Source: an optimization exercise on an open RTL-to-GDS flow (aim: small area, a short achievable clock period and few clock cycles). Production flows keep margins and buffers that such runs may drop.
At most, simulation tests tie the RTL to the original design; equivalence was not proved.
Some runs may be left out. An edit can pass the tests and still lose a function that they never use.
No functional check of the RTL was part of runs 2 to 7.

`flow/config.mk`:
```
export PLATFORM = sky130hd
export DESIGN_NAME = rsa_encrypt
export DESIGN_NICKNAME = rsa_encrypt
export VERILOG_FILES = /design/flow/design.v
export SDC_FILE = /design/flow/constraint.sdc
export NUM_CORES = 4
export LEC_CHECK = 0
export CAP_MARGIN = 20
export CORE_MARGIN = 2
export CORE_UTILIZATION = 40
export PLACE_DENSITY = 0.6
export SLEW_MARGIN = 20
```
`flow/constraint.sdc`:
```
create_clock -name core_clock -period 5.0 [get_ports {clk}]
set_input_delay 1.0000 -clock core_clock [delete_from_list [all_inputs] [get_ports {clk}]]
set_output_delay 1.0000 -clock core_clock [all_outputs]
set_load 0.01 [all_outputs]
```
`flow/design.v`:
```
module rsa_encrypt(input clk, reset_n, compute,
                   input [31:0] M, e, n,
                   output logic [31:0] C,
                   output logic encrypt_done);
  logic        busy, mul;
  logic [4:0]  i;       
  logic [3:0]  j;       
  logic [15:0] acc, X;
  function automatic [4:0] msb32(input [31:0] v);
    msb32 = 5'd0;
    for (int k = 1; k < 32; k++) if (v[k]) msb32 = k[4:0];
  endfunction
  function automatic [3:0] msb16(input [15:0] v);
    msb16 = 4'd0;
    for (int k = 1; k < 16; k++) if (v[k]) msb16 = k[3:0];
  endfunction
  wire [15:0] nn = n[15:0];
  wire [3:0]  jtop = msb16(nn);
  wire [4:0]  itop = msb32(e);
  wire [15:0] a = mul ? M[15:0] : X;
  wire        b = X[j];
  wire [17:0] t  = {1'b0, acc, 1'b0} + (b ? {2'b0, a} : 18'd0);
  wire [18:0] t1 = {1'b0, t} - {3'b0, nn};
  wire [18:0] t2 = {1'b0, t} - {2'b0, nn, 1'b0};
  wire [15:0] acc_n = !t2[18] ? t2[15:0] : (!t1[18] ? t1[15:0] : t[15:0]);
  always_ff @(posedge clk, negedge reset_n) begin
    if (!reset_n) begin
      busy <= 1'b0;
      encrypt_done <= 1'b0;
    end else if (busy) begin
      if (j == 4'd0 && !(!mul && e[i]) && i == 5'd0) begin
        busy <= 1'b0;
        encrypt_done <= 1'b1;
      end
    end else if (encrypt_done) begin
      if (!compute) encrypt_done <= 1'b0;
    end else if (compute) begin
      if (itop == 5'd0) encrypt_done <= 1'b1;
      else busy <= 1'b1;
    end
  end
  always_ff @(posedge clk) begin
    if (busy) begin
      if (j != 4'd0) begin
        acc <= acc_n;
        j <= j - 4'd1;
      end else begin
        X <= acc_n;
        acc <= 16'd0;
        j <= jtop;
        if (!mul && e[i]) mul <= 1'b1;
        else begin
          mul <= 1'b0;
          i <= i - 5'd1;
        end
      end
    end else if (!encrypt_done) begin
      X <= M[15:0];
      acc <= 16'd0;
      j <= jtop;
      mul <= 1'b0;
      i <= itop - 5'd1;
    end
  end
  assign C = {16'd0, X};
endmodule
```
`flow/run.sh`:
```
#!/bin/bash
# synth_recipe.tcl (not shown) runs the flow's synth.tcl, then flattens the netlist and writes it again
# the make line also repeats each setting of config.mk as NAME=value (left out here)
make -C /OpenROAD-flow-scripts/flow DESIGN_CONFIG=/design/flow/config.mk WORK_HOME=/design/flow/orfs CLKGATE_MAP_FILE= SYNTH_SCRIPT=/design/flow/synth_recipe.tcl finish
```
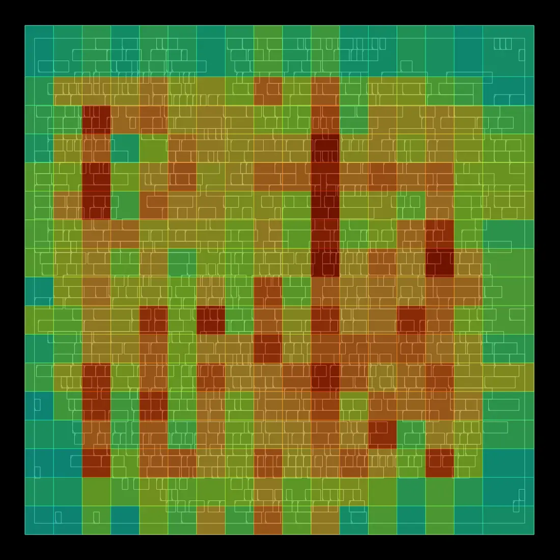
*Routing congestion, run 1*
share of the core filled with cells: 63.0%
global-route usage over all layers: 24.8%

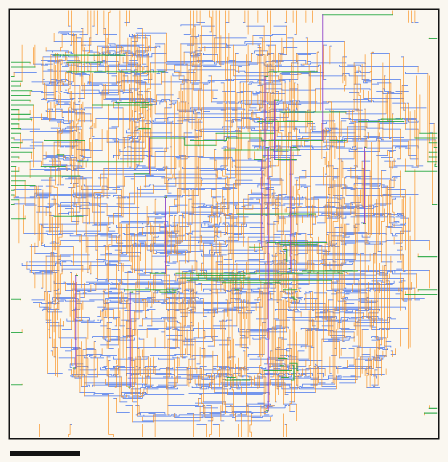
*Metal layers overlaid, run 1*
Scale bar: 20 microns.
Key: metal 2 = orange [wire length 9490 microns]; metal 4 = purple [wire length 319 microns]; metal 3 = green [wire length 812 microns]; metal 1 = blue [wire length 8040 microns]
wire length after detailed routing: 18.7 mm
Via Count: 5864
routed len/inst: 17.4 microns

==> Implementation_results.wiki, run 1 <==
{| class="wikitable"
! Metric !! Value
|-
| Share of final-layout standard cells stronger than drive strength 1 || 33.4%
|-
| Final Instance Area || 8710 sq um
|-
| Cells after Synth || 646
|-
| Slowest cell delay on critical path || 0.45 ns
|-
| Slew Limit Headroom || 35.5%
|-
| # Max-Cap Violations || 0
|-
| Total number of sequential cells || 44
|-
| DRC violations left || 0
|-
| Critical path peak fanout || 5
|-
| Unique masters post-synth || 69
|-
| Antenna diode count || 0
|-
| Largest buffer count on any clock path || 2
|-
| Count of plain and timing-repair buffers || 254
|-
| Reasons for failing layout checks || setup timing
|-
| Synthesized area per cell || 8.73 sq um
|-
| Latest clock arrival within the worst-skew pair || 0.29 ns
|-
| XOR/XNOR share of the synthesized area || 5.74%
|-
| Number of nets with antenna violations after routing || 0
|-
| Highest clock frequency the design can meet || 178 MHz
|-
| Commonest non-fill, non-tap cell in the layout || sky130_fd_sc_hd__buf_4
|-
| Outcome || failed layout checks
|-
| Proportion of synthesized area in mux cells || 14.4%
|-
| Cell area after placement || 7840 sq um
|-
| Final WS setup || -0.603 ns
|-
| Async SR Flop Fraction || 4.55%
|-
| TritonCTS clock tree || done
|-
| Final worst path period share || 112%
|-
| Dominant class by area || multi-input combinational cells
|-
| Tap cell count || 180
|-
| Fraction of area in multi-input gates || 53.7%
|-
| Synth Area in Simple Gates || 17.4%
|-
| Sinks on the clock net || 44
|-
| TritonRoute pass-1 iters || 7
|-
| Number of setup violations in the final report || 32
|-
| PostCTS Resize Cnt || 86
|-
| Prevailing post-synth register cell || sky130_fd_sc_hd__edfxtp_1
|-
| Final critical path time including I/O delays and setup || 5.60 ns
|-
| DP Worst Slack || -0.699 ns
|-
| Detailed placement HPWL || 14.4 mm
|-
| Clock buffer count in the final layout || 5
|-
| Placeable core region || 13800 sq um
|-
| Clock-cell share of area || 1.71%
|-
| Required time reported for the critical path endpoint || 5.05 ns
|-
| Combined area of the multi-input logic cells || 4670 sq um
|-
| I/O pin total || 132
|-
| Wire length of the first global-routing pass || 29.2 mm
|-
| Root buffer cell || sky130_fd_sc_hd__clkbuf_16
|-
| Flip-flop and latch count after synthesis || 44
|-
| Kind of start point of the critical path || register
|-
| Worst Hold Class || reg -> reg
|-
| Sequential-to-total area share from yosys stat || 23.2%
|-
| Area share of fa/ha/maj cells after synthesis || 11.9%
|-
| Largest family of logic cells by synthesized area || compound AO/OA/AOI/OAI gates
|-
| Area contributors post-synth || sky130_fd_sc_hd__edfxtp_1, sky130_fd_sc_hd__ha_1, sky130_fd_sc_hd__mux2i_1
|-
| Hold violation total from the final report || 0
|-
| Multi-In Gates || 546
|-
| Most frequent cells in the layout || sky130_fd_sc_hd__buf_4, sky130_fd_sc_hd__clkdlybuf4s50_1, sky130_fd_sc_hd__nor2_1
|-
| Setup clock skew after layout || 0.0119 ns
|-
| Post-Place Cells || 1045
|-
| Pin count of the biggest net entering global routing || 24
|-
| Buffers inserted during post-CTS setup optimization || 14
|-
| DIE AREA || 15100 sq um
|}
Testbench counts for the RTL of run 1, summed over its fixed seeds: cycles 6,521.
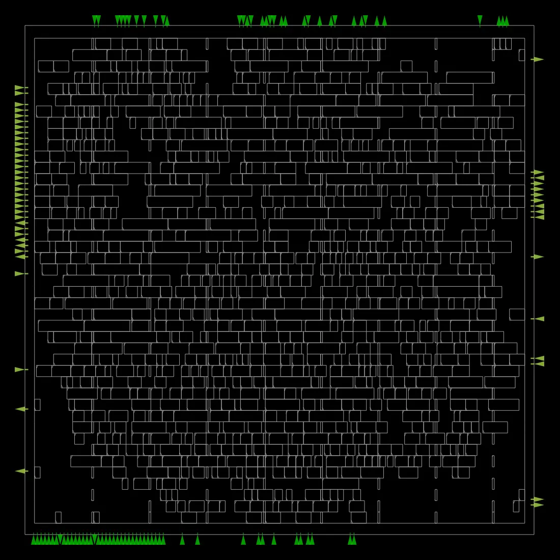
*Placement view, run 1*
post-route insts no fill: 1071
Core Rows: 43

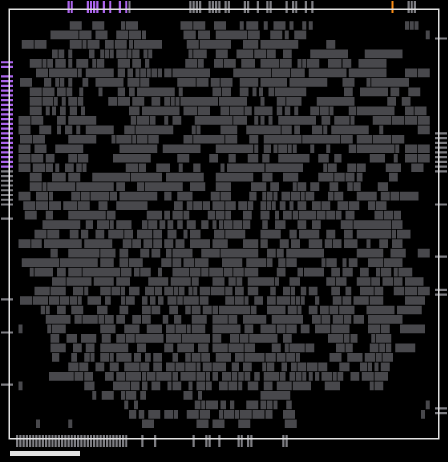
*Pin map, run 1*
Scale bar: 20 microns. Pins as bars across the die edge, other pins in gray.
Key: clk = orange [pins 1, direction input, edge north]; e = purple [pins 32, direction input, edge 22 west, 10 north]
Die H: 123 microns
Port Buf Inserts: 83
width of the die: 123 microns

[run 1: path summary, 6_finish.rpt]
| kind | start | endpoint | depth (start not counted) |
|---|---|---|---|
| setup / recovery | j[0] | X[14] | 26 |
| hold / removal | encrypt_done | encrypt_done | 1 |
| setup reg to reg | j[0] | X[14] | 26 |
| hold reg to reg | encrypt_done | encrypt_done | 1 |
| max in group asynchronous | reset_n | encrypt_done | 1 |
| min in group asynchronous | reset_n | busy | 1 |
[run 1: metal layers]
layer	routed length, microns	global-route usage, %
met4	318	4.74
met3	811	2.37
met2	9490	43.6
met1	8040	33.0
met5	0	0
[run 1: state kept, by name, summed over array words and instances, names as in the netlist]
signal        flops
i                 5
busy              1
j                 4
mul               1
acc              16
encrypt_done      1
X                16
[run 1: cell usage after synthesis, types with 5 or more instances]
cell	instances
sky130_fd_sc_hd__a31oi_1	9
sky130_fd_sc_hd__nor4_1	7
sky130_fd_sc_hd__nor3_1	18
sky130_fd_sc_hd__clkbuf_1	7
sky130_fd_sc_hd__ha_1	49
sky130_fd_sc_hd__xor2_1	12
sky130_fd_sc_hd__nand2b_1	5
sky130_fd_sc_hd__o21ai_1	6
sky130_fd_sc_hd__nor2b_1	11
sky130_fd_sc_hd__o21a_1	13
sky130_fd_sc_hd__mux2i_1	34
sky130_fd_sc_hd__a21oi_1	42
sky130_fd_sc_hd__nor2_1	86
sky130_fd_sc_hd__nand2_1	25
sky130_fd_sc_hd__inv_1	39
sky130_fd_sc_hd__xnor2_1	25
sky130_fd_sc_hd__mux4_2	12
sky130_fd_sc_hd__edfxtp_1	42
sky130_fd_sc_hd__a21oi_2	5
sky130_fd_sc_hd__o21ai_0	30
sky130_fd_sc_hd__and2_1	13
sky130_fd_sc_hd__a21o_1	12
sky130_fd_sc_hd__buf_2	5
sky130_fd_sc_hd__a211oi_1	13
sky130_fd_sc_hd__nand3_1	9
sky130_fd_sc_hd__mux2_2	12
sky130_fd_sc_hd__buf_4	17
[run 1: worst max-delay path: cells and delay by family, from the launching register on]
kind | cells | cell delay, ns
flops | 1 | 0.45
compound gates | 9 | 1.83
mux | 3 | 0.70
xor+xnor | 1 | 0.14
simple gates | 4 | 0.48
buf+inv | 6 | 0.96
fa+ha+maj | 3 | 0.77
## Run 2: what changed since run 1
--- a/flow/design.v
+++ b/flow/design.v
@@ -18,10 +18,18 @@
   wire [3:0]  jtop = msb16(nn);
   wire [4:0]  itop = msb32(e);
-  wire [15:0] a = mul ? M[15:0] : X;
-  wire        b = X[j];
-  wire [17:0] t  = {1'b0, acc, 1'b0} + (b ? {2'b0, a} : 18'd0);
-  wire [18:0] t1 = {1'b0, t} - {3'b0, nn};
-  wire [18:0] t2 = {1'b0, t} - {2'b0, nn, 1'b0};
-  wire [15:0] acc_n = !t2[18] ? t2[15:0] : (!t1[18] ? t1[15:0] : t[15:0]);
+  wire [15:0] a  = mul ? M[15:0] : X;
+  wire        b  = X[j];
+  wire [18:0] x  = {2'b0, acc, 1'b0};
+  wire [18:0] y  = b ? {3'b0, a} : 19'd0;
+  wire [18:0] z1 = ~{3'b0, nn};
+  wire [18:0] z2 = ~{2'b0, nn, 1'b0};
+  wire [18:0] s1 = x ^ y ^ z1;
+  wire [18:0] c1 = {(x[17:0] & y[17:0]) | (x[17:0] & z1[17:0]) | (y[17:0] & z1[17:0]), 1'b1};
+  wire [18:0] s2 = x ^ y ^ z2;
+  wire [18:0] c2 = {(x[17:0] & y[17:0]) | (x[17:0] & z2[17:0]) | (y[17:0] & z2[17:0]), 1'b1};
+  wire [18:0] t0 = x + y;
+  wire [18:0] t1 = s1 + c1;    
+  wire [18:0] t2 = s2 + c2;    
+  wire [15:0] acc_n = !t2[18] ? t2[15:0] : (!t1[18] ? t1[15:0] : t0[15:0]);
   always_ff @(posedge clk, negedge reset_n) begin
     if (!reset_n) begin
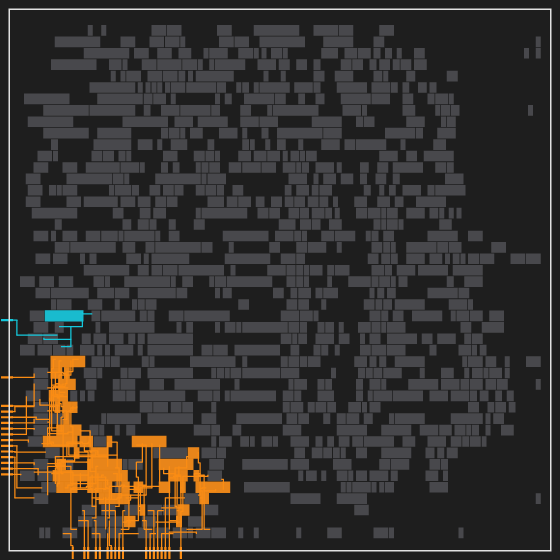
*Port wiring, run 2*
Key: encrypt_done = cyan [bits 1, direction output, end cells 1, wire 38.1 microns]; e = orange [bits 32, direction input, end cells 51, wire 975 microns]
I/O pin total: 132

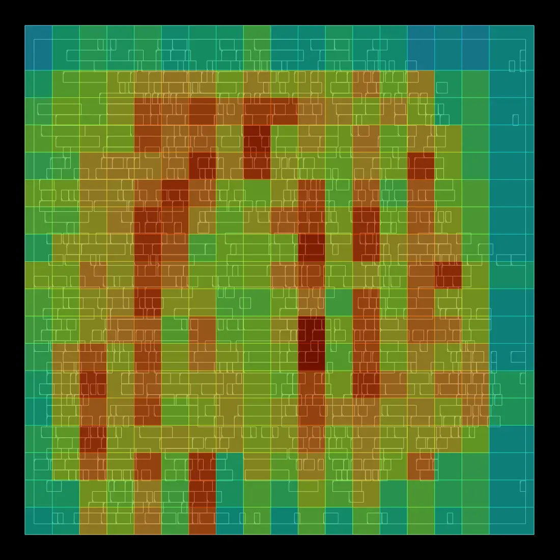
*Routing congestion, run 2*
layer with the highest usage after global routing: met2
global-route usage over all layers: 23.6%
share of the core filled with cells: 51.7%

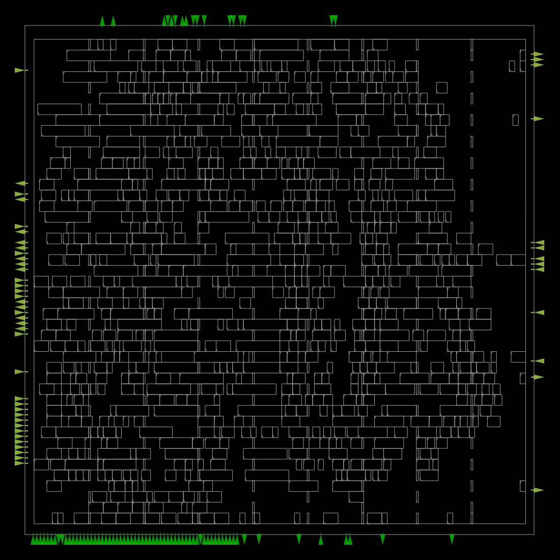
*Placement view, run 2*
proportion of cell area occupied by registers: 16.7%
number of fill cells in the layout: 1431
post-route insts no fill: 1017
Core Rows: 45
total number of sequential cells: 44

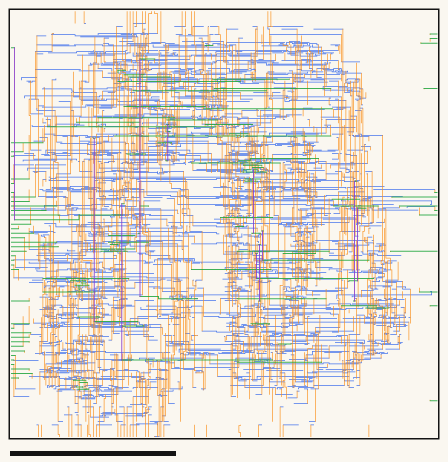
*Metal layers overlaid, run 2*
Scale bar: 50 microns.
wire length after detailed routing: 18.9 mm
Via Count: 5792
routed len/inst: 18.6 microns

==> run 2 against run 1 <==
Setup slack improved by 0.86 ns. Global-route usage fell by 1.1 points. Sequential share of layout area is 1.6 points higher. Non-clock buffer count down 101. Clock skew decreased by 0.0049 ns. The run now finishes clean. Routed wire length grew 1.3%. Via count down 1.2%. Synthesized cell count up 7.0%.
==> Implementation_results.wiki, run 2 <==
{| class="wikitable"
! Metric !! Value
|-
| Met1 track demand over resource in global routing || 33.0% (about the same)
|-
| Number of DRC markers after the initial detailed-route iteration || 285
|-
| Fraction of area in non-clock buffers || 17.4%
|-
| Port Buf Inserts || 83 (unchanged)
|-
| Largest buffer count on any clock path || 2 (unchanged)
|-
| Final worst path period share || 94.9% (-17 points)
|-
| Unique masters post-synth || 72 (+4.3%)
|-
| Width of the die || 129 microns (+4.8%)
|-
| DP Worst Slack || -0.242 ns (+0.457 ns)
|-
| Detailed placement HPWL || 15.9 mm (+10%)
|-
| TNS Setup || 0 ns
|-
| Clock-cell share of area || 1.75% (+0.042 points)
|-
| Biggest regs || X: 16 flops, acc: 16 flops, i: 5 flops
|-
| Multi-In Gates || 585 (+7.1%)
|-
| Number of buffer and inverter instances along the worst setup path || 4 (-2)
|-
| Root buffer cell || sky130_fd_sc_hd__clkbuf_16
|-
| Cells after Synth || 691 (+7.0%)
|-
| Flip-flop and latch count after synthesis || 44 (unchanged)
|-
| Fraction of area in multi-input gates || 59.2% (+5.6 points)
|-
| Area contributors post-synth || sky130_fd_sc_hd__edfxtp_1, sky130_fd_sc_hd__fa_1, sky130_fd_sc_hd__ha_1
|-
| Worst path top cell family by delay || compound AO/OA/AOI/OAI gates
|-
| Async SR Flop Fraction || 4.55% (unchanged)
|-
| Clock-pin slew of the registers on the worst-case setup and hold paths || 0.06 ns
|-
| # Max-Cap Violations || 0 (unchanged)
|-
| Latest clock arrival within the worst-skew pair || 0.30 ns (about the same)
|-
| Setup repair after global routing missed its margin || yes
|-
| Highest clock frequency the design can meet || 211 MHz (+18%)
|-
| Combined area of the multi-input logic cells || 4650 sq um (-0.40%)
|-
| Pin count of the biggest net entering global routing || 35 (+46%)
|-
| Die H || 129 microns (+4.8%)
|-
| TritonCTS buffer count || 5
|-
| Met2 demand-to-capacity share in global routing || 38.1% (-5.5 points)
|-
| Prevailing post-synth register cell || sky130_fd_sc_hd__edfxtp_1
|-
| DRC violations left || 0 (unchanged)
|-
| Met3 track demand over resource || 4.53% (+2.2 points)
|-
| Setup clock skew after layout || 0.00707 ns (-0.00487 ns)
|-
| Sequential-to-total area share from yosys stat || 21.1% (-2.1 points)
|-
| Clock buffer count in the final layout || 5 (unchanged)
|-
| Wire length of the first global-routing pass || 30.6 mm (+4.6%)
|-
| TritonRoute pass-1 iters || 5 (-2)
|-
| Tap cell count || 188 (+4.4%)
|-
| List of most frequent post-synthesis cells || sky130_fd_sc_hd__nor2_1, sky130_fd_sc_hd__a21oi_1, sky130_fd_sc_hd__ha_1
|-
| Most frequent cells in the layout || sky130_fd_sc_hd__nor2_1, sky130_fd_sc_hd__clkdlybuf4s50_1, sky130_fd_sc_hd__buf_4
|-
| Sinks on the clock net || 44 (unchanged)
|-
| Dominant class by area || multi-input combinational cells
|-
| Routability congestion estimate || 0.925
|-
| Commonest non-fill, non-tap cell in the layout || sky130_fd_sc_hd__nor2_1
|-
| Number of global-route vias before repair || 5821
|-
| Share of final-layout standard cells stronger than drive strength 1 || 15.1% (-18 points)
|-
| Final critical path time including I/O delays and setup || 4.75 ns (-0.856 ns)
|-
| Synthesized area per cell || 8.99 sq um (+2.9%)
|-
| Cell Chain, Critical Path || clkdlybuf4s50_1 -> mux2_2 -> and4b_1 -> a211oi_4 -> inv_2 -> ha_1 -> inv_1 -> fa_1 -> nor2b_2 -> o31a_1 -> o2111ai_2 -> a21oi_2 -> or2_0 -> buf_4 -> o22ai_1 -> a211o_1 -> a31oi_2
|-
| Slowest cell delay on critical path || 0.44 ns (about the same)
|-
| Required time reported for the critical path endpoint || 5.12 ns (+0.07 ns)
|-
| TritonCTS clock tree || done
|-
| Number of setup violations in the final report || 0 (-100%)
|-
| Syn Std Cell Area || 6210 sq um
|-
| Fraction of post-synthesis cell area in the top cell type by area || 20.3%
|-
| Hold violation total from the final report || 0 (unchanged)
|-
| Kind of start point of the critical path || input port
|-
| Worst Path Arrival || 4.86 ns
|-
| Slew Limit Headroom || 39.6% (+4.0 points)
|-
| Cell with the most instances after synthesis || sky130_fd_sc_hd__nor2_1
|-
| Placeable core region || 15200 sq um (+9.9%)
|-
| Outcome || finished clean
|-
| Number of nets with antenna violations after routing || 0 (unchanged)
|-
| Antenna diode count || 0 (unchanged)
|-
| Count of plain and timing-repair buffers || 153 (-40%)
|-
| Post-Place Cells || 1007 (-3.6%)
|-
| DIE AREA || 16500 sq um (+9.8%)
|-
| Final WS setup || 0.253 ns (+0.856 ns)
|-
| Critical path peak fanout || 5 (unchanged)
|-
| Worst Hold Class || reg -> reg
|}
==> run 2: cell count changes after synthesis, sizes merged, moves of 7 or more <==
cell,previous run,this run
a21oi,48,55
fa,3,33
xnor2,25,17
nand3,9,16
nand2,25,36
clkbuf,7,16
mux2i,35,25
mux2,16,6
xor2,12,19
and2,13,2
==> run 2: final timing paths <==
path / start / end / slack (ns) / cells after the start
worst max-delay path: M[0] / X[11] / 0.25 / 17
worst min-delay path: encrypt_done / encrypt_done / 0.58 / 2
worst max register to register: X[1] / X[11] / 0.31 / 18
worst min register to register: encrypt_done / encrypt_done / 0.58 / 2
max in group asynchronous: reset_n / encrypt_done / 4.00 / 1
min in group asynchronous: reset_n / busy / 0.88 / 1
==> run 2: cells by family after synthesis <==
group / Yosys count / share of synthesized area (%)
simple gates: 212 / 15.9
compound gates: 193 / 21.2
fa+ha+maj: 83 / 20.7
buf+inv: 77 / 5.82
mux: 45 / 10.2
flops: 44 / 21.1
xor+xnor: 36 / 5.08
other cells: 1 / 0.0604
==> run 2: tightest hold or removal path, delay by kind of cell (launching register included) <==
kind               cells  cell delay (ns)
DFF                    1             0.38
and+or+nand+nor        1             0.08
AOI/OAI and AO/OA      1             0.08
==> run 2: routing by layer <==
metal  vias up  share of wire (%)
met5         -                  0
met4         0                1.8
met3        25                6.6
met2       191                 46
met1      2774                 46
li1       2802                  -
==> run 2: metrics by stage <==
step / instance area, sq um / util [%] / hold slack (ns)
3_5_place_dp: 7640 / 50.2 / 0.565
3_3_place_gp: 7640 / 50.2 / 0.571
4_1_cts: 7780 / 51.2 / 0.583
6_report: 7860 / 51.7 / 0.584
5_1_grt: 7860 / 51.7 / 0.609
2_1_floorplan: 6270 / - / 0.583
==> run 2: repair_timing <==
item | CTS | global route
setup buffers | 0 | 2
pin swaps | 0 | 2
gates resized for setup | 1 | 14
endpoints found under the setup margin | 1 | 30
### A small window of the routed layout, run 2

Scale bar: 20 microns. Window x 71 to 121, y 71 to 121 microns. Cells in gray, sequential cells in the stronger gray; small squares are vias.
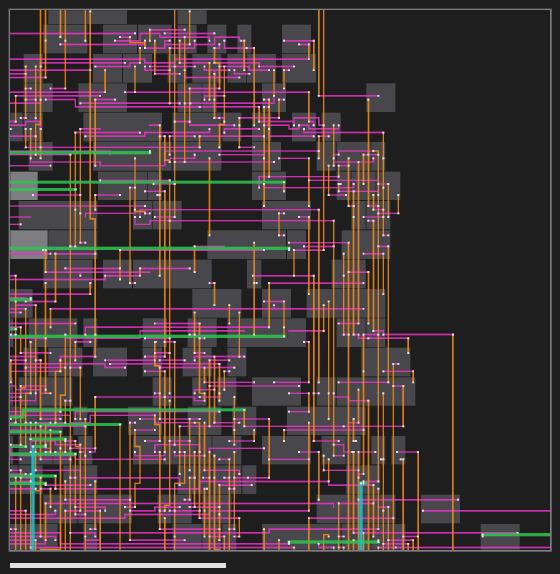

## Run 3: what changed since run 2
--- a/flow/design.v
+++ b/flow/design.v
@@ -3,8 +3,8 @@
                    output logic [31:0] C,
                    output logic encrypt_done);
-  logic        busy, mul;
+  logic        busy, first, mul, yb, eb;
   logic [4:0]  i;       
   logic [3:0]  j;       
-  logic [15:0] acc, X;
+  logic [15:0] acc, X, nr;
   function automatic [4:0] msb32(input [31:0] v);
     msb32 = 5'd0;
@@ -15,13 +15,12 @@
     for (int k = 1; k < 16; k++) if (v[k]) msb16 = k[3:0];
   endfunction
-  wire [15:0] nn = n[15:0];
-  wire [3:0]  jtop = msb16(nn);
+  always_ff @(posedge clk) nr <= n[15:0];
+  wire [3:0]  jtop = msb16(nr);
   wire [4:0]  itop = msb32(e);
-  wire [15:0] a  = mul ? M[15:0] : X;
-  wire        b  = X[j];
+  wire [15:0] Y    = mul ? M[15:0] : X;
   wire [18:0] x  = {2'b0, acc, 1'b0};
-  wire [18:0] y  = b ? {3'b0, a} : 19'd0;
-  wire [18:0] z1 = ~{3'b0, nn};
-  wire [18:0] z2 = ~{2'b0, nn, 1'b0};
+  wire [18:0] y  = yb ? {3'b0, X} : 19'd0;
+  wire [18:0] z1 = ~{3'b0, nr};
+  wire [18:0] z2 = ~{2'b0, nr, 1'b0};
   wire [18:0] s1 = x ^ y ^ z1;
   wire [18:0] c1 = {(x[17:0] & y[17:0]) | (x[17:0] & z1[17:0]) | (y[17:0] & z1[17:0]), 1'b1};
@@ -32,4 +31,5 @@
   wire [18:0] t2 = s2 + c2;    
   wire [15:0] acc_n = !t2[18] ? t2[15:0] : (!t1[18] ? t1[15:0] : t0[15:0]);
+  wire last = !first && j == 4'd0;
   always_ff @(posedge clk, negedge reset_n) begin
     if (!reset_n) begin
@@ -37,5 +37,5 @@
       encrypt_done <= 1'b0;
     end else if (busy) begin
-      if (j == 4'd0 && !(!mul && e[i]) && i == 5'd0) begin
+      if (last && !(!mul && eb) && i == 5'd0) begin
         busy <= 1'b0;
         encrypt_done <= 1'b1;
@@ -49,13 +49,19 @@
   end
   always_ff @(posedge clk) begin
+    eb <= e[i];
     if (busy) begin
-      if (j != 4'd0) begin
+      if (first) begin
+        acc <= Y[jtop] ? X : 16'd0;
+        yb <= Y[jtop - 4'd1];
+        j <= jtop - 4'd1;
+        first <= 1'b0;
+      end else if (!last) begin
         acc <= acc_n;
+        yb <= Y[j - 4'd1];
         j <= j - 4'd1;
       end else begin
         X <= acc_n;
-        acc <= 16'd0;
-        j <= jtop;
-        if (!mul && e[i]) mul <= 1'b1;
+        first <= 1'b1;
+        if (!mul && eb) mul <= 1'b1;
         else begin
           mul <= 1'b0;
@@ -65,6 +71,5 @@
     end else if (!encrypt_done) begin
       X <= M[15:0];
-      acc <= 16'd0;
-      j <= jtop;
+      first <= 1'b1;
       mul <= 1'b0;
       i <= itop - 5'd1;
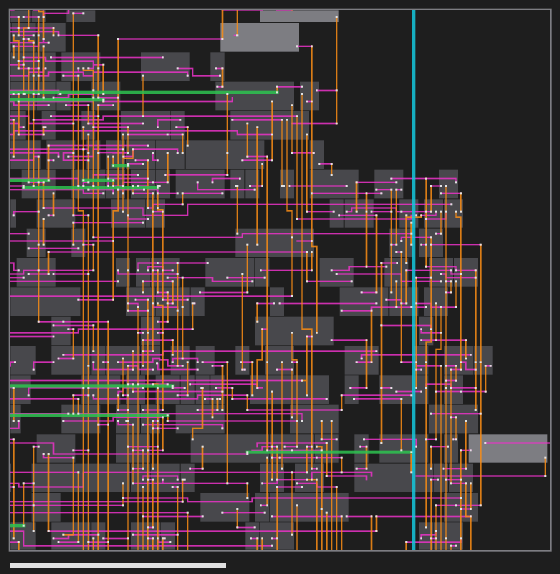
*A small window of the routed layout, run 3*
Scale bar: 20 microns. Window x 79 to 129, y 79 to 129 microns. Cells in gray, sequential cells in the stronger gray; small squares are vias.
Key: metal 1 = magenta; metal 3 = green; metal 4 = cyan; metal 2 = orange
Most frequent: inv_1 (26), a21oi_1 (12), ha_1 (10). Netlist names of flops here include nr (2). Sequential cells in the window: 2. 139 logic cells have their middle in the window.

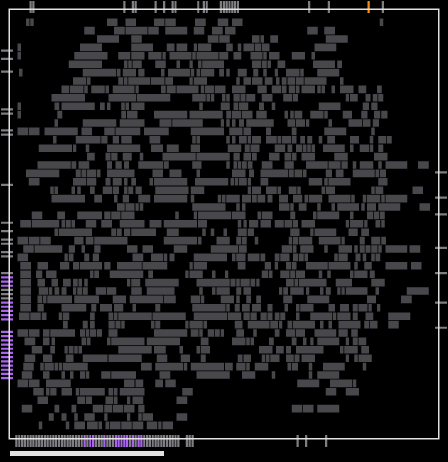
*Pin map, run 3*
Scale bar: 50 microns. Pins as bars across the die edge, other pins in gray.
Key: clk = orange [pins 1, direction input, edge north]; e = purple [pins 32, direction input, edge 20 west, 12 south]
All pins by edge: 64 south, 38 west, 23 north, 7 east.
width of the die: 139 microns
Die H: 139 microns

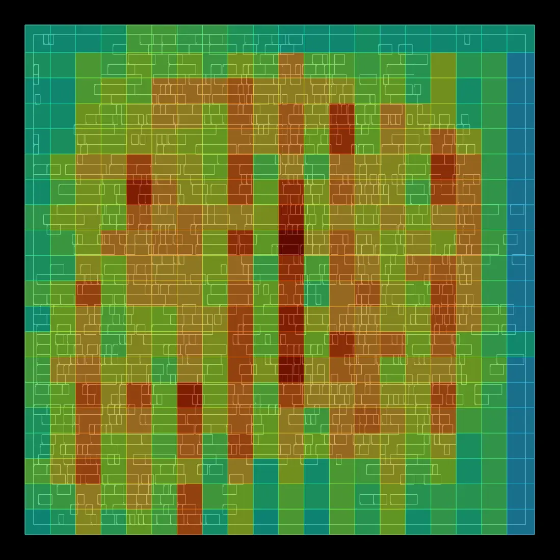
*Routing congestion, run 3*
met1 track demand over resource in global routing: 28.6%
global-route usage over all layers: 20.3%
share of the core filled with cells: 47.9%

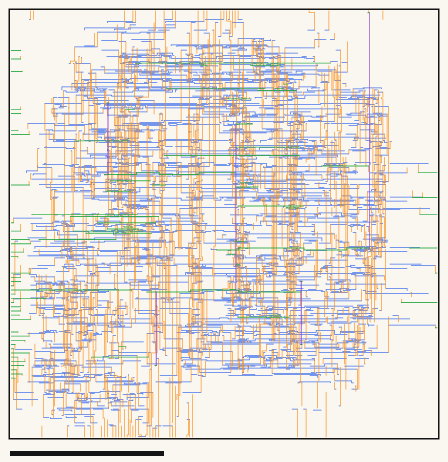
*Metal layers overlaid, run 3*
Scale bar: 50 microns.
Key: metal 1 = blue [wire length 9150 microns]; metal 2 = orange [wire length 8820 microns]; metal 4 = purple [wire length 197 microns]; metal 3 = green [wire length 863 microns]
Via Count: 6059
routed len/inst: 17.0 microns

==> run 3 against run 2 <==
Still clean. Count of clock-buffer cells in the layout grew 4. Setup slack gained 0.086 ns. Non-clock buffer count shrank 61. Largest cell class unchanged.
==> Implementation_results.wiki, run 3 <==
{| class="wikitable"
! Metric !! Value
|-
| Outcome || finished clean
|-
| TritonCTS clock tree || done
|-
| Detailed placement HPWL || 15.6 mm (-2.1%)
|-
| Antenna violations before repair || 0
|-
| Number of buffer and inverter instances along the worst setup path || 2 (-2)
|-
| Yosys synthesis warning count || 1
|-
| Area contributors post-synth || sky130_fd_sc_hd__edfxtp_1, sky130_fd_sc_hd__fa_1, sky130_fd_sc_hd__ha_1
|-
| Slew Viols, Final || 0
|-
| PostCTS Resize Cnt || 0 (-1)
|-
| Worst path top cell family by delay || compound AO/OA/AOI/OAI gates
|-
| Latest clock arrival within the worst-skew pair || 0.35 ns (+0.05 ns)
|-
| Final critical path time including I/O delays and setup || 4.66 ns (-0.0856 ns)
|-
| Highest clock frequency the design can meet || 215 MHz (+1.8%)
|-
| Sinks on the clock net || 63 (+43%)
|-
| Cells after Synth || 808 (+17%)
|-
| Number of setup violations in the final report || 0 (unchanged)
|-
| Pin count of the biggest net entering global routing || 36 (+2.9%)
|-
| Slew Limit Headroom || 36.1% (-3.5 points)
|-
| Setup clock skew after layout || 0.0107 ns (+0.00368 ns)
|-
| Port Buf Inserts || 83 (unchanged)
|-
| Worst Hold Class || reg -> reg
|-
| I/O pin total || 132 (unchanged)
|-
| Number of H-tree branching levels || 3
|-
| Cell Chain, Critical Path || nand2_1 -> fa_1 -> inv_1 -> ha_1 -> nor3_1 -> nor3_1 -> a221oi_1 -> a21oi_1 -> a31oi_1 -> mux2i_1 -> o211ai_1 -> mux2i_1 -> buf_4 -> o22ai_2
|-
| Wire length after detailed routing || 19.0 mm (+0.71%)
|-
| Unique masters post-synth || 73 (+1.4%)
|-
| DP Worst Slack || 0.386 ns (+0.628 ns)
|-
| XOR/XNOR share of the synthesized area || 4.47% (-0.60 points)
|-
| Post-route insts no fill || 1122 (+10%)
|-
| Buffers inserted during post-CTS setup optimization || 0 (unchanged)
|-
| Worst Path Arrival || 4.73 ns (-0.13 ns)
|-
| Required time reported for the critical path endpoint || 5.07 ns (-0.05 ns)
|-
| Root buffer cell || sky130_fd_sc_hd__clkbuf_16
|-
| DIE AREA || 19200 sq um (+16%)
|-
| Final WS setup || 0.338 ns (+0.0856 ns)
|-
| Synthesized-area fraction occupied by ao, oa, aoi and oai cells || 19.8% (-1.4 points)
|-
| Sequential-to-total area share from yosys stat || 23.6% (+2.5 points)
|-
| Final Hold Slack || 0.563 ns (-0.0216 ns)
|-
| Clock-pin slew of the registers on the worst-case setup and hold paths || 0.06 ns (about the same)
|-
| Biggest regs || X: 16 flops, acc: 16 flops, nr: 16 flops
|-
| Number of flops mapped to enable cells by yosys || 44
|-
| Cell area after placement || 8260 sq um (+8.1%)
|-
| Core Rows || 49 (+8.9%)
|-
| Final worst path period share || 93.2% (-1.7 points)
|-
| Largest area contributor in the netlist || sky130_fd_sc_hd__edfxtp_1
|-
| TNS Setup || 0 ns (unchanged)
|-
| Final Instance Area || 8540 sq um (+8.7%)
|-
| TritonRoute pass-1 iters || 5 (unchanged)
|-
| Syn Std Cell Area || 7250 sq um (+17%)
|-
| Number of fill cells in the layout || 1746 (+22%)
|-
| Post-Place Cells || 1106 (+9.8%)
|-
| Hold violation total from the final report || 0 (unchanged)
|-
| Area grow syn2layout || 17.8%
|-
| Most frequent cells in the layout || sky130_fd_sc_hd__inv_1, sky130_fd_sc_hd__clkdlybuf4s50_1, sky130_fd_sc_hd__nand2_1
|-
| Antenna diode count || 0 (unchanged)
|-
| Placeable core region || 17800 sq um (+17%)
|-
| Initial core utilization || 40.6%
|-
| Largest family of logic cells by synthesized area || compound AO/OA/AOI/OAI gates
|-
| Prevailing post-synth register cell || sky130_fd_sc_hd__edfxtp_1
|-
| Number of DRC markers after the initial detailed-route iteration || 329 (+15%)
|-
| Share of final-layout standard cells stronger than drive strength 1 || 8.96% (-6.1 points)
|-
| Via density || 5.40
|-
| Flip-flop and latch count after synthesis || 63 (+43%)
|-
| # Max-Cap Violations || 0 (unchanged)
|-
| Slowest cell delay on critical path || 0.75 ns (+0.31 ns)
|-
| Routability congestion estimate || 0.869 (-6.0%)
|-
| Synthesized area per cell || 8.97 sq um (-0.25%)
|-
| Number of nets with antenna violations after routing || 0 (unchanged)
|-
| TritonCTS buffer count || 9 (+4)
|-
| List of most frequent post-synthesis cells || sky130_fd_sc_hd__inv_1, sky130_fd_sc_hd__nand2_1, sky130_fd_sc_hd__nor2_1
|-
| Commonest non-fill, non-tap cell in the layout || sky130_fd_sc_hd__inv_1
|-
| Slew of the pin with the lowest slew margin || 0.958 ns
|-
| Async SR Flop Fraction || 3.17% (-1.4 points)
|-
| Hold-fix buffer count after cts || 0
|-
| Kind of start point of the critical path || register
|-
| Endpoint type of the worst setup path || register
|-
| Wire length of the first global-routing pass || 30.7 mm (+0.57%)
|-
| Number of global-route vias before repair || 5910 (+1.5%)
|-
| Fraction of post-synthesis cell area in the top cell type by area || 18.2% (-2.1 points)
|-
| DRC violations left || 0 (unchanged)
|-
| Largest buffer count on any clock path || 2 (unchanged)
|-
| Area share of fa/ha/maj cells after synthesis || 17.8% (-3.0 points)
|-
| Proportion of synthesized area in mux cells || 11.7% (+1.5 points)
|-
| Synth Area in Simple Gates || 13.3% (-2.5 points)
|-
| Setup repair after global routing missed its margin || no
|-
| Cell with the most instances after synthesis || sky130_fd_sc_hd__inv_1
|-
| Critical path peak fanout || 17 (+12)
|}
## run 3: cell types whose count changed in the layout (fill, tap and decap cells not counted), moves of 5 or more
cell | previous run | this run
sky130_fd_sc_hd__dfxtp_1 | 0 | 17
sky130_fd_sc_hd__and3_1 | 7 | 1
sky130_fd_sc_hd__xnor2_1 | 17 | 22
sky130_fd_sc_hd__buf_4 | 69 | 8
sky130_fd_sc_hd__nor2_1 | 85 | 58
sky130_fd_sc_hd__nand2_1 | 36 | 62
sky130_fd_sc_hd__o21ai_0 | 30 | 38
sky130_fd_sc_hd__o22ai_2 | 0 | 10
sky130_fd_sc_hd__mux4_2 | 14 | 20
sky130_fd_sc_hd__mux2_2 | 6 | 12
sky130_fd_sc_hd__inv_1 | 39 | 115
## run 3: routing by layer
metal | vias up | share of wire (%) | global-route usage [%]
met3 | 14 | 4.5 | 3.00
met2 | 127 | 46 | 33.1
li1 | 3019 | - | -
met5 | - | 0 | 0
met4 | 0 | 1.0 | 4.56
met1 | 2899 | 48 | 28.6
## run 3: area by class of cell
type	count	area, sq um	share of cell area (%)
Tap cell	229	287	3.36
Sequential cell	63	1710	20.0
Clock buffer	9	225	2.64
Multi-Input combinational cell	607	4920	57.6
Timing Repair Buffer	92	911	10.7
Inverter	115	432	5.06
Clock inverter	7	55.1	0.645
## run 3: final timing paths
kind,to,cells after the start,from,slack (ns)
setup / recovery,acc[15],14,yb,0.34
hold / removal,first,1,busy,0.56
setup reg to reg,acc[15],14,yb,0.34
hold reg to reg,first,1,busy,0.56
max in group asynchronous,encrypt_done,1,reset_n,4.07
min in group asynchronous,busy,1,reset_n,0.80
## run 3: cells by family after synthesis
family	Yosys count
AOI/OAI and AO/OA	207
and+or+nand+nor	206
adders and majority gates	83
xor gates and xnor gates	37
buffers and inverters	153
muxes	58
other	1
DFF	63
## Run 4: what changed since run 3
--- a/flow/config.mk
+++ b/flow/config.mk
@@ -6,7 +6,9 @@
 export NUM_CORES = 4
 export LEC_CHECK = 0
+export ABC_CLOCK_PERIOD_IN_PS = 3000
 export CAP_MARGIN = 20
 export CORE_MARGIN = 2
 export CORE_UTILIZATION = 40
 export PLACE_DENSITY = 0.6
+export SETUP_SLACK_MARGIN = 1.5
 export SLEW_MARGIN = 20
==> run 4 against run 3 <==
Still clean on timing, DRC and antenna. Register-to-register slack better by 0.90 ns. Critical path depth up 2. Flip-flop and latch count unchanged. First-iteration DRC count up 13%. Setup slack better by 0.90 ns. Design area up 15%. Critical endpoint is now acc[7].
==> Implementation_results.wiki, run 4 <==
{| class="wikitable"
! Metric !! Value
|-
| Antenna violations before repair || 0 (unchanged)
|-
| Number of H-tree branching levels || 3 (unchanged)
|-
| Worst Reg-to-Reg Cells || 16 (+2)
|-
| Largest area contributor in the netlist || sky130_fd_sc_hd__edfxtp_1
|-
| DP Worst Slack || 0.529 ns (+0.143 ns)
|-
| Sinks on the clock net || 63 (unchanged)
|-
| Largest family of logic cells by synthesized area || compound AO/OA/AOI/OAI gates
|-
| Slew Viols, Final || 0 (unchanged)
|-
| # Max-Cap Violations || 0 (unchanged)
|-
| Proportion of synthesized area in mux cells || 11.7% (unchanged)
|-
| XOR/XNOR share of the synthesized area || 4.47% (unchanged)
|-
| Slowest cell delay on critical path || 0.51 ns (-0.24 ns)
|-
| Worst Hold Class || reg -> reg
|-
| Commonest non-fill, non-tap cell in the layout || sky130_fd_sc_hd__inv_1
|-
| Cells after Synth || 808 (unchanged)
|-
| TritonCTS buffer count || 9 (unchanged)
|-
| Wire length of the first global-routing pass || 33.2 mm (+7.9%)
|-
| Post-Place Cells || 1109 (+0.27%)
|-
| Final critical path time including I/O delays and setup || 3.76 ns (-0.900 ns)
|-
| Area contributors post-synth || sky130_fd_sc_hd__edfxtp_1, sky130_fd_sc_hd__fa_1, sky130_fd_sc_hd__ha_1
|-
| Cell area after placement || 8290 sq um (+0.44%)
|-
| Required time reported for the critical path endpoint || 5.08 ns (about the same)
|-
| Clock-pin slew of the registers on the worst-case setup and hold paths || 0.06 ns (about the same)
|-
| Slew of the pin with the lowest slew margin || 0.955 ns (-0.00277 ns)
|-
| Critical path peak fanout || 6 (-11)
|-
| Hold violation total from the final report || 0 (unchanged)
|-
| Biggest regs || X: 16 flops, acc: 16 flops, nr: 16 flops
|-
| Final worst path period share || 75.2% (-18 points)
|-
| Sequential-to-total area share from yosys stat || 23.6% (unchanged)
|-
| Instance count along the most critical hold path || 1 (unchanged)
|-
| Pin count of the biggest net entering global routing || 36 (unchanged)
|-
| Worst Path Arrival || 3.84 ns (-0.89 ns)
|-
| Cell Chain, Critical Path || buf_6 -> nand2_8 -> fa_1 -> inv_2 -> ha_4 -> nor2b_4 -> o31a_1 -> o21ai_4 -> a31oi_4 -> o211ai_1 -> buf_4 -> nand2_8 -> buf_6 -> mux2i_1 -> mux2i_2 -> o22ai_2
|-
| Synthesized area per cell || 8.97 sq um (unchanged)
|-
| Flip-flop and latch count after synthesis || 63 (unchanged)
|-
| Synth Area in Simple Gates || 13.3% (unchanged)
|-
| Async SR Flop Fraction || 3.17% (unchanged)
|-
| Hold EP || first
|-
| Port Buf Inserts || 83 (unchanged)
|-
| Highest clock frequency the design can meet || 266 MHz (+24%)
|-
| Post-route insts no fill || 1170 (+4.3%)
|-
| Largest buffer count on any clock path || 2 (unchanged)
|-
| Startpoint of the worst-slack reg-to-reg timing path || yb
|-
| Via density || 5.50 (+1.8%)
|-
| Latest clock arrival within the worst-skew pair || 0.35 ns (about the same)
|-
| Width of the die || 139 microns (unchanged)
|-
| Number of global-route vias before repair || 6367 (+7.7%)
|-
| Layer with the highest usage after global routing || met2
|-
| Hold Startpoint || busy
|-
| Number of flops mapped to enable cells by yosys || 44 (unchanged)
|-
| Kind of start point of the critical path || register
|-
| Cell with the most instances after synthesis || sky130_fd_sc_hd__inv_1
|-
| Slew Limit Headroom || 36.3% (+0.19 points)
|-
| Hold-fix buffer count after cts || 0 (unchanged)
|-
| TritonRoute pass-1 iters || 4 (-1)
|-
| Root buffer cell || sky130_fd_sc_hd__clkbuf_16
|-
| Worst path top cell family by delay || compound AO/OA/AOI/OAI gates
|-
| Antenna diode count || 0 (unchanged)
|-
| Number of buffer and inverter instances along the worst setup path || 4 (+2)
|-
| Register-to-register path setup slack || 1.24 ns (+0.90 ns)
|-
| Initial core utilization || 40.6% (unchanged)
|-
| DRC violations left || 0 (unchanged)
|-
| Unique masters post-synth || 73 (unchanged)
|-
| Area share of fa/ha/maj cells after synthesis || 17.8% (unchanged)
|-
| Synthesized-area fraction occupied by ao, oa, aoi and oai cells || 19.8% (unchanged)
|-
| Setup clock skew after layout || 0.00896 ns (-0.00178 ns)
|-
| Number of setup violations in the final report || 0 (unchanged)
|-
| Detailed placement HPWL || 15.7 mm (+0.72%)
|-
| Reg2reg end || acc[7]
|-
| Number of nets with antenna violations after routing || 0 (unchanged)
|-
| Number of DRC markers after the initial detailed-route iteration || 372 (+13%)
|-
| Routability congestion estimate || 0.916 (+5.3%)
|-
| Area grow syn2layout || 35.7%
|-
| Share of final-layout standard cells stronger than drive strength 1 || 24.4% (+15 points)
|-
| Crit path depth || 16 (+2)
|-
| TritonCTS clock tree || done
|-
| Outcome || finished clean
|-
| Die H || 139 microns (unchanged)
|-
| Endpoint type of the worst setup path || register
|}
run 4: cell counts after synthesis:
No cell type changed its count.
run 4: kinds of logic (layout without fill, tap and decap cells):
family | count (synthesis) | count (layout)
other cells | 1 | 16
simple gates | 206 | 207
flops | 63 | 63
buf+inv | 153 | 269
xor+xnor | 37 | 37
mux | 58 | 58
compound gates | 207 | 208
fa+ha+maj | 83 | 83
run 4: final cells by class:
class / count / area [sq um]
Fill cell: 1557 / 8010
Multi-Input combinational cell: 609 / 5700
Sequential cell: 63 / 1710
Timing Repair Buffer: 138 / 1350
Inverter: 115 / 435
Tap cell: 229 / 287
Clock buffer: 11 / 243
Clock inverter: 5 / 106
run 4: worst max-delay path by stage:
stage,to,slack [ns],from
after floorplan,acc[7],1.51,X[2]
after global placement,acc[7],0.60,yb
after detailed placement,acc[7],0.53,yb
after CTS,acc[7],1.31,yb
after global routing,X[7],1.12,yb
final,acc[7],1.24,yb
run 4: repair_timing:
| action | in CTS | in global routing |
|---|---|---|
| pin swaps | 34 | 28 |
| setup buffers | 24 | 18 |
| resized for setup | 108 | 53 |
| setup endpoints to repair | 33 | 33 |
| cloned | 2 | 1 |
run 4: through the flow:
step	hold WS [ns]
floorplan	0.521
global placement	0.536
detailed placement	0.537
CTS	0.547
global route	0.585
finish	0.549
run 4: per-layer routing:
layer	up-vias	share of wire (%)
li1	3128	-
met1	3088	45
met2	184	49
met3	32	4.6
met4	0	1.9
met5	-	0
run 4: worst reg2reg max path: cells and delay by family, from the launching register on:
kind                       cells  cell delay (ns)
DFF                            1             0.44
and+or+nand+nor                3             0.27
adders and majority gates      2             0.72
muxes                          2             0.40
buffers and inverters          4             0.56
AOI/OAI and AO/OA              5             1.09
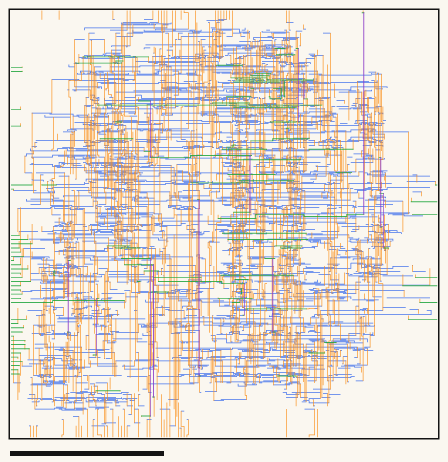
*Metal layers overlaid, run 4*
Scale bar: 50 microns.
Via Count: 6432
wire length after detailed routing: 21.0 mm
routed len/inst: 18.0 microns
global-route usage over all layers: 21.6%

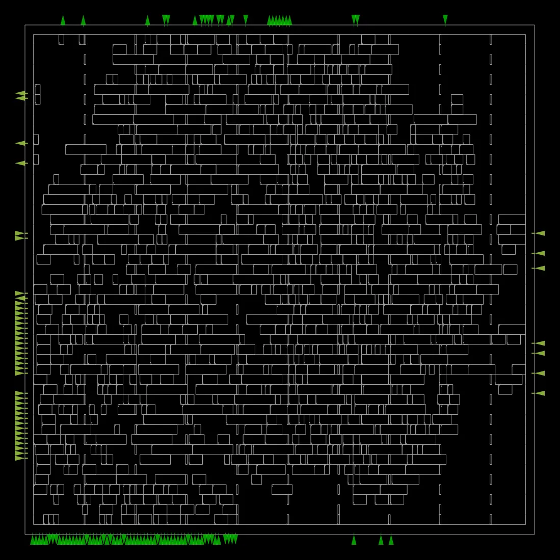
*Placement view, run 4*
Core Rows: 49
share of the core filled with cells: 55.1%
placeable core region: 17800 sq um

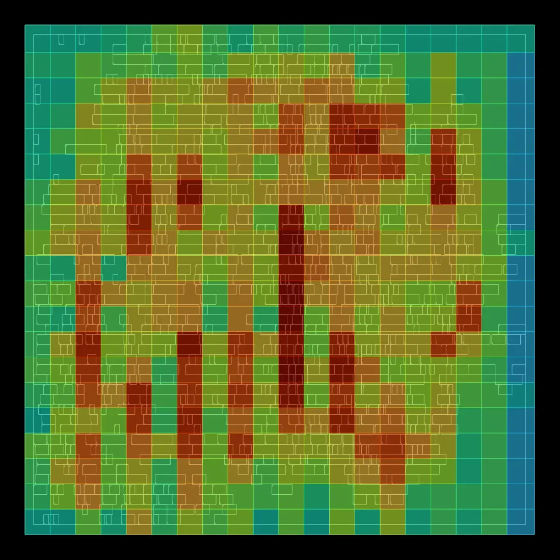
*Routing congestion, run 4*
met3 track demand over resource: 3.76%
met2 demand-to-capacity share in global routing: 36.0%
met1 track demand over resource in global routing: 29.1%

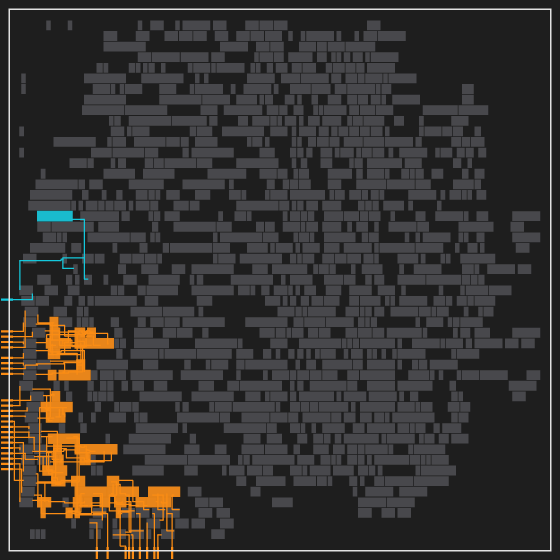
*Port wiring, run 4*
Key: encrypt_done = cyan [bits 1, direction output, end cells 1, wire 56.1 microns]; e = orange [bits 32, direction input, end cells 51, wire 911 microns]

## Run 5: what changed since run 4
--- a/flow/config.mk
+++ b/flow/config.mk
@@ -6,9 +6,9 @@
 export NUM_CORES = 4
 export LEC_CHECK = 0
-export ABC_CLOCK_PERIOD_IN_PS = 3000
+export ABC_CLOCK_PERIOD_IN_PS = 2000
 export CAP_MARGIN = 20
 export CORE_MARGIN = 2
 export CORE_UTILIZATION = 40
 export PLACE_DENSITY = 0.6
-export SETUP_SLACK_MARGIN = 1.5
+export SETUP_SLACK_MARGIN = 2.5
 export SLEW_MARGIN = 20
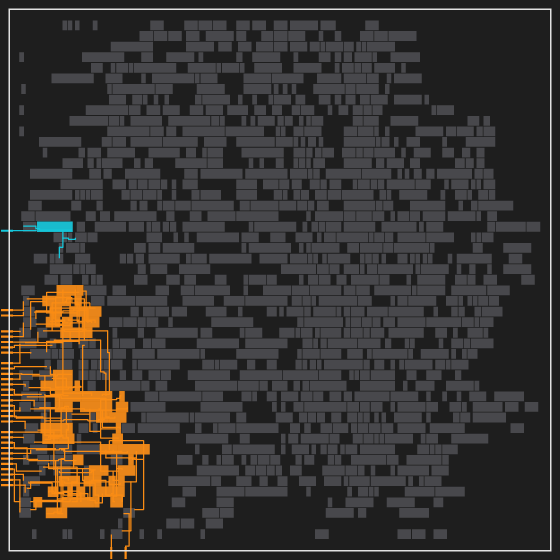
*Port wiring, run 5*
Key: encrypt_done = cyan [bits 1, direction output, end cells 1, wire 32.2 microns]; e = orange [bits 32, direction input, end cells 51, wire 1200 microns]

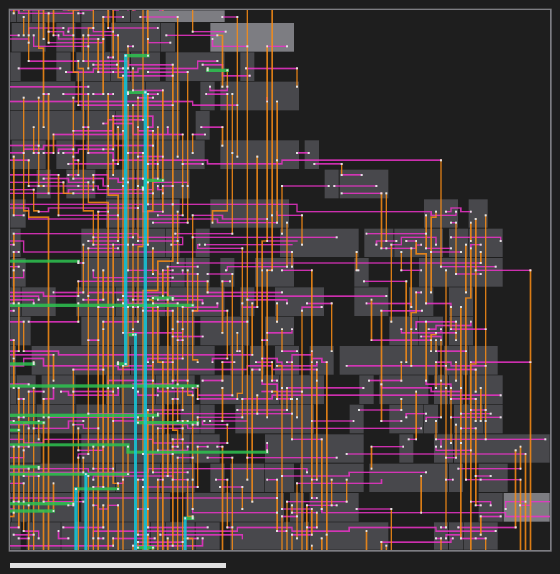
*A small window of the routed layout, run 5*
Scale bar: 20 microns. Window x 79 to 129, y 79 to 129 microns. Cells in gray, sequential cells in the stronger gray; small squares are vias.
Key: metal 1 = magenta; metal 4 = cyan; metal 3 = green; metal 2 = orange
Most frequent: inv_1 (21), fa_1 (9), buf_4 (9). Sequential cells in the window: 2. 147 logic cells have their middle in the window. Netlist names of flops here include nr (2).

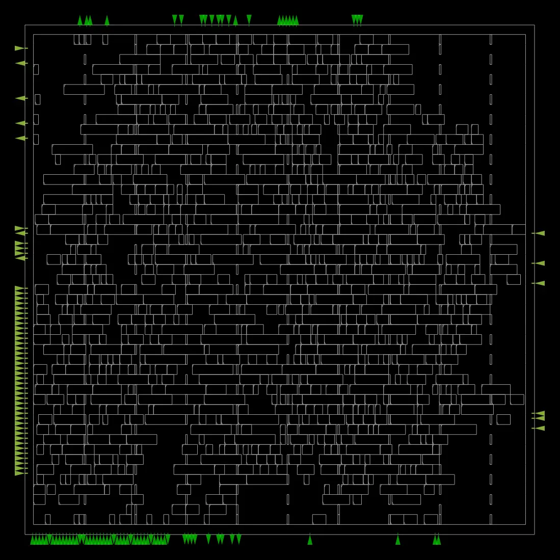
*Placement view, run 5*
post-route insts no fill: 1187
number of fill cells in the layout: 1531
tap cell count: 229
proportion of cell area occupied by registers: 16.5%
share of the core filled with cells: 58.4%

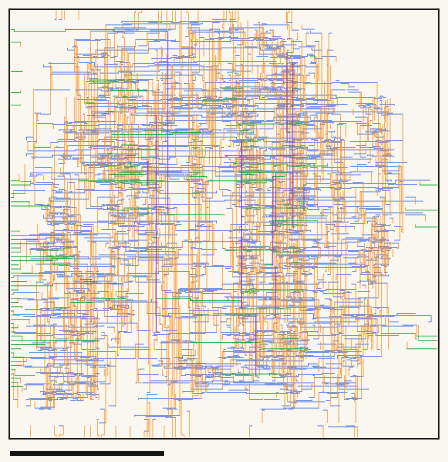
*Metal layers overlaid, run 5*
Scale bar: 50 microns.
Key: metal 4 = purple [wire length 388 microns]; metal 2 = orange [wire length 11300 microns]; metal 3 = green [wire length 1200 microns]; metal 1 = blue [wire length 9820 microns]
routed len/inst: 19.2 microns
global-route usage over all layers: 23.0%
Via Count: 6714

==> run 5 against run 4 <==
Sequential share of layout area is 0.87 points lower. Setup slack better by 0.029 ns. Via count is 4.4% higher. Critical path type unchanged.
==> Implementation_results.wiki, run 5 <==
{| class="wikitable"
! Metric !! Value
|-
| Outcome || finished clean
|-
| Slew Limit Headroom || 53.9% (+18 points)
|-
| Flip-flop and latch count after synthesis || 63 (unchanged)
|-
| Routability congestion estimate || 0.840 (-8.3%)
|-
| Hold-fix buffer count after cts || 0 (unchanged)
|-
| Combined area of the multi-input logic cells || 6090 sq um (+6.8%)
|-
| Latest clock arrival within the worst-skew pair || 0.35 ns (about the same)
|-
| Sinks on the clock net || 63 (unchanged)
|-
| Antenna violations before repair || 0 (unchanged)
|-
| Worst path top cell family by delay || compound AO/OA/AOI/OAI gates
|-
| TritonCTS clock tree || done
|-
| TritonRoute pass-1 iters || 5 (+1)
|-
| Number of global-route vias before repair || 6683 (+5.0%)
|-
| DP Worst Slack || 0.738 ns (+0.209 ns)
|-
| Wire length after detailed routing || 22.7 mm (+8.1%)
|-
| Worst Path Arrival || 3.83 ns (about the same)
|-
| Root buffer cell || sky130_fd_sc_hd__clkbuf_16
|-
| Setup clock skew after layout || 0.00872 ns (-0.000244 ns)
|-
| Endpoint type of the worst setup path || register
|-
| Placeable core region || 17800 sq um (unchanged)
|-
| Final critical path time including I/O delays and setup || 3.73 ns (-0.0292 ns)
|-
| Unique masters post-synth || 73 (unchanged)
|-
| Pin count of the biggest net entering global routing || 35 (-2.8%)
|-
| Highest clock frequency the design can meet || 268 MHz (+0.78%)
|-
| Hold violation total from the final report || 0 (unchanged)
|-
| Width of the die || 139 microns (unchanged)
|-
| Required time reported for the critical path endpoint || 5.10 ns (+0.02 ns)
|-
| Share of final-layout standard cells stronger than drive strength 1 || 33.3% (+8.9 points)
|-
| Core Rows || 49 (unchanged)
|-
| Number of buffer and inverter instances along the worst setup path || 6 (+2)
|-
| Cells after Synth || 808 (unchanged)
|-
| Area occupied by registers || 1720 sq um (+0.73%)
|-
| Largest area contributor in the netlist || sky130_fd_sc_hd__edfxtp_1
|-
| # Max-Cap Violations || 0 (unchanged)
|-
| Cell Chain, Critical Path || buf_12 -> nand2_8 -> fa_1 -> inv_1 -> ha_4 -> o211ai_1 -> buf_4 -> a21oi_4 -> nor3_4 -> o31ai_4 -> o31ai_2 -> a22o_2 -> buf_12 -> buf_12 -> buf_16 -> nor2_1 -> a21oi_2 -> mux2_2
|-
| DRC violations left || 0 (unchanged)
|-
| Final worst path period share || 74.6% (-0.58 points)
|}
==> run 5: cell counts after synthesis <==
No cell type changed its count.
==> run 5: final cells by class <==
class,instances,area share [%]
Tap cell,229,2.75
Inverter,115,4.20
Clock inverter,7,1.22
Sequential cell,63,16.5
Multi-Input combinational cell,608,58.4
Clock buffer,9,2.16
Timing Repair Buffer,155,14.7
Timing Repair inverter,1,0.0480
==> run 5: repair_timing <==
action | in CTS | in global routing
hold endpoints to repair | 0 | 0
setup endpoints to repair | 48 | 47
gates resized for setup | 168 | 114
pin swaps | 47 | 42
gates cloned | 5 | 0
setup buffers | 41 | 22
==> run 5: cells by family (layout without fill, tap and decap cells) <==
family	Yosys count	count (layout)	synth area share, %
AOI/OAI and AO/OA	207	207	19.8
xor gates and xnor gates	37	37	4.47
adders and majority gates	83	83	17.8
buffers and inverters	153	287	9.36
DFF	63	63	23.6
muxes	58	58	11.7
other	1	16	0.0518
and+or+nand+nor	206	207	13.3
==> run 5: worst reg2reg max path, delay by kind of cell (launching register included) <==
family	cells	cell delay [ns]
adder cells (fa/ha/maj)	2	0.76
buffers and inverters	6	0.78
flip-flops	1	0.37
AO/OA/AOI/OAI	6	1.00
multiplexers	1	0.27
AND/OR/NAND/NOR	3	0.28
==> run 5: worst paths after layout <==
check                           cells after the start      endpoint    start
min in group asynchronous                           1          busy  reset_n
max in group asynchronous                           1  encrypt_done  reset_n
worst max-delay path                               18         X[11]       yb
worst min register to register                      1            eb     i[4]
worst max register to register                     18         X[11]       yb
worst min-delay path                                1            eb     i[4]
==> run 5: through the flow <==
step / std cells / hold slack (ns) / util [%] / instance area (sq um)
final: 1187 / 0.595 / 58.4 / 10400
after global routing: 1187 / 0.638 / 58.4 / 10400
after detailed placement: 1103 / 0.561 / 47.2 / 8420
after global placement: 1103 / 0.570 / 47.2 / 8420
after floorplan: 823 / 0.521 / - / 7560
after CTS: 1165 / 0.597 / 55.1 / 9830
==> run 5: per-layer routing <==
metal	global-route usage [%]	routed length, microns	vias to the layer above
met1	30.0	9820	3286
li1	-	-	3158
met3	3.35	1200	30
met2	40.2	11300	240
met5	0	0	-
met4	6.18	387	0
## Run 6: what changed since run 5
==> flow/design.v (replaced) <==
module rsa_encrypt(input clk, reset_n, compute,
                   input [31:0] M, e, n,
                   output logic [31:0] C,
                   output logic encrypt_done);
  logic        busy, first, keep, mul, yb, ec;
  logic [4:0]  i;       
  logic [3:0]  j;       
  logic [15:0] acc, X, nr;
  function automatic [4:0] msb32(input [31:0] v);
    msb32 = 5'd0;
    for (int k = 1; k < 32; k++) if (v[k]) msb32 = k[4:0];
  endfunction
  function automatic [3:0] msb16(input [15:0] v);
    msb16 = 4'd0;
    for (int k = 1; k < 16; k++) if (v[k]) msb16 = k[3:0];
  endfunction
  function automatic below16(input [15:0] v);
    below16 = 1'b0;
    for (int k = 0; k < 15; k++) if (v[k+1]) below16 = v[k];
  endfunction
  always_ff @(posedge clk) nr <= n[15:0];
  wire [15:0] Y = mul ? M[15:0] : X;
  wire [18:0] x  = first ? 19'd0 : {2'b0, acc, 1'b0};
  wire [18:0] y  = (first | yb) ? {3'b0, X} : 19'd0;
  wire [18:0] z1 = ~{3'b0, nr};
  wire [18:0] z2 = ~{2'b0, nr, 1'b0};
  wire [18:0] s1 = x ^ y ^ z1;
  wire [18:0] c1 = {(x[17:0] & y[17:0]) | (x[17:0] & z1[17:0]) | (y[17:0] & z1[17:0]), 1'b1};
  wire [18:0] s2 = x ^ y ^ z2;
  wire [18:0] c2 = {(x[17:0] & y[17:0]) | (x[17:0] & z2[17:0]) | (y[17:0] & z2[17:0]), 1'b1};
  wire [18:0] t0 = x + y;
  wire [18:0] t1 = s1 + c1;    
  wire [18:0] t2 = s2 + c2;    
  wire [15:0] acc_n = !t2[18] ? t2[15:0] : (!t1[18] ? t1[15:0] : t0[15:0]);
  wire y01  = Y[15:1] == 15'd0;           
  wire fin  = !first && j == 4'd0;
  wire more = !mul && ec;                 
  wire adv  = fin && !more;               
  wire triv = (e[31:1] == 31'd0) || (M[15:1] == 15'd0);    
  always_ff @(posedge clk, negedge reset_n) begin
    if (!reset_n) begin
      busy <= 1'b0;
      encrypt_done <= 1'b0;
    end else if (busy) begin
      if (adv && i == 5'd0) begin
        busy <= 1'b0;
        encrypt_done <= 1'b1;
      end
    end else if (encrypt_done) begin
      if (!compute) encrypt_done <= 1'b0;
    end else if (compute) begin
      if (triv) encrypt_done <= 1'b1;
      else busy <= 1'b1;
    end
  end
  always_ff @(posedge clk) begin
    acc <= acc_n;
    ec <= e[i];
    if (busy) begin
      if (first) begin
        first <= 1'b0;
        keep <= y01;
        j <= y01 ? 4'd0 : msb16({1'b0, Y[15:1]});
        yb <= below16(Y);
      end else begin
        j <= j - 4'd1;
        yb <= Y[j - 4'd1];
      end
      if (fin) begin
        if (!keep) X <= acc_n;
        first <= 1'b1;
        mul <= more;
        if (adv) i <= i - 5'd1;
      end
    end else if (!encrypt_done) begin
      X <= M[15:0];
      first <= 1'b1;
      mul <= 1'b0;
      i <= msb32({1'b0, e[31:1]});
    end
  end
  assign C = {16'd0, X};
endmodule
--- a/flow/config.mk
+++ b/flow/config.mk
@@ -6,9 +6,9 @@
 export NUM_CORES = 4
 export LEC_CHECK = 0
-export ABC_CLOCK_PERIOD_IN_PS = 2000
+export ABC_CLOCK_PERIOD_IN_PS = 3000
 export CAP_MARGIN = 20
 export CORE_MARGIN = 2
 export CORE_UTILIZATION = 40
 export PLACE_DENSITY = 0.6
-export SETUP_SLACK_MARGIN = 2.5
+export SETUP_SLACK_MARGIN = 1.5
 export SLEW_MARGIN = 20
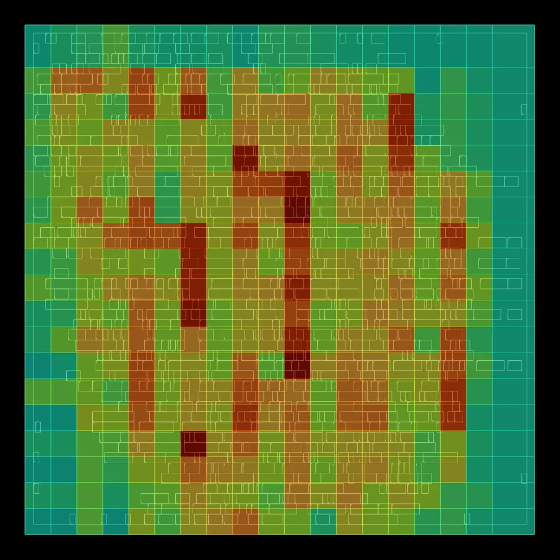
*Routing congestion, run 6*
routed len/inst: 16.5 microns
share of the core filled with cells: 54.5%
met3 track demand over resource: 3.44%
global-route usage over all layers: 21.1%
met1 track demand over resource in global routing: 28.7%

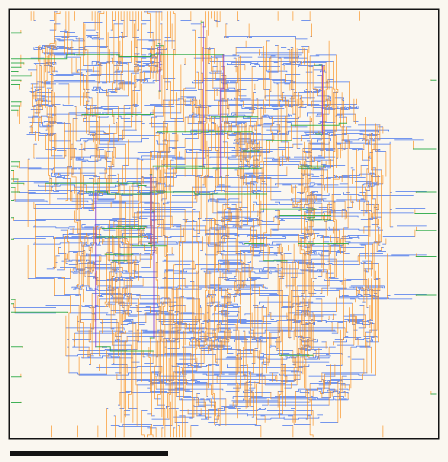
*Metal layers overlaid, run 6*
Scale bar: 50 microns.
Key: metal 3 = green [wire length 610 microns]; metal 2 = orange [wire length 9010 microns]; metal 1 = blue [wire length 8630 microns]; metal 4 = purple [wire length 233 microns]
wire length after detailed routing: 18.5 mm
Via Count: 5856

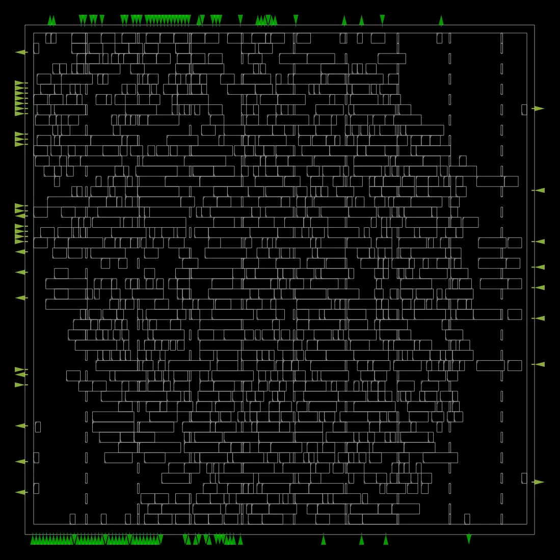
*Placement view, run 6*
proportion of cell area occupied by registers: 17.0%
Core Rows: 48
tap cell count: 225
total number of sequential cells: 64

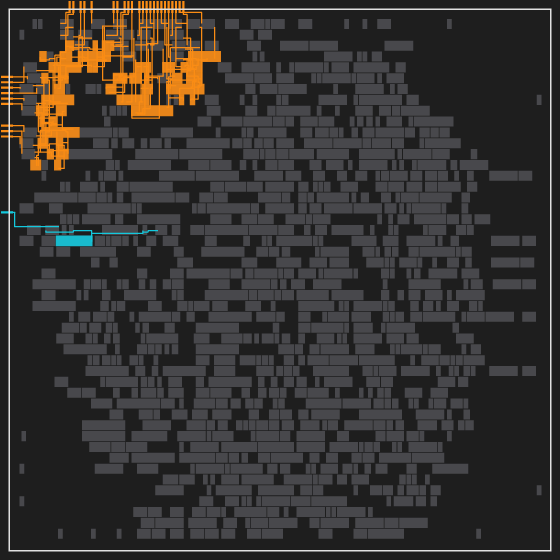
*Port wiring, run 6*

==> run 6 against run 5 <==
Global-route usage shrank 2.0 points. Sequential share of layout area grew 0.42 points. Critical path type unchanged. Core utilization shrank 4.0 points. Critical path depth shrank 4. Routed wire length shrank 19%. Critical endpoint is now X[2]. Worst hold slack lost 0.010 ns. Final cell count shrank 5.4%. Maximum frequency shrank 6.8%. Via count shrank 13%.
==> Implementation_results.wiki, run 6 <==
{| class="wikitable"
! Metric !! Value
|-
| Final worst path period share || 80.1% (+5.4 points)
|-
| Pin count of the biggest net entering global routing || 26 (-26%)
|-
| Worst path top cell family by delay || compound AO/OA/AOI/OAI gates
|-
| Required time reported for the critical path endpoint || 5.09 ns (about the same)
|-
| Syn Std Cell Area || 6910 sq um
|-
| Post-route insts no fill || 1123 (-5.4%)
|-
| Width of the die || 135 microns (-2.3%)
|-
| TritonCTS clock tree || done
|-
| Slew Limit Headroom || 31.9% (-22 points)
|-
| Cell Chain, Critical Path || buf_6 -> nand2b_4 -> fa_1 -> inv_2 -> ha_2 -> o211ai_1 -> a21oi_2 -> or3_4 -> a31o_4 -> a31o_4 -> a21oi_4 -> buf_12 -> mux2_4 -> mux2_4
|-
| DIE AREA || 18300 sq um
|-
| Flip-flop and latch count after synthesis || 64 (+1.6%)
|-
| Number of fill cells in the layout || 1531 (unchanged)
|-
| Worst Path Arrival || 4.09 ns (+0.26 ns)
|-
| Outcome || finished clean
|-
| DRC violations left || 0 (unchanged)
|-
| Latest clock arrival within the worst-skew pair || 0.34 ns (about the same)
|-
| # Max-Cap Violations || 0 (unchanged)
|-
| Post-Place Cells || 1067 (-3.3%)
|-
| Sinks on the clock net || 64 (+1.6%)
|-
| Cells after Synth || 772 (-4.5%)
|-
| TritonCTS buffer count || 9
|-
| Port Buf Inserts || 83
|-
| Root buffer cell || sky130_fd_sc_hd__clkbuf_16
|-
| Hold violation total from the final report || 0 (unchanged)
|-
| Largest area contributor in the netlist || sky130_fd_sc_hd__edfxtp_1
|-
| Unique masters post-synth || 68 (-6.8%)
|-
| TritonRoute pass-1 iters || 4 (-1)
|-
| Number of global-route vias before repair || 5845 (-13%)
|-
| Final critical path time including I/O delays and setup || 4.00 ns (+0.271 ns)
|-
| Highest clock frequency the design can meet || 250 MHz (-6.8%)
|-
| Routability congestion estimate || 0.847 (+0.81%)
|-
| Number of buffer and inverter instances along the worst setup path || 3 (-3)
|-
| Placeable core region || 17100 sq um (-4.1%)
|-
| Antenna violations before repair || 0 (unchanged)
|-
| Share of final-layout standard cells stronger than drive strength 1 || 21.5% (-12 points)
|-
| Setup clock skew after layout || 0.0102 ns (+0.00148 ns)
|-
| Critical path peak fanout || 8
|-
| Endpoint type of the worst setup path || register
|}
-- run 6: worst reg2reg max path, delay by kind of cell (launching register included) --
kind | cells | cell delay, ns
buf+inv | 3 | 0.38
simple gates | 2 | 0.56
mux | 2 | 0.59
compound gates | 5 | 1.04
flops | 1 | 0.49
fa+ha+maj | 2 | 0.68
-- run 6: final cells by class --
| cell class | instances | area (sq um) | area share [%] |
|---|---|---|---|
| clock buffer | 10 | 229 | 2.46 |
| clock inverter | 6 | 82.6 | 0.886 |
| sequential | 64 | 1580 | 17.0 |
| tap | 225 | 282 | 3.02 |
| multi-input combinational | 574 | 5430 | 58.3 |
| inverter | 115 | 434 | 4.66 |
| timing repair buffer | 129 | 1280 | 13.8 |
-- run 6: cells by family (layout without fill, tap and decap cells) --
logic type,after synthesis,after routing,synth area share [%]
AO/OA/AOI/OAI,158,158,15.6
XOR/XNOR,45,45,5.70
AND/OR/NAND/NOR,195,196,13.5
adder cells (fa/ha/maj),85,85,19.0
other,1,16,0.0543
buffers and inverters,150,260,9.33
multiplexers,74,74,14.0
flip-flops,64,64,22.9
-- run 6: repair_timing --
item                                    4_1_cts  5_1_grt
setup buffers                                32        7
hold buffers                                  0        0
pin swaps                                    21        5
gates resized for setup                      83       40
gates cloned                                  1        0
endpoints found under the setup margin       32       32
-- run 6: path summary, 6_finish.rpt --
path | slack [ns] | cells after the start | from | end
worst max-delay path | 1.0 | 14 | first | X[2]
worst min-delay path | 0.58 | 2 | encrypt_done | encrypt_done
worst max register to register | 1.0 | 14 | first | X[2]
worst min register to register | 0.58 | 2 | encrypt_done | encrypt_done
max in group asynchronous | 4.05 | 1 | reset_n | busy
min in group asynchronous | 0.83 | 1 | reset_n | encrypt_done
-- run 6: per-stage QoR --
step,worst slack [ns],hold slack [ns],instance area [sq um]
2_1_floorplan,1.20,0.532,7150
3_3_place_gp,0.620,0.600,8050
3_5_place_dp,0.573,0.571,8050
4_1_cts,1.06,0.587,9060
5_1_grt,0.904,0.622,9320
6_report,0.996,0.585,9320
-- run 6: layer usage --
layer	track usage [%]	routed length, microns
met3	3.44	609
met4	4.75	232
met1	28.7	8630
met2	35.3	9010
met5	0	0
## Run 7: what changed since run 6
--- a/flow/config.mk
+++ b/flow/config.mk
@@ -6,9 +6,9 @@
 export NUM_CORES = 4
 export LEC_CHECK = 0
-export ABC_CLOCK_PERIOD_IN_PS = 3000
+export ABC_CLOCK_PERIOD_IN_PS = 2500
 export CAP_MARGIN = 20
 export CORE_MARGIN = 2
 export CORE_UTILIZATION = 40
 export PLACE_DENSITY = 0.6
-export SETUP_SLACK_MARGIN = 1.5
+export SETUP_SLACK_MARGIN = 2.2
 export SLEW_MARGIN = 20
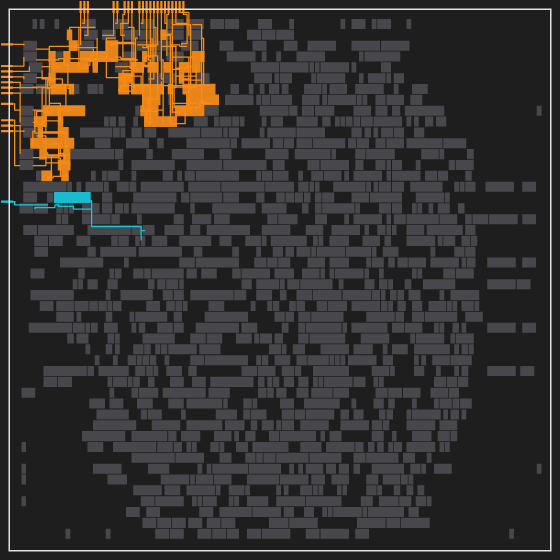
*Port wiring, run 7*

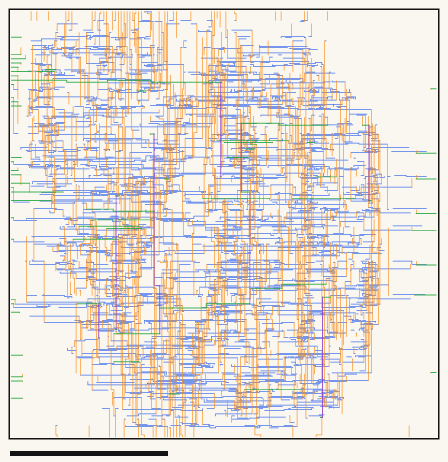
*Metal layers overlaid, run 7*
Scale bar: 50 microns.
Key: metal 1 = blue [wire length 8660 microns]; metal 4 = purple [wire length 267 microns]; metal 2 = orange [wire length 8880 microns]; metal 3 = green [wire length 546 microns]
global-route usage over all layers: 20.6%
Via Count: 5821
wire length after detailed routing: 18.4 mm
routed len/inst: 16.3 microns

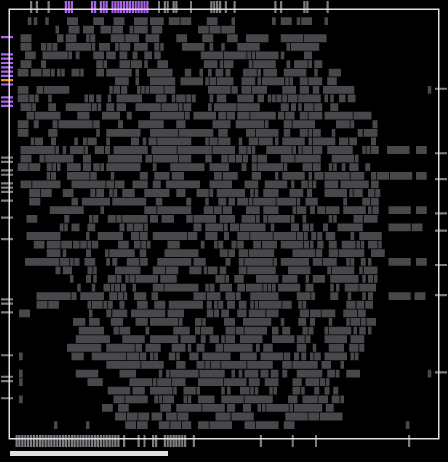
*Pin map, run 7*
Scale bar: 50 microns. Pins as bars across the die edge, other pins in gray.
Key: e = purple [pins 32, direction input, edge 21 north, 11 west]; clk = orange [pins 1, direction input, edge west]
All pins by edge: 54 south, 41 north, 29 west, 8 east.
width of the die: 135 microns
Die H: 135 microns

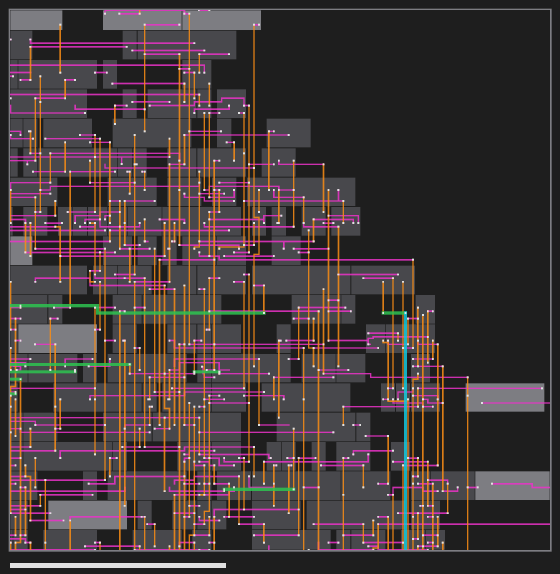
*A small window of the routed layout, run 7*
Scale bar: 20 microns. Window x 77 to 127, y 77 to 127 microns. Cells in gray, sequential cells in the stronger gray; small squares are vias.

==> run 7 against run 6 <==
Global-route usage shrank 0.46 points. Still clean on timing, DRC and antenna. Sequential share of layout area is essentially flat. Maximum frequency grew 0.23%. Critical path depth is the same. Setup slack gained 0.0093 ns. Highest routed layer unchanged.
==> Implementation_results.wiki, run 7 <==
{| class="wikitable"
! Metric !! Value
|-
| Highest clock frequency the design can meet || 250 MHz (+0.23%)
|-
| Final worst path period share || 79.9% (-0.19 points)
|-
| Share of the core filled with cells || 54.5% (about the same)
|-
| Setup clock skew after layout || 0.00439 ns (-0.00581 ns)
|-
| Slew Limit Headroom || 50.2% (+18 points)
|-
| Root buffer cell || sky130_fd_sc_hd__clkbuf_16
|-
| Unique masters post-synth || 68 (unchanged)
|-
| Placeable core region || 17100 sq um (unchanged)
|-
| # Max-Cap Violations || 0 (unchanged)
|-
| Commonest non-fill, non-tap cell in the layout || sky130_fd_sc_hd__inv_1
|-
| Largest area contributor in the netlist || sky130_fd_sc_hd__edfxtp_1
|-
| TritonCTS clock tree || done
|-
| Number of global-route vias before repair || 5707 (-2.4%)
|-
| Combined area of the multi-input logic cells || 5460 sq um (+0.60%)
|-
| Worst path top cell family by delay || simple AND/OR/NAND/NOR gates
|-
| Crit path depth || 14 (unchanged)
|-
| Share of final-layout standard cells stronger than drive strength 1 || 21.9% (+0.42 points)
|-
| Area contributors post-synth || sky130_fd_sc_hd__edfxtp_1, sky130_fd_sc_hd__dfxtp_1, sky130_fd_sc_hd__fa_1
|-
| Hold Startpoint || encrypt_done
|-
| Biggest regs || X: 16 flops, acc: 16 flops, nr: 16 flops
|-
| Critical setup path kind || reg -> reg
|-
| Pin count of the biggest net entering global routing || 25 (-3.8%)
|-
| Fraction of post-synthesis cell area in the top cell type by area || 12.6%
|-
| Reg2reg end || X[2]
|-
| Hold violation total from the final report || 0 (unchanged)
|-
| Routability congestion estimate || 0.855 (+0.90%)
|-
| Cells after Synth || 772 (unchanged)
|-
| Yosys synthesis warning count || 1
|-
| Startpoint of the worst-slack reg-to-reg timing path || first
|-
| Flip-flop and latch count after synthesis || 64 (unchanged)
|-
| Critical path peak fanout || 8 (unchanged)
|-
| DRC violations left || 0 (unchanged)
|-
| Core Rows || 48 (unchanged)
|-
| Port Buf Inserts || 83 (unchanged)
|-
| Number of buffer and inverter instances along the worst setup path || 3 (unchanged)
|-
| Antenna violations before repair || 0 (unchanged)
|-
| Synthesized area per cell || 8.95 sq um
|-
| Number of setup violations in the final report || 0
|-
| Slew of the pin with the lowest slew margin || 0.740 ns
|-
| Async SR Flop Fraction || 3.13%
|-
| Worst Path Arrival || 4.09 ns (about the same)
|-
| Initial core utilization || 40.4%
|-
| Number of nets with antenna violations after routing || 0
|-
| Cell Chain, Critical Path || or2_4 -> buf_6 -> nand2_4 -> fa_1 -> inv_1 -> ha_4 -> or3_1 -> or3_4 -> a31o_1 -> a31o_4 -> a21oi_4 -> buf_12 -> mux2_4 -> mux2_4
|-
| Syn Std Cell Area || 6910 sq um (unchanged)
|-
| Prevailing post-synth register cell || sky130_fd_sc_hd__dfxtp_1
|-
| Sinks on the clock net || 64 (unchanged)
|-
| Endpoint type of the worst setup path || register
|-
| DIE AREA || 18300 sq um (unchanged)
|-
| I/O pin total || 132
|-
| Largest buffer count on any clock path || 2
|-
| Number of fill cells in the layout || 1520 (-0.72%)
|-
| Instance count along the most critical hold path || 2 (unchanged)
|-
| Outcome || finished clean
|-
| Hold EP || encrypt_done
|-
| Required time reported for the critical path endpoint || 5.10 ns (about the same)
|-
| Area occupied by registers || 1580 sq um (unchanged)
|-
| Setup repair after global routing missed its margin || yes
|-
| Final critical path time including I/O delays and setup || 3.99 ns (-0.00929 ns)
|-
| TritonRoute pass-1 iters || 4 (unchanged)
|-
| Clock-pin slew of the registers on the worst-case setup and hold paths || 0.06 ns
|-
| Latest clock arrival within the worst-skew pair || 0.35 ns (about the same)
|-
| Via density || 5.18
|-
| TritonCTS buffer count || 9 (unchanged)
|-
| Number of nets in the layout || 1078
|-
| Worst Reg-to-Reg Cells || 14 (unchanged)
|-
| Register-to-register path setup slack || 1.01 ns (about the same)
|}
[run 7: layout make-up]
class | instances | area share (%)
Clock buffer | 12 | 2.54
Clock inverter | 4 | 0.241
Inverter | 115 | 4.63
Multi-Input combinational cell | 573 | 58.6
Sequential cell | 64 | 17.0
Tap cell | 225 | 3.02
Timing Repair Buffer | 131 | 14.0
[run 7: per-stage QoR]
stage	setup WS, ns	std cells	area [sq um]	hold WS, ns
2_1_floorplan	1.20	787	7150	0.532
5_1_grt	0.925	1124	9330	0.653
3_5_place_dp	0.546	1068	8050	0.581
6_report	1.01	1124	9330	0.598
4_1_cts	1.04	1111	8940	0.597
3_3_place_gp	0.588	1068	8050	0.600
[run 7: worst max path at each step]
stage / end / from / slack (ns)
final: X[2] / first / 1.01
after global routing: X[2] / first / 0.92
after CTS: X[0] / first / 1.04
after detailed placement: X[13] / first / 0.55
after global placement: X[13] / first / 0.59
after floorplan: X[13] / first / 1.20
[run 7: logic make-up after synthesis]
logic type	Yosys count	share of synthesized area, %
simple gates	195	13.5
other cells	1	0.0543
flops	64	22.9
buf+inv	150	9.33
fa+ha+maj	85	19.0
mux	74	14.0
compound gates	158	15.6
xor+xnor	45	5.70
[run 7: what timing repair did]
item | in CTS | in global routing
cloned | 1 | 0
hold buffers | 0 | 0
setup buffers | 26 | 13
pin swaps | 9 | 14
endpoints found under the setup margin | 34 | 37
resized for setup | 79 | 51
[run 7: routing by layer]
metal,vias up,GRT usage [%],part of all wire [%]
met5,-,0,0
met4,0,4.92,1.5
met3,19,3.25,3.0
met2,97,34.5,48
met1,2806,28.0,47
li1,2899,-,-
## Run 8: what changed since run 7
==> flow/design.v (replaced) <==
module rsa_encrypt(input clk, reset_n, compute,
                   input [31:0] M, e, n,
                   output logic [31:0] C,
                   output logic encrypt_done);
  logic        busy, first, init, keep, trv, mul, yb, ec;
  logic        sa, sx, zx;    
  logic [4:0]  i;             
  logic [3:0]  j;             
  logic [15:0] acc, X, nr;
  function automatic [4:0] msb32(input [31:0] v);
    msb32 = 5'd0;
    for (int k = 1; k < 32; k++) if (v[k]) msb32 = k[4:0];
  endfunction
  function automatic [3:0] msb16(input [15:0] v);
    msb16 = 4'd0;
    for (int k = 1; k < 16; k++) if (v[k]) msb16 = k[3:0];
  endfunction
  function automatic below16(input [15:0] v);
    below16 = 1'b0;
    for (int k = 0; k < 15; k++) if (v[k+1]) below16 = v[k];
  endfunction
  wire idle = !busy && !encrypt_done;
  always_ff @(posedge clk) if (idle) nr <= n[15:0];
  wire [18:0] xa = zx ? 19'd0 : {2'b0, acc, 1'b0};
  wire [18:0] xb = {3'b0, ({16{sa}} & acc) | ({16{sx}} & X)};
  wire [18:0] z1 = ~{3'b0, nr};
  wire [18:0] z2 = ~{2'b0, nr, 1'b0};
  wire [18:0] s1 = xa ^ xb ^ z1;
  wire [18:0] c1 = {(xa[17:0] & xb[17:0]) | (xa[17:0] & z1[17:0]) | (xb[17:0] & z1[17:0]), 1'b1};
  wire [18:0] s2 = xa ^ xb ^ z2;
  wire [18:0] c2 = {(xa[17:0] & xb[17:0]) | (xa[17:0] & z2[17:0]) | (xb[17:0] & z2[17:0]), 1'b1};
  wire [18:0] t0 = xa + xb;
  wire [18:0] t1 = s1 + c1;    
  wire [18:0] t2 = s2 + c2;    
  wire [15:0] acc_n = !t2[18] ? t2[15:0] : (!t1[18] ? t1[15:0] : t0[15:0]);
  wire [15:0] Yf  = mul ? M[15:0] : (init ? X : acc);    
  wire [15:0] Y   = mul ? M[15:0] : X;                   
  wire y01  = Yf[15:1] == 15'd0;          
  wire fin  = !first && j == 4'd0;
  wire more = !mul && ec;                 
  wire adv  = fin && !more;               
  wire triv = (e[31:1] == 31'd0) || (M[15:1] == 15'd0);    
  logic busy_n, done_n, first_n, init_n, keep_n, mul_n, yb_n;
  logic [3:0] j_n;
  logic [4:0] i_n;
  always_comb begin
    busy_n = busy; done_n = encrypt_done;
    first_n = first; init_n = init; keep_n = keep; mul_n = mul;
    yb_n = yb; j_n = j; i_n = i;
    if (busy) begin
      if ((first && init && trv) || (adv && i == 5'd0)) begin
        busy_n = 1'b0;
        done_n = 1'b1;
      end
      if (first) begin
        first_n = 1'b0;
        init_n = 1'b0;
        keep_n = y01;
        j_n = y01 ? 4'd0 : msb16({1'b0, Yf[15:1]});
        yb_n = below16(Yf);
      end else begin
        j_n = j - 4'd1;
        yb_n = Y[j - 4'd1];
        keep_n = 1'b0;
      end
      if (fin) begin
        first_n = 1'b1;
        mul_n = more;
        if (adv) i_n = i - 5'd1;
      end
    end else begin
      if (encrypt_done) begin
        if (!compute) done_n = 1'b0;
      end else if (compute) busy_n = 1'b1;
      first_n = 1'b1;
      init_n = 1'b1;
      keep_n = 1'b0;
      mul_n = 1'b0;
      i_n = msb32({1'b0, e[31:1]});
    end
  end
  always_ff @(posedge clk, negedge reset_n) begin
    if (!reset_n) begin
      busy <= 1'b0;
      encrypt_done <= 1'b0;
    end else begin
      busy <= busy_n;
      encrypt_done <= done_n;
    end
  end
  always_ff @(posedge clk) begin
    acc <= acc_n;
    ec <= e[i];
    first <= first_n; init <= init_n; keep <= keep_n; mul <= mul_n;
    yb <= yb_n; j <= j_n; i <= i_n;
    sa <= (first_n && !init_n) || keep_n || !busy_n;
    sx <= busy_n && ((first_n && init_n) || (!first_n && !keep_n && yb_n));
    zx <= first_n || keep_n || !busy_n;
    if (busy && first && !init) X <= acc;
    if (!busy) begin
      X <= M[15:0];
      trv <= triv;
    end
  end
  assign C = {16'd0, acc};
endmodule
--- a/flow/config.mk
+++ b/flow/config.mk
@@ -6,9 +6,7 @@
 export NUM_CORES = 4
 export LEC_CHECK = 0
-export ABC_CLOCK_PERIOD_IN_PS = 2500
 export CAP_MARGIN = 20
 export CORE_MARGIN = 2
 export CORE_UTILIZATION = 40
 export PLACE_DENSITY = 0.6
-export SETUP_SLACK_MARGIN = 2.2
 export SLEW_MARGIN = 20
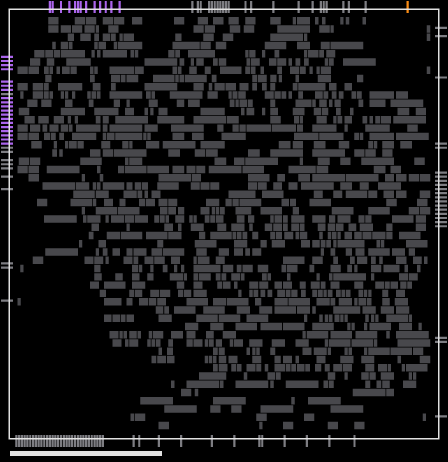
*Pin map, run 8*
Scale bar: 50 microns. Pins as bars across the die edge, other pins in gray.
Key: clk = orange [pins 1, direction input, edge north]; e = purple [pins 32, direction input, edge 19 west, 13 north]
All pins by edge: 44 south, 36 north, 30 west, 22 east.
width of the die: 141 microns
Die H: 141 microns

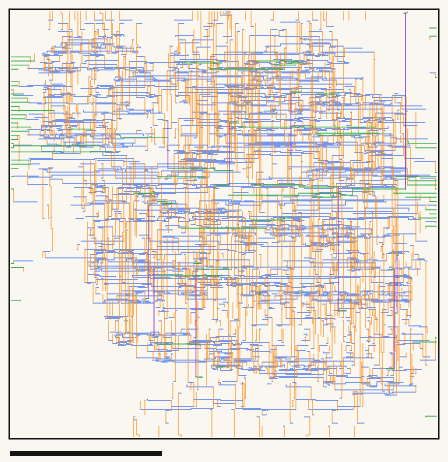
*Metal layers overlaid, run 8*
Scale bar: 50 microns.
routed len/inst: 16.8 microns
wire length after detailed routing: 18.6 mm
Via Count: 6172
global-route usage over all layers: 19.3%

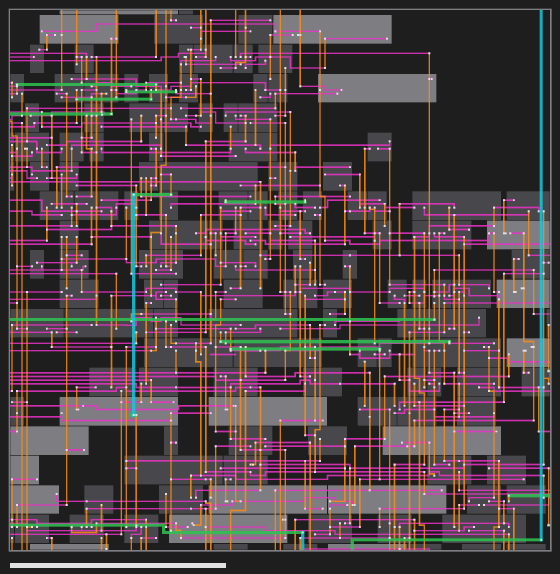
*A small window of the routed layout, run 8*
Scale bar: 20 microns. Window x 81 to 131, y 81 to 131 microns. Cells in gray, sequential cells in the stronger gray; small squares are vias.
Key: metal 3 = green; metal 4 = cyan; metal 2 = orange; metal 1 = magenta
Netlist names of flops here include X (8), j (2). Most frequent: nand2_1 (11), mux2_2 (11), o21ai_0 (11). 125 logic cells have their middle in the window. Sequential cells in the window: 12.

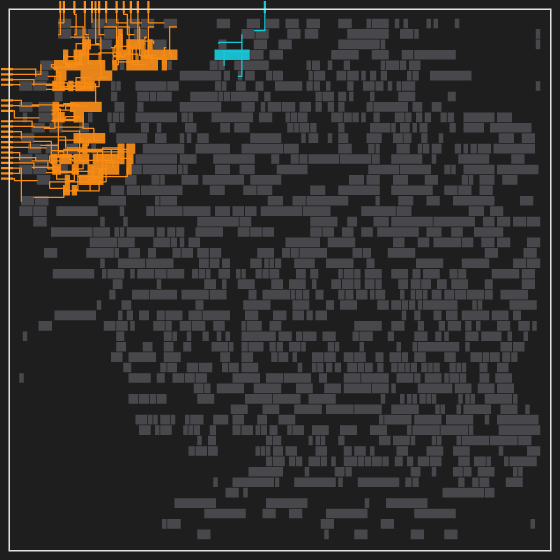
*Port wiring, run 8*
Key: e = orange [bits 32, direction input, end cells 52, wire 929 microns]; encrypt_done = cyan [bits 1, direction output, end cells 1, wire 36.0 microns]

==> run 8 against run 7 <==
Final cell count shrank 1.2%. First-iteration DRC count grew 15%. Global-route usage shrank 1.3 points. Critical path depth shrank 1. Design area shrank 6.3%. Core utilization shrank 7.3 points. Register-to-register slack lost 0.21 ns. Critical endpoint is now acc[15].
==> Implementation_results.wiki, run 8 <==
{| class="wikitable"
! Metric !! Value
|-
| Outcome || finished clean
|-
| Setup clock skew after layout || 0.00709 ns (+0.00270 ns)
|-
| TritonRoute pass-1 iters || 5 (+1)
|-
| Port Buf Inserts || 83 (unchanged)
|-
| List of most frequent post-synthesis cells || sky130_fd_sc_hd__inv_1, sky130_fd_sc_hd__a21oi_1, sky130_fd_sc_hd__ha_1
|-
| Cells after Synth || 798 (+3.4%)
|-
| Hold Startpoint || encrypt_done
|-
| Sequential-to-total area share from yosys stat || 23.6%
|-
| Placeable core region || 18500 sq um (+8.2%)
|-
| Most frequent cells in the layout || sky130_fd_sc_hd__clkdlybuf4s50_1, sky130_fd_sc_hd__inv_1, sky130_fd_sc_hd__a21oi_1
|-
| Clock-pin slew of the registers on the worst-case setup and hold paths || 0.06 ns (about the same)
|-
| Largest buffer count on any clock path || 2 (unchanged)
|-
| Core Rows || 50 (+4.2%)
|-
| Share of the core filled with cells || 47.2% (-7.3 points)
|-
| Yosys synthesis warning count || 1 (unchanged)
|-
| Final WS setup || 0.800 ns (-0.206 ns)
|-
| Final Instance Area || 8740 sq um (-6.3%)
|-
| Buffers inserted during post-CTS setup optimization || 0 (-100%)
|-
| Via density || 5.56 (+7.4%)
|-
| Register-to-register path setup slack || 0.80 ns (-0.21 ns)
|-
| Number of fill cells in the layout || 1791 (+18%)
|-
| Final worst path period share || 84.0% (+4.1 points)
|-
| Number of nets in the layout || 1055 (-2.1%)
|-
| Antenna diode count || 0
|-
| # Max-Cap Violations || 0 (unchanged)
|-
| Synthesized area per cell || 9.39 sq um (+4.9%)
|-
| Highest clock frequency the design can meet || 238 MHz (-4.9%)
|-
| Async SR Flop Fraction || 2.99% (-0.14 points)
|-
| Number of global-route vias before repair || 5939 (+4.1%)
|-
| DIE AREA || 19800 sq um (+8.2%)
|-
| Setup repair after global routing missed its margin || no
|-
| Area grow syn2layout || 16.6%
|-
| Hold violation total from the final report || 0 (unchanged)
|-
| Syn Std Cell Area || 7490 sq um (+8.5%)
|-
| Slew Limit Headroom || 30.3% (-20 points)
|-
| Number of nets with antenna violations after routing || 0 (unchanged)
|-
| Post-route insts no fill || 1110 (-1.2%)
|-
| Prevailing post-synth register cell || sky130_fd_sc_hd__edfxtp_1
|-
| Instance count along the most critical hold path || 2 (unchanged)
|-
| Fraction of post-synthesis cell area in the top cell type by area || 16.8% (+4.2 points)
|-
| Commonest non-fill, non-tap cell in the layout || sky130_fd_sc_hd__clkdlybuf4s50_1
|-
| DP Worst Slack || 0.812 ns (+0.266 ns)
|-
| Largest area contributor in the netlist || sky130_fd_sc_hd__edfxtp_1
|-
| Post-Place Cells || 1094 (+2.4%)
|-
| Worst Path Arrival || 4.43 ns (+0.34 ns)
|-
| Critical path peak fanout || 16 (+8)
|-
| Cell area after placement || 8450 sq um (+4.9%)
|-
| Startpoint of the worst-slack reg-to-reg timing path || sa
|-
| Biggest regs || X: 16 flops, acc: 16 flops, nr: 16 flops
|-
| Endpoint type of the worst setup path || register
|-
| Pin count of the biggest net entering global routing || 24 (-4.0%)
|-
| DRC violations left || 0 (unchanged)
|-
| Number of flops mapped to enable cells by yosys || 42
|-
| Antenna violations before repair || 0 (unchanged)
|-
| Hold-fix buffer count after cts || 0 (unchanged)
|-
| Number of H-tree branching levels || 3
|-
| Routability congestion estimate || 0.866 (+1.3%)
|-
| Flip-flop and latch count after synthesis || 67 (+4.7%)
|-
| Final Hold Slack || 0.571 ns (-0.0265 ns)
|-
| I/O pin total || 132 (unchanged)
|-
| Hold EP || encrypt_done
|-
| Reg2reg end || acc[15]
|-
| Slew Viols, Final || 0
|-
| Critical setup path kind || reg -> reg
|-
| Initial core utilization || 40.5% (+0.11 points)
|-
| Root buffer cell || sky130_fd_sc_hd__clkbuf_16
|-
| PostCTS Resize Cnt || 0 (-100%)
|-
| Final critical path time including I/O delays and setup || 4.20 ns (+0.206 ns)
|-
| Unique masters post-synth || 78 (+15%)
|-
| Latest clock arrival within the worst-skew pair || 0.35 ns (about the same)
|-
| Required time reported for the critical path endpoint || 5.23 ns (+0.13 ns)
|-
| Number of setup violations in the final report || 0 (unchanged)
|-
| Slew of the pin with the lowest slew margin || 1.04 ns (+0.304 ns)
|-
| Share of final-layout standard cells stronger than drive strength 1 || 9.47% (-12 points)
|-
| TritonCTS clock tree || done
|-
| TritonCTS buffer count || 9 (unchanged)
|-
| Sinks on the clock net || 67 (+4.7%)
|-
| Worst Reg-to-Reg Cells || 13 (-1)
|-
| Area contributors post-synth || sky130_fd_sc_hd__edfxtp_1, sky130_fd_sc_hd__fa_1, sky130_fd_sc_hd__ha_1
|}
Testbench counts for the RTL of run 8, summed over its fixed seeds: cycles 5,383.
run 8: cell type report:
| class | count | area [sq um] | area share [%] |
|---|---|---|---|
| multi-input cells | 632 | 5240 | 60.0 |
| flip-flops and latches | 67 | 1770 | 20.3 |
| repair buffers | 89 | 876 | 10.0 |
| well taps | 234 | 293 | 3.35 |
| inverters | 72 | 270 | 3.09 |
| clock buffers | 11 | 233 | 2.66 |
| clock inverters | 5 | 55.1 | 0.630 |
run 8: worst max path at each step:
| stage | startpoint | endpoint | slack, ns | depth (start not counted) |
|---|---|---|---|---|
| floorplan | sa | acc[0] | 1.47 | 16 |
| global placement | sa | acc[15] | 0.84 | 13 |
| detailed placement | sa | acc[15] | 0.81 | 13 |
| CTS | sa | acc[15] | 0.81 | 13 |
| global route | sa | acc[15] | 0.53 | 13 |
| finish | sa | acc[15] | 0.80 | 13 |
run 8: kinds of logic (layout without fill, tap and decap cells):
group,Yosys count,after routing,synth area share [%]
compound gates,224,224,20.7
simple gates,198,198,13.0
buf+inv,114,177,7.23
fa+ha+maj,85,85,17.5
mux,74,74,13.9
flops,67,67,23.6
xor+xnor,35,35,4.09
other cells,1,16,0.0500
run 8: routing by layer:
metal	vias to the layer above	share of wire (%)	track usage (%)
li1	3068	-	-
met1	2957	47	26.4
met2	125	47	31.6
met3	22	3.9	2.92
met4	0	1.6	6.16
met5	-	0	0
run 8: critical path, stage by stage (launching register included):
cell and delay, ns:
sky130_fd_sc_hd__dfxtp_1 0.71, sky130_fd_sc_hd__a22o_1 0.27, sky130_fd_sc_hd__inv_1 0.11, sky130_fd_sc_hd__fa_1 0.50, sky130_fd_sc_hd__inv_1 0.04, sky130_fd_sc_hd__ha_1 0.31, sky130_fd_sc_hd__nor2b_1 0.15, sky130_fd_sc_hd__o21a_1 0.19
sky130_fd_sc_hd__o21ai_2 0.19, sky130_fd_sc_hd__a211o_1 0.19, sky130_fd_sc_hd__a31o_2 0.21, sky130_fd_sc_hd__o21a_1 0.69, sky130_fd_sc_hd__o41ai_2 0.16, sky130_fd_sc_hd__or3_1 0.38
### Routing congestion, run 8

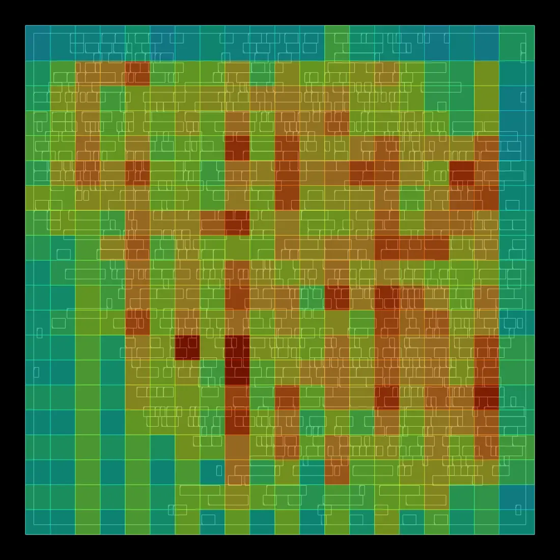

## Run 9: what changed since run 8
--- a/flow/config.mk
+++ b/flow/config.mk
@@ -6,7 +6,9 @@
 export NUM_CORES = 4
 export LEC_CHECK = 0
+export ABC_CLOCK_PERIOD_IN_PS = 3000
 export CAP_MARGIN = 20
 export CORE_MARGIN = 2
 export CORE_UTILIZATION = 40
 export PLACE_DENSITY = 0.6
+export SETUP_SLACK_MARGIN = 1.5
 export SLEW_MARGIN = 20
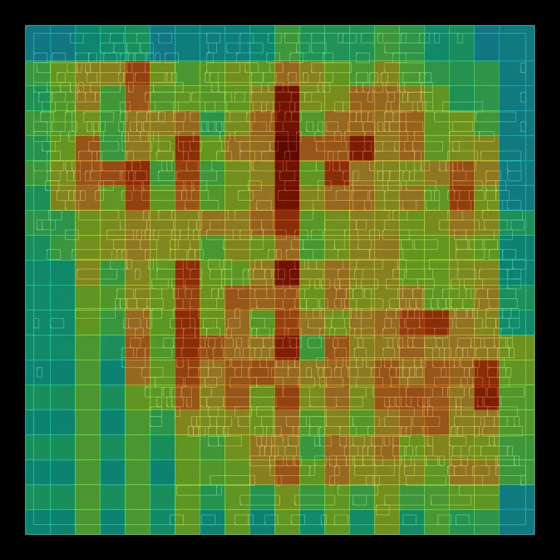
*Routing congestion, run 9*
share of the core filled with cells: 49.1%
met2 demand-to-capacity share in global routing: 33.6%
routed len/inst: 17.1 microns

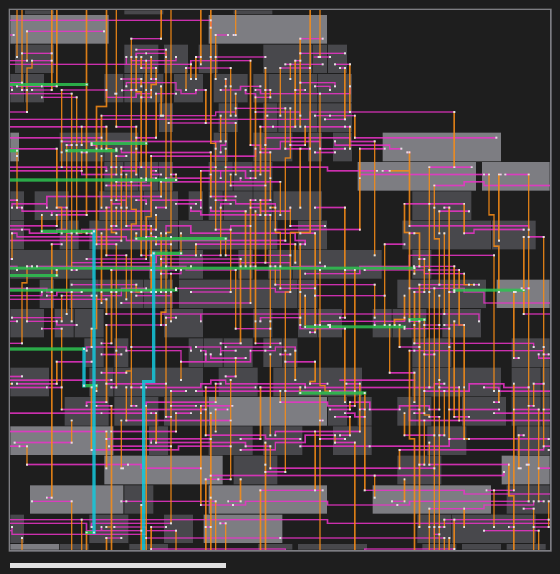
*A small window of the routed layout, run 9*
Scale bar: 20 microns. Window x 81 to 131, y 81 to 131 microns. Cells in gray, sequential cells in the stronger gray; small squares are vias.
Key: metal 1 = magenta; metal 3 = green; metal 2 = orange; metal 4 = cyan
Sequential cells in the window: 12. Most frequent: nand2_1 (13), o21ai_0 (13), mux2i_1 (11). 131 logic cells have their middle in the window. Netlist names of flops here include X (7), j (3).

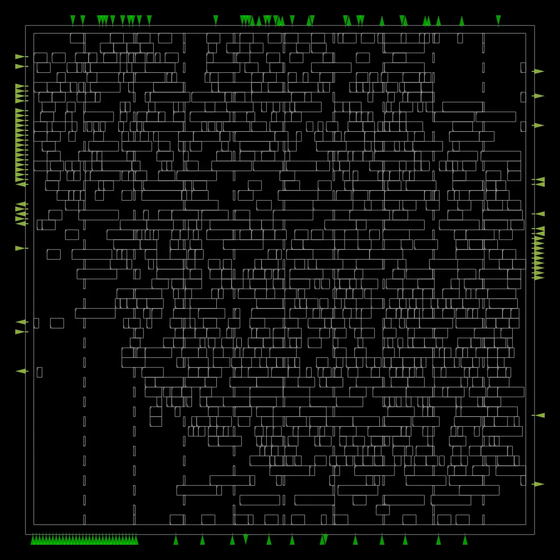
*Placement view, run 9*
number of fill cells in the layout: 1785
proportion of cell area occupied by registers: 19.7%
Core Rows: 50
total number of sequential cells: 67
post-route insts no fill: 1129

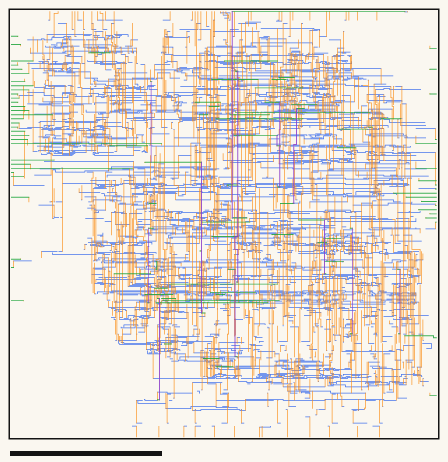
*Metal layers overlaid, run 9*
Scale bar: 50 microns.
wire length after detailed routing: 19.4 mm
global-route usage over all layers: 19.7%
Via Count: 6321

==> run 9 against run 8 <==
Flip-flop and latch count did not move. Critical endpoint is now acc[14]. Highest routed layer unchanged. Design area up 3.9%. Sequential share of layout area decreased by 0.58 points. Non-clock buffer count up 18.
==> Implementation_results.wiki, run 9 <==
{| class="wikitable"
! Metric !! Value
|-
| Proportion of synthesized area in mux cells || 13.9% (unchanged)
|-
| Cells after Synth || 798 (unchanged)
|-
| Endpoint type of the worst setup path || register
|-
| Prevailing post-synth register cell || sky130_fd_sc_hd__edfxtp_1
|-
| Slew of the pin with the lowest slew margin || 1.06 ns (+0.0202 ns)
|-
| Setup clock skew after layout || 0.00729 ns (+0.000198 ns)
|-
| Number of global-route vias before repair || 6195 (+4.3%)
|-
| Die H || 141 microns (unchanged)
|-
| Via density || 5.60 (+0.69%)
|-
| Biggest regs || X: 16 flops, acc: 16 flops, nr: 16 flops
|-
| Width of the die || 141 microns (unchanged)
|-
| I/O pin total || 132 (unchanged)
|-
| Critical path peak fanout || 3 (-13)
|-
| # Max-Cap Violations || 0 (unchanged)
|-
| Outcome || finished clean
|-
| Final worst path period share || 68.5% (-16 points)
|-
| List of most frequent post-synthesis cells || sky130_fd_sc_hd__inv_1, sky130_fd_sc_hd__a21oi_1, sky130_fd_sc_hd__ha_1
|-
| Hold violation total from the final report || 0 (unchanged)
|-
| Antenna diode count || 0 (unchanged)
|-
| Required time reported for the critical path endpoint || 5.21 ns (-0.02 ns)
|-
| XOR/XNOR share of the synthesized area || 4.09% (unchanged)
|-
| Fraction of post-synthesis cell area in the top cell type by area || 16.8% (unchanged)
|-
| DP Worst Slack || 1.03 ns (+0.216 ns)
|-
| Sinks on the clock net || 67 (unchanged)
|-
| Cell Chain, Critical Path || a22o_4 -> buf_4 -> fa_1 -> ha_1 -> o21ai_2 -> a21o_1 -> a21oi_2 -> o31a_1 -> buf_4 -> buf_4 -> a31o_2 -> a21oi_2 -> xor2_1 -> o22ai_1
|-
| Final WS setup || 1.58 ns (+0.777 ns)
|-
| Syn Std Cell Area || 7490 sq um (unchanged)
|-
| Detailed placement HPWL || 15.2 mm
|-
| Largest area contributor in the netlist || sky130_fd_sc_hd__edfxtp_1
|-
| DRC violations left || 0 (unchanged)
|-
| Latest clock arrival within the worst-skew pair || 0.34 ns (about the same)
|-
| Pin count of the biggest net entering global routing || 39 (+63%)
|-
| Antenna violations before repair || 0 (unchanged)
|-
| Number of nets in the layout || 1074 (+1.8%)
|-
| Number of nets with antenna violations after routing || 0 (unchanged)
|-
| Synthesized-area fraction occupied by ao, oa, aoi and oai cells || 20.7% (unchanged)
|-
| Setup repair after global routing missed its margin || yes
|-
| Largest family of logic cells by synthesized area || compound AO/OA/AOI/OAI gates
|-
| Slowest cell on the critical path || sky130_fd_sc_hd__fa_1
|-
| Placeable core region || 18500 sq um (unchanged)
|-
| CP dominant cell by count || sky130_fd_sc_hd__buf_4
|-
| TritonCTS clock tree || done
|-
| Async SR Flop Fraction || 2.99% (unchanged)
|-
| Commonest non-fill, non-tap cell in the layout || sky130_fd_sc_hd__clkdlybuf4s50_1
|-
| Most frequent cells in the layout || sky130_fd_sc_hd__clkdlybuf4s50_1, sky130_fd_sc_hd__inv_1, sky130_fd_sc_hd__a21oi_1
|-
| Number of H-tree branching levels || 3 (unchanged)
|-
| Synthesized area per cell || 9.39 sq um (unchanged)
|-
| Largest buffer count on any clock path || 2 (unchanged)
|-
| Area share of fa/ha/maj cells after synthesis || 17.5% (unchanged)
|-
| Hold-fix buffer count after cts || 0 (unchanged)
|-
| Synth Area in Simple Gates || 13.0% (unchanged)
|-
| Area contributors post-synth || sky130_fd_sc_hd__edfxtp_1, sky130_fd_sc_hd__fa_1, sky130_fd_sc_hd__ha_1
|-
| Routability congestion estimate || 0.905 (+4.5%)
|-
| Unique masters post-synth || 78 (unchanged)
|-
| Final critical path time including I/O delays and setup || 3.42 ns (-0.777 ns)
|-
| Slowest cell delay on critical path || 0.49 ns (-0.22 ns)
|-
| Highest clock frequency the design can meet || 292 MHz (+23%)
|-
| Worst Path Arrival || 3.63 ns (-0.80 ns)
|-
| Clock-pin slew of the registers on the worst-case setup and hold paths || 0.06 ns (about the same)
|-
| Number of flops mapped to enable cells by yosys || 42 (unchanged)
|-
| Share of final-layout standard cells stronger than drive strength 1 || 16.1% (+6.6 points)
|-
| Initial core utilization || 40.5% (unchanged)
|-
| Root buffer cell || sky130_fd_sc_hd__clkbuf_16
|-
| TritonCTS buffer count || 9 (unchanged)
|-
| TritonRoute pass-1 iters || 5 (unchanged)
|-
| Critical setup path kind || reg -> reg
|}
-- run 9: cell families after synthesis --
family | after synthesis
buffers and inverters | 114
adder cells (fa/ha/maj) | 85
other | 1
AO/OA/AOI/OAI | 224
XOR/XNOR | 35
AND/OR/NAND/NOR | 198
flip-flops | 67
multiplexers | 74
-- run 9: layout make-up --
class,instances,area [sq um],share of cell area (%)
clock inverter,6,66.3,0.730
tap,234,293,3.22
clock buffer,10,229,2.52
sequential,67,1790,19.7
multi-input combinational,633,5430,59.7
timing repair buffer,107,1010,11.1
inverter,72,270,2.98
-- run 9: worst paths after layout --
kind                       slack (ns)  cells after the start      endpoint          from
max reg2reg                      1.58                     14       acc[14]          X[1]
max                              1.58                     14       acc[14]          X[1]
min in group asynchronous        0.82                      1  encrypt_done       reset_n
max in group asynchronous        4.06                      1          busy       reset_n
min                              0.56                      2  encrypt_done  encrypt_done
min reg2reg                      0.56                      2  encrypt_done  encrypt_done
-- run 9: routing by layer --
layer,global-route usage [%],vias to the layer above,share of wire (%),wire [microns]
met5,0,-,0,0
met4,6.26,0,2.3,438
met3,2.85,31,4.5,863
met2,33.6,153,48,9350
met1,25.8,3029,45,8700
li1,-,3108,-,-
-- run 9: worst max-delay path: cells and delay by family, from the launching register on --
kind / cells / cell delay (ns)
AOI/OAI and AO/OA: 8 / 1.57
xor gates and xnor gates: 1 / 0.16
adders and majority gates: 2 / 0.73
buffers and inverters: 3 / 0.43
DFF: 1 / 0.41
-- run 9: repair_timing --
| item | 4_1_cts | 5_1_grt |
|---|---|---|
| gates resized for setup | 16 | 36 |
| endpoints found under the setup margin | 15 | 16 |
| setup buffers | 5 | 12 |
| pin swaps | 2 | 9 |
| cloned | 1 | 0 |
-- run 9: stage by stage --
stage	area (sq um)	hold WS (ns)	cells
2_1_floorplan	7550	0.510	813
3_5_place_dp	8460	0.552	1095
5_1_grt	9080	0.594	1129
6_report	9080	0.562	1129
4_1_cts	8860	0.567	1117
3_3_place_gp	8460	0.546	1095
## Run 10: what changed since run 9
==> flow/flow/run.sh (new file) <==
#!/bin/bash
# The standard layout, with the port buffers made from the smallest buffer
# cell instead of the delay cell buffer_ports picks by default.
set -euo pipefail
export BUFFER_PORTS_ARGS="-buffer_cell sky130_fd_sc_hd__buf_1"
bash standard.sh > standard_flow.log 2>&1
==> flow/standard.sh (new file) <==
#!/bin/bash
# synth_recipe.tcl (not shown) runs the flow's synth.tcl, then flattens the netlist and writes it again
# the make line also repeats each setting of config.mk as NAME=value (left out here)
make -C /OpenROAD-flow-scripts/flow DESIGN_CONFIG=/design/flow/config.mk WORK_HOME=/design/flow/orfs CLKGATE_MAP_FILE= SYNTH_SCRIPT=/design/flow/synth_recipe.tcl "${@:-finish}"
removed: flow/run.sh
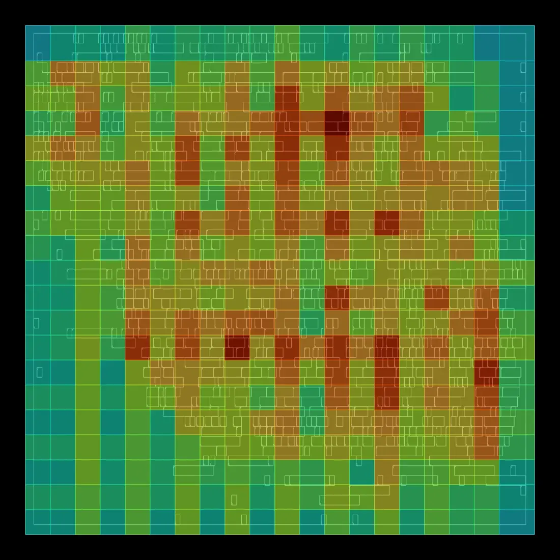
*Routing congestion, run 10*
global-route usage over all layers: 19.6%
met1 track demand over resource in global routing: 26.4%

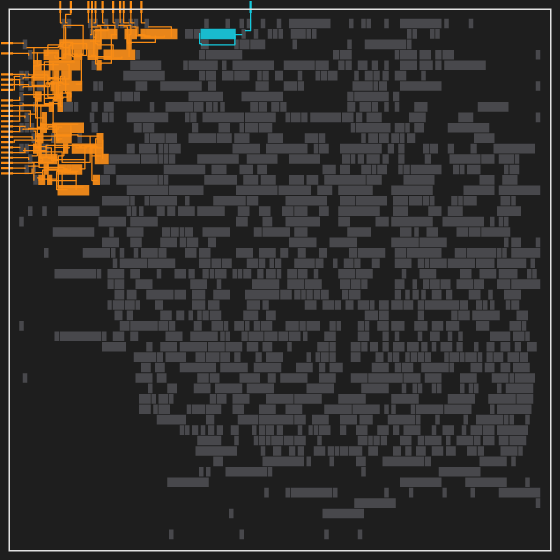
*Port wiring, run 10*

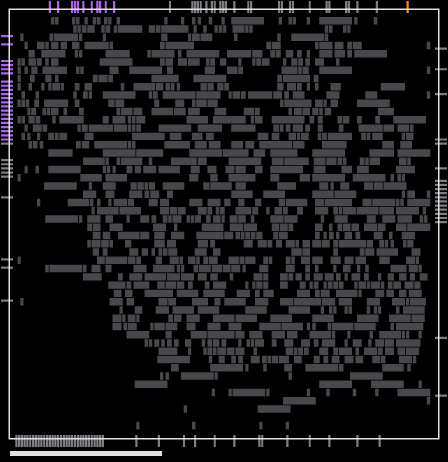
*Pin map, run 10*
Scale bar: 50 microns. Pins as bars across the die edge, other pins in gray.
Key: e = purple [pins 32, direction input, edge 21 west, 11 north]; clk = orange [pins 1, direction input, edge north]

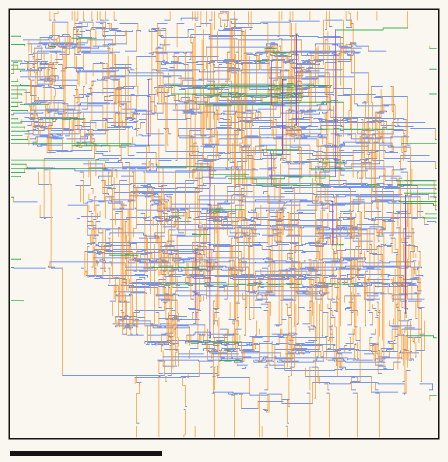
*Metal layers overlaid, run 10*
Scale bar: 50 microns.
Key: metal 4 = purple [wire length 283 microns]; metal 1 = blue [wire length 8790 microns]; metal 3 = green [wire length 898 microns]; metal 2 = orange [wire length 9350 microns]
Via Count: 6286
routed len/inst: 17.1 microns
wire length after detailed routing: 19.3 mm

==> run 10 against run 9 <==
Core utilization down 2.7 points. Register-to-register slack worse by 0.02 ns. Setup slack worse by 0.023 ns. Global-route usage down 0.080 points. Non-clock buffer count down 1. Still clean on timing, DRC and antenna. Synthesized cell count unchanged. First-iteration DRC count up 0.90%. Largest cell class unchanged. Count of clock-buffer cells in the layout up 1.
==> Implementation_results.wiki, run 10 <==
{| class="wikitable"
! Metric !! Value
|-
| Post-Place Cells || 1094 (-0.091%)
|-
| Number of nets in the layout || 1073 (-0.093%)
|-
| Synthesized area per cell || 9.39 sq um (unchanged)
|-
| Critical setup path kind || reg -> reg
|-
| Routed length on met1 || 8.79 mm (+0.95%)
|-
| Port Buf Inserts || 83
|-
| Async SR Flop Fraction || 2.99% (unchanged)
|-
| Worst Reg-to-Reg Cells || 12 (-2)
|-
| Number of H-tree branching levels || 3 (unchanged)
|-
| Worst Path Arrival || 3.70 ns (+0.07 ns)
|-
| Hold violation total from the final report || 0 (unchanged)
|-
| Clock-pin slew of the registers on the worst-case setup and hold paths || 0.06 ns (about the same)
|-
| Highest clock frequency the design can meet || 290 MHz (-0.66%)
|-
| Commonest non-fill, non-tap cell in the layout || sky130_fd_sc_hd__buf_1
|-
| Top sig layer || met4
|-
| TritonRoute pass-1 iters || 4 (-1)
|-
| Die H || 141 microns (unchanged)
|-
| List of most frequent post-synthesis cells || sky130_fd_sc_hd__inv_1, sky130_fd_sc_hd__a21oi_1, sky130_fd_sc_hd__ha_1
|-
| Largest buffer count on any clock path || 2 (unchanged)
|-
| Latest clock arrival within the worst-skew pair || 0.35 ns (about the same)
|-
| Final Instance Area || 8580 sq um (-5.6%)
|-
| Core Rows || 50 (unchanged)
|-
| TritonCTS buffer count || 9 (unchanged)
|-
| Placeable core region || 18500 sq um (unchanged)
|-
| Via density || 5.57 (-0.47%)
|-
| Cells after Synth || 798 (unchanged)
|-
| Post-route insts no fill || 1128 (-0.089%)
|-
| Root buffer cell || sky130_fd_sc_hd__clkbuf_16
|-
| Outcome || finished clean
|-
| TritonCTS clock tree || done
|-
| Most frequent cells in the layout || sky130_fd_sc_hd__buf_1, sky130_fd_sc_hd__inv_1, sky130_fd_sc_hd__a21oi_1
|-
| Detailed placement HPWL || 15.3 mm (+0.19%)
|-
| # Max-Cap Violations || 0 (unchanged)
|-
| Biggest regs || X: 16 flops, acc: 16 flops, nr: 16 flops
|-
| Met3 wirelength from detailed routing || 897 microns (+3.9%)
|-
| Setup clock skew after layout || 0.00980 ns (+0.00251 ns)
|-
| Unique masters post-synth || 78 (unchanged)
|-
| Number of nets with antenna violations after routing || 0 (unchanged)
|-
| Largest area contributor in the netlist || sky130_fd_sc_hd__edfxtp_1
|-
| Routability congestion estimate || 0.917 (+1.4%)
|-
| Pin count of the biggest net entering global routing || 29 (-26%)
|-
| Endpoint type of the worst setup path || register
|-
| Prevailing post-synth register cell || sky130_fd_sc_hd__edfxtp_1
|-
| Area contributors post-synth || sky130_fd_sc_hd__edfxtp_1, sky130_fd_sc_hd__fa_1, sky130_fd_sc_hd__ha_1
|-
| Antenna diode count || 0 (unchanged)
|-
| I/O pin total || 132 (unchanged)
|-
| Met2 demand-to-capacity share in global routing || 32.9% (-0.72 points)
|-
| Setup repair after global routing missed its margin || yes
|-
| Number of flops mapped to enable cells by yosys || 42 (unchanged)
|-
| Share of final-layout standard cells stronger than drive strength 1 || 15.8% (-0.32 points)
|-
| DIE AREA || 19800 sq um
|-
| Width of the die || 141 microns (unchanged)
|-
| Required time reported for the critical path endpoint || 5.25 ns (+0.04 ns)
|-
| Slew of the pin with the lowest slew margin || 0.968 ns (-0.0964 ns)
|-
| Sinks on the clock net || 67 (unchanged)
|-
| Hold-fix buffer count after cts || 0 (unchanged)
|-
| Initial core utilization || 40.5% (unchanged)
|-
| Critical path peak fanout || 10 (+7)
|-
| Cell area after placement || 7930 sq um (-6.2%)
|-
| Met3 track demand over resource || 3.29% (+0.44 points)
|-
| Number of global-route vias before repair || 6009 (-3.0%)
|-
| Fraction of post-synthesis cell area in the top cell type by area || 16.8% (unchanged)
|-
| Routed length on met2 || 9.35 mm (about the same)
|-
| DRC violations left || 0 (unchanged)
|-
| Antenna violations before repair || 0 (unchanged)
|-
| Final critical path time including I/O delays and setup || 3.45 ns (+0.0226 ns)
|-
| Layer with the highest usage after global routing || met2
|-
| Syn Std Cell Area || 7490 sq um (unchanged)
|-
| Final worst path period share || 68.9% (+0.45 points)
|}
[run 10: cell counts after synthesis]
Identical to the previous run, type by type.
[run 10: path summary, 6_finish.rpt]
path                                   start            to  slack, ns
worst min register to register  encrypt_done  encrypt_done       0.55
worst min-delay path                 reset_n  encrypt_done       0.43
worst max-delay path                      sa       acc[12]       1.55
max in group asynchronous            reset_n          busy       4.43
min in group core_clock         encrypt_done  encrypt_done       0.55
worst max register to register            sa       acc[12]       1.55
[run 10: final cells by class]
class,count,area (sq um)
clock inverter,5,57.6
multi-input combinational,633,5430
clock buffer,11,254
tap,234,293
inverter,72,270
timing repair buffer,106,484
fill,1818,9940
sequential,67,1790
[run 10: cells by family after synthesis]
logic type	Yosys count	synth area share, %
XOR/XNOR	35	4.09
other	1	0.0500
AND/OR/NAND/NOR	198	13.0
multiplexers	74	13.9
AO/OA/AOI/OAI	224	20.7
flip-flops	67	23.6
buffers and inverters	114	7.23
adder cells (fa/ha/maj)	85	17.5
[run 10: critical path, stage by stage (launching register included)]
cell and delay [ns]:
sky130_fd_sc_hd__dfxtp_4 0.38, sky130_fd_sc_hd__buf_4 0.18, sky130_fd_sc_hd__a22o_4 0.29, sky130_fd_sc_hd__fa_1 0.52, sky130_fd_sc_hd__ha_4 0.31, sky130_fd_sc_hd__o21a_1 0.14
sky130_fd_sc_hd__o21a_1 0.11, sky130_fd_sc_hd__nor2_1 0.05, sky130_fd_sc_hd__a211o_1 0.32, sky130_fd_sc_hd__a31o_4 0.28, sky130_fd_sc_hd__o21a_4 0.27, sky130_fd_sc_hd__o31a_1 0.29
sky130_fd_sc_hd__mux2i_1 0.20
[run 10: metrics by stage]
stage | worst slack [ns] | hold slack (ns) | util [%]
after global placement | 0.894 | 0.543 | 42.8
after CTS | 1.50 | 0.422 | 45.3
final | 1.55 | 0.430 | 46.3
after global routing | 1.43 | 0.435 | 46.3
after detailed placement | 0.865 | 0.549 | 42.8
after floorplan | 1.52 | 0.510 | -
[run 10: what timing repair did]
item,CTS,global route
gates cloned,1,0
resized for setup,25,25
setup buffers,6,11
pin swaps,6,11
endpoints found under the hold margin,0,0
endpoints found under the setup margin,16,17

## re-timing with driven ports
Ports are ideal in the flow. The routed layouts listed here were re-timed in OpenROAD.
Step 1, drivers: a clkbuf_16 drives clk and a buf_2 each remaining input, both assumed.
Step 2 adds t to the input delays and takes it off the output delays; t is the mean of the earliest and latest rising clock arrival at the registers after step 1. Input paths then give back, and output paths get back, about the clock's delay inside the block.
Slacks: ideal ports / drivers / drivers and shift; pairs: ideal ports / drivers.
run | t (ns) | slack for setup (ns) | worst setup path at the end | cell pins on the clock port's net
run 1 | 0.327 | -0.603 / -0.603 / -0.667 | input to register | 1
run 2 | 0.328 | 0.253 / 0.263 / -0.065 | input to register | 1
run 3 | 0.394 | 0.338 / 0.338 / 0.338 | register to register | 1
run 4 | 0.387 | 1.238 / 1.238 / 1.238 | register to register | 1
run 5 | 0.392 | 1.268 / 1.268 / 1.268 | register to register | 1
run 6 | 0.382 | 0.996 / 0.996 / 0.996 | register to register | 1
run 7 | 0.387 | 1.005 / 1.005 / 1.005 | register to register | 1
run 8 | 0.386 | 0.800 / 0.800 / 0.800 | register to register | 1
run 9 | 0.386 | 1.577 / 1.577 / 1.577 | register to register | 1
run 10 | 0.383 | 1.554 / 1.554 / 1.554 | register to register | 1
Met with ideal ports but missed after step 2: setup timing in run 2. For run 2, which loses most, drivers alone change the setup slack by +0.010 ns; drivers and shift together by -0.318 ns.
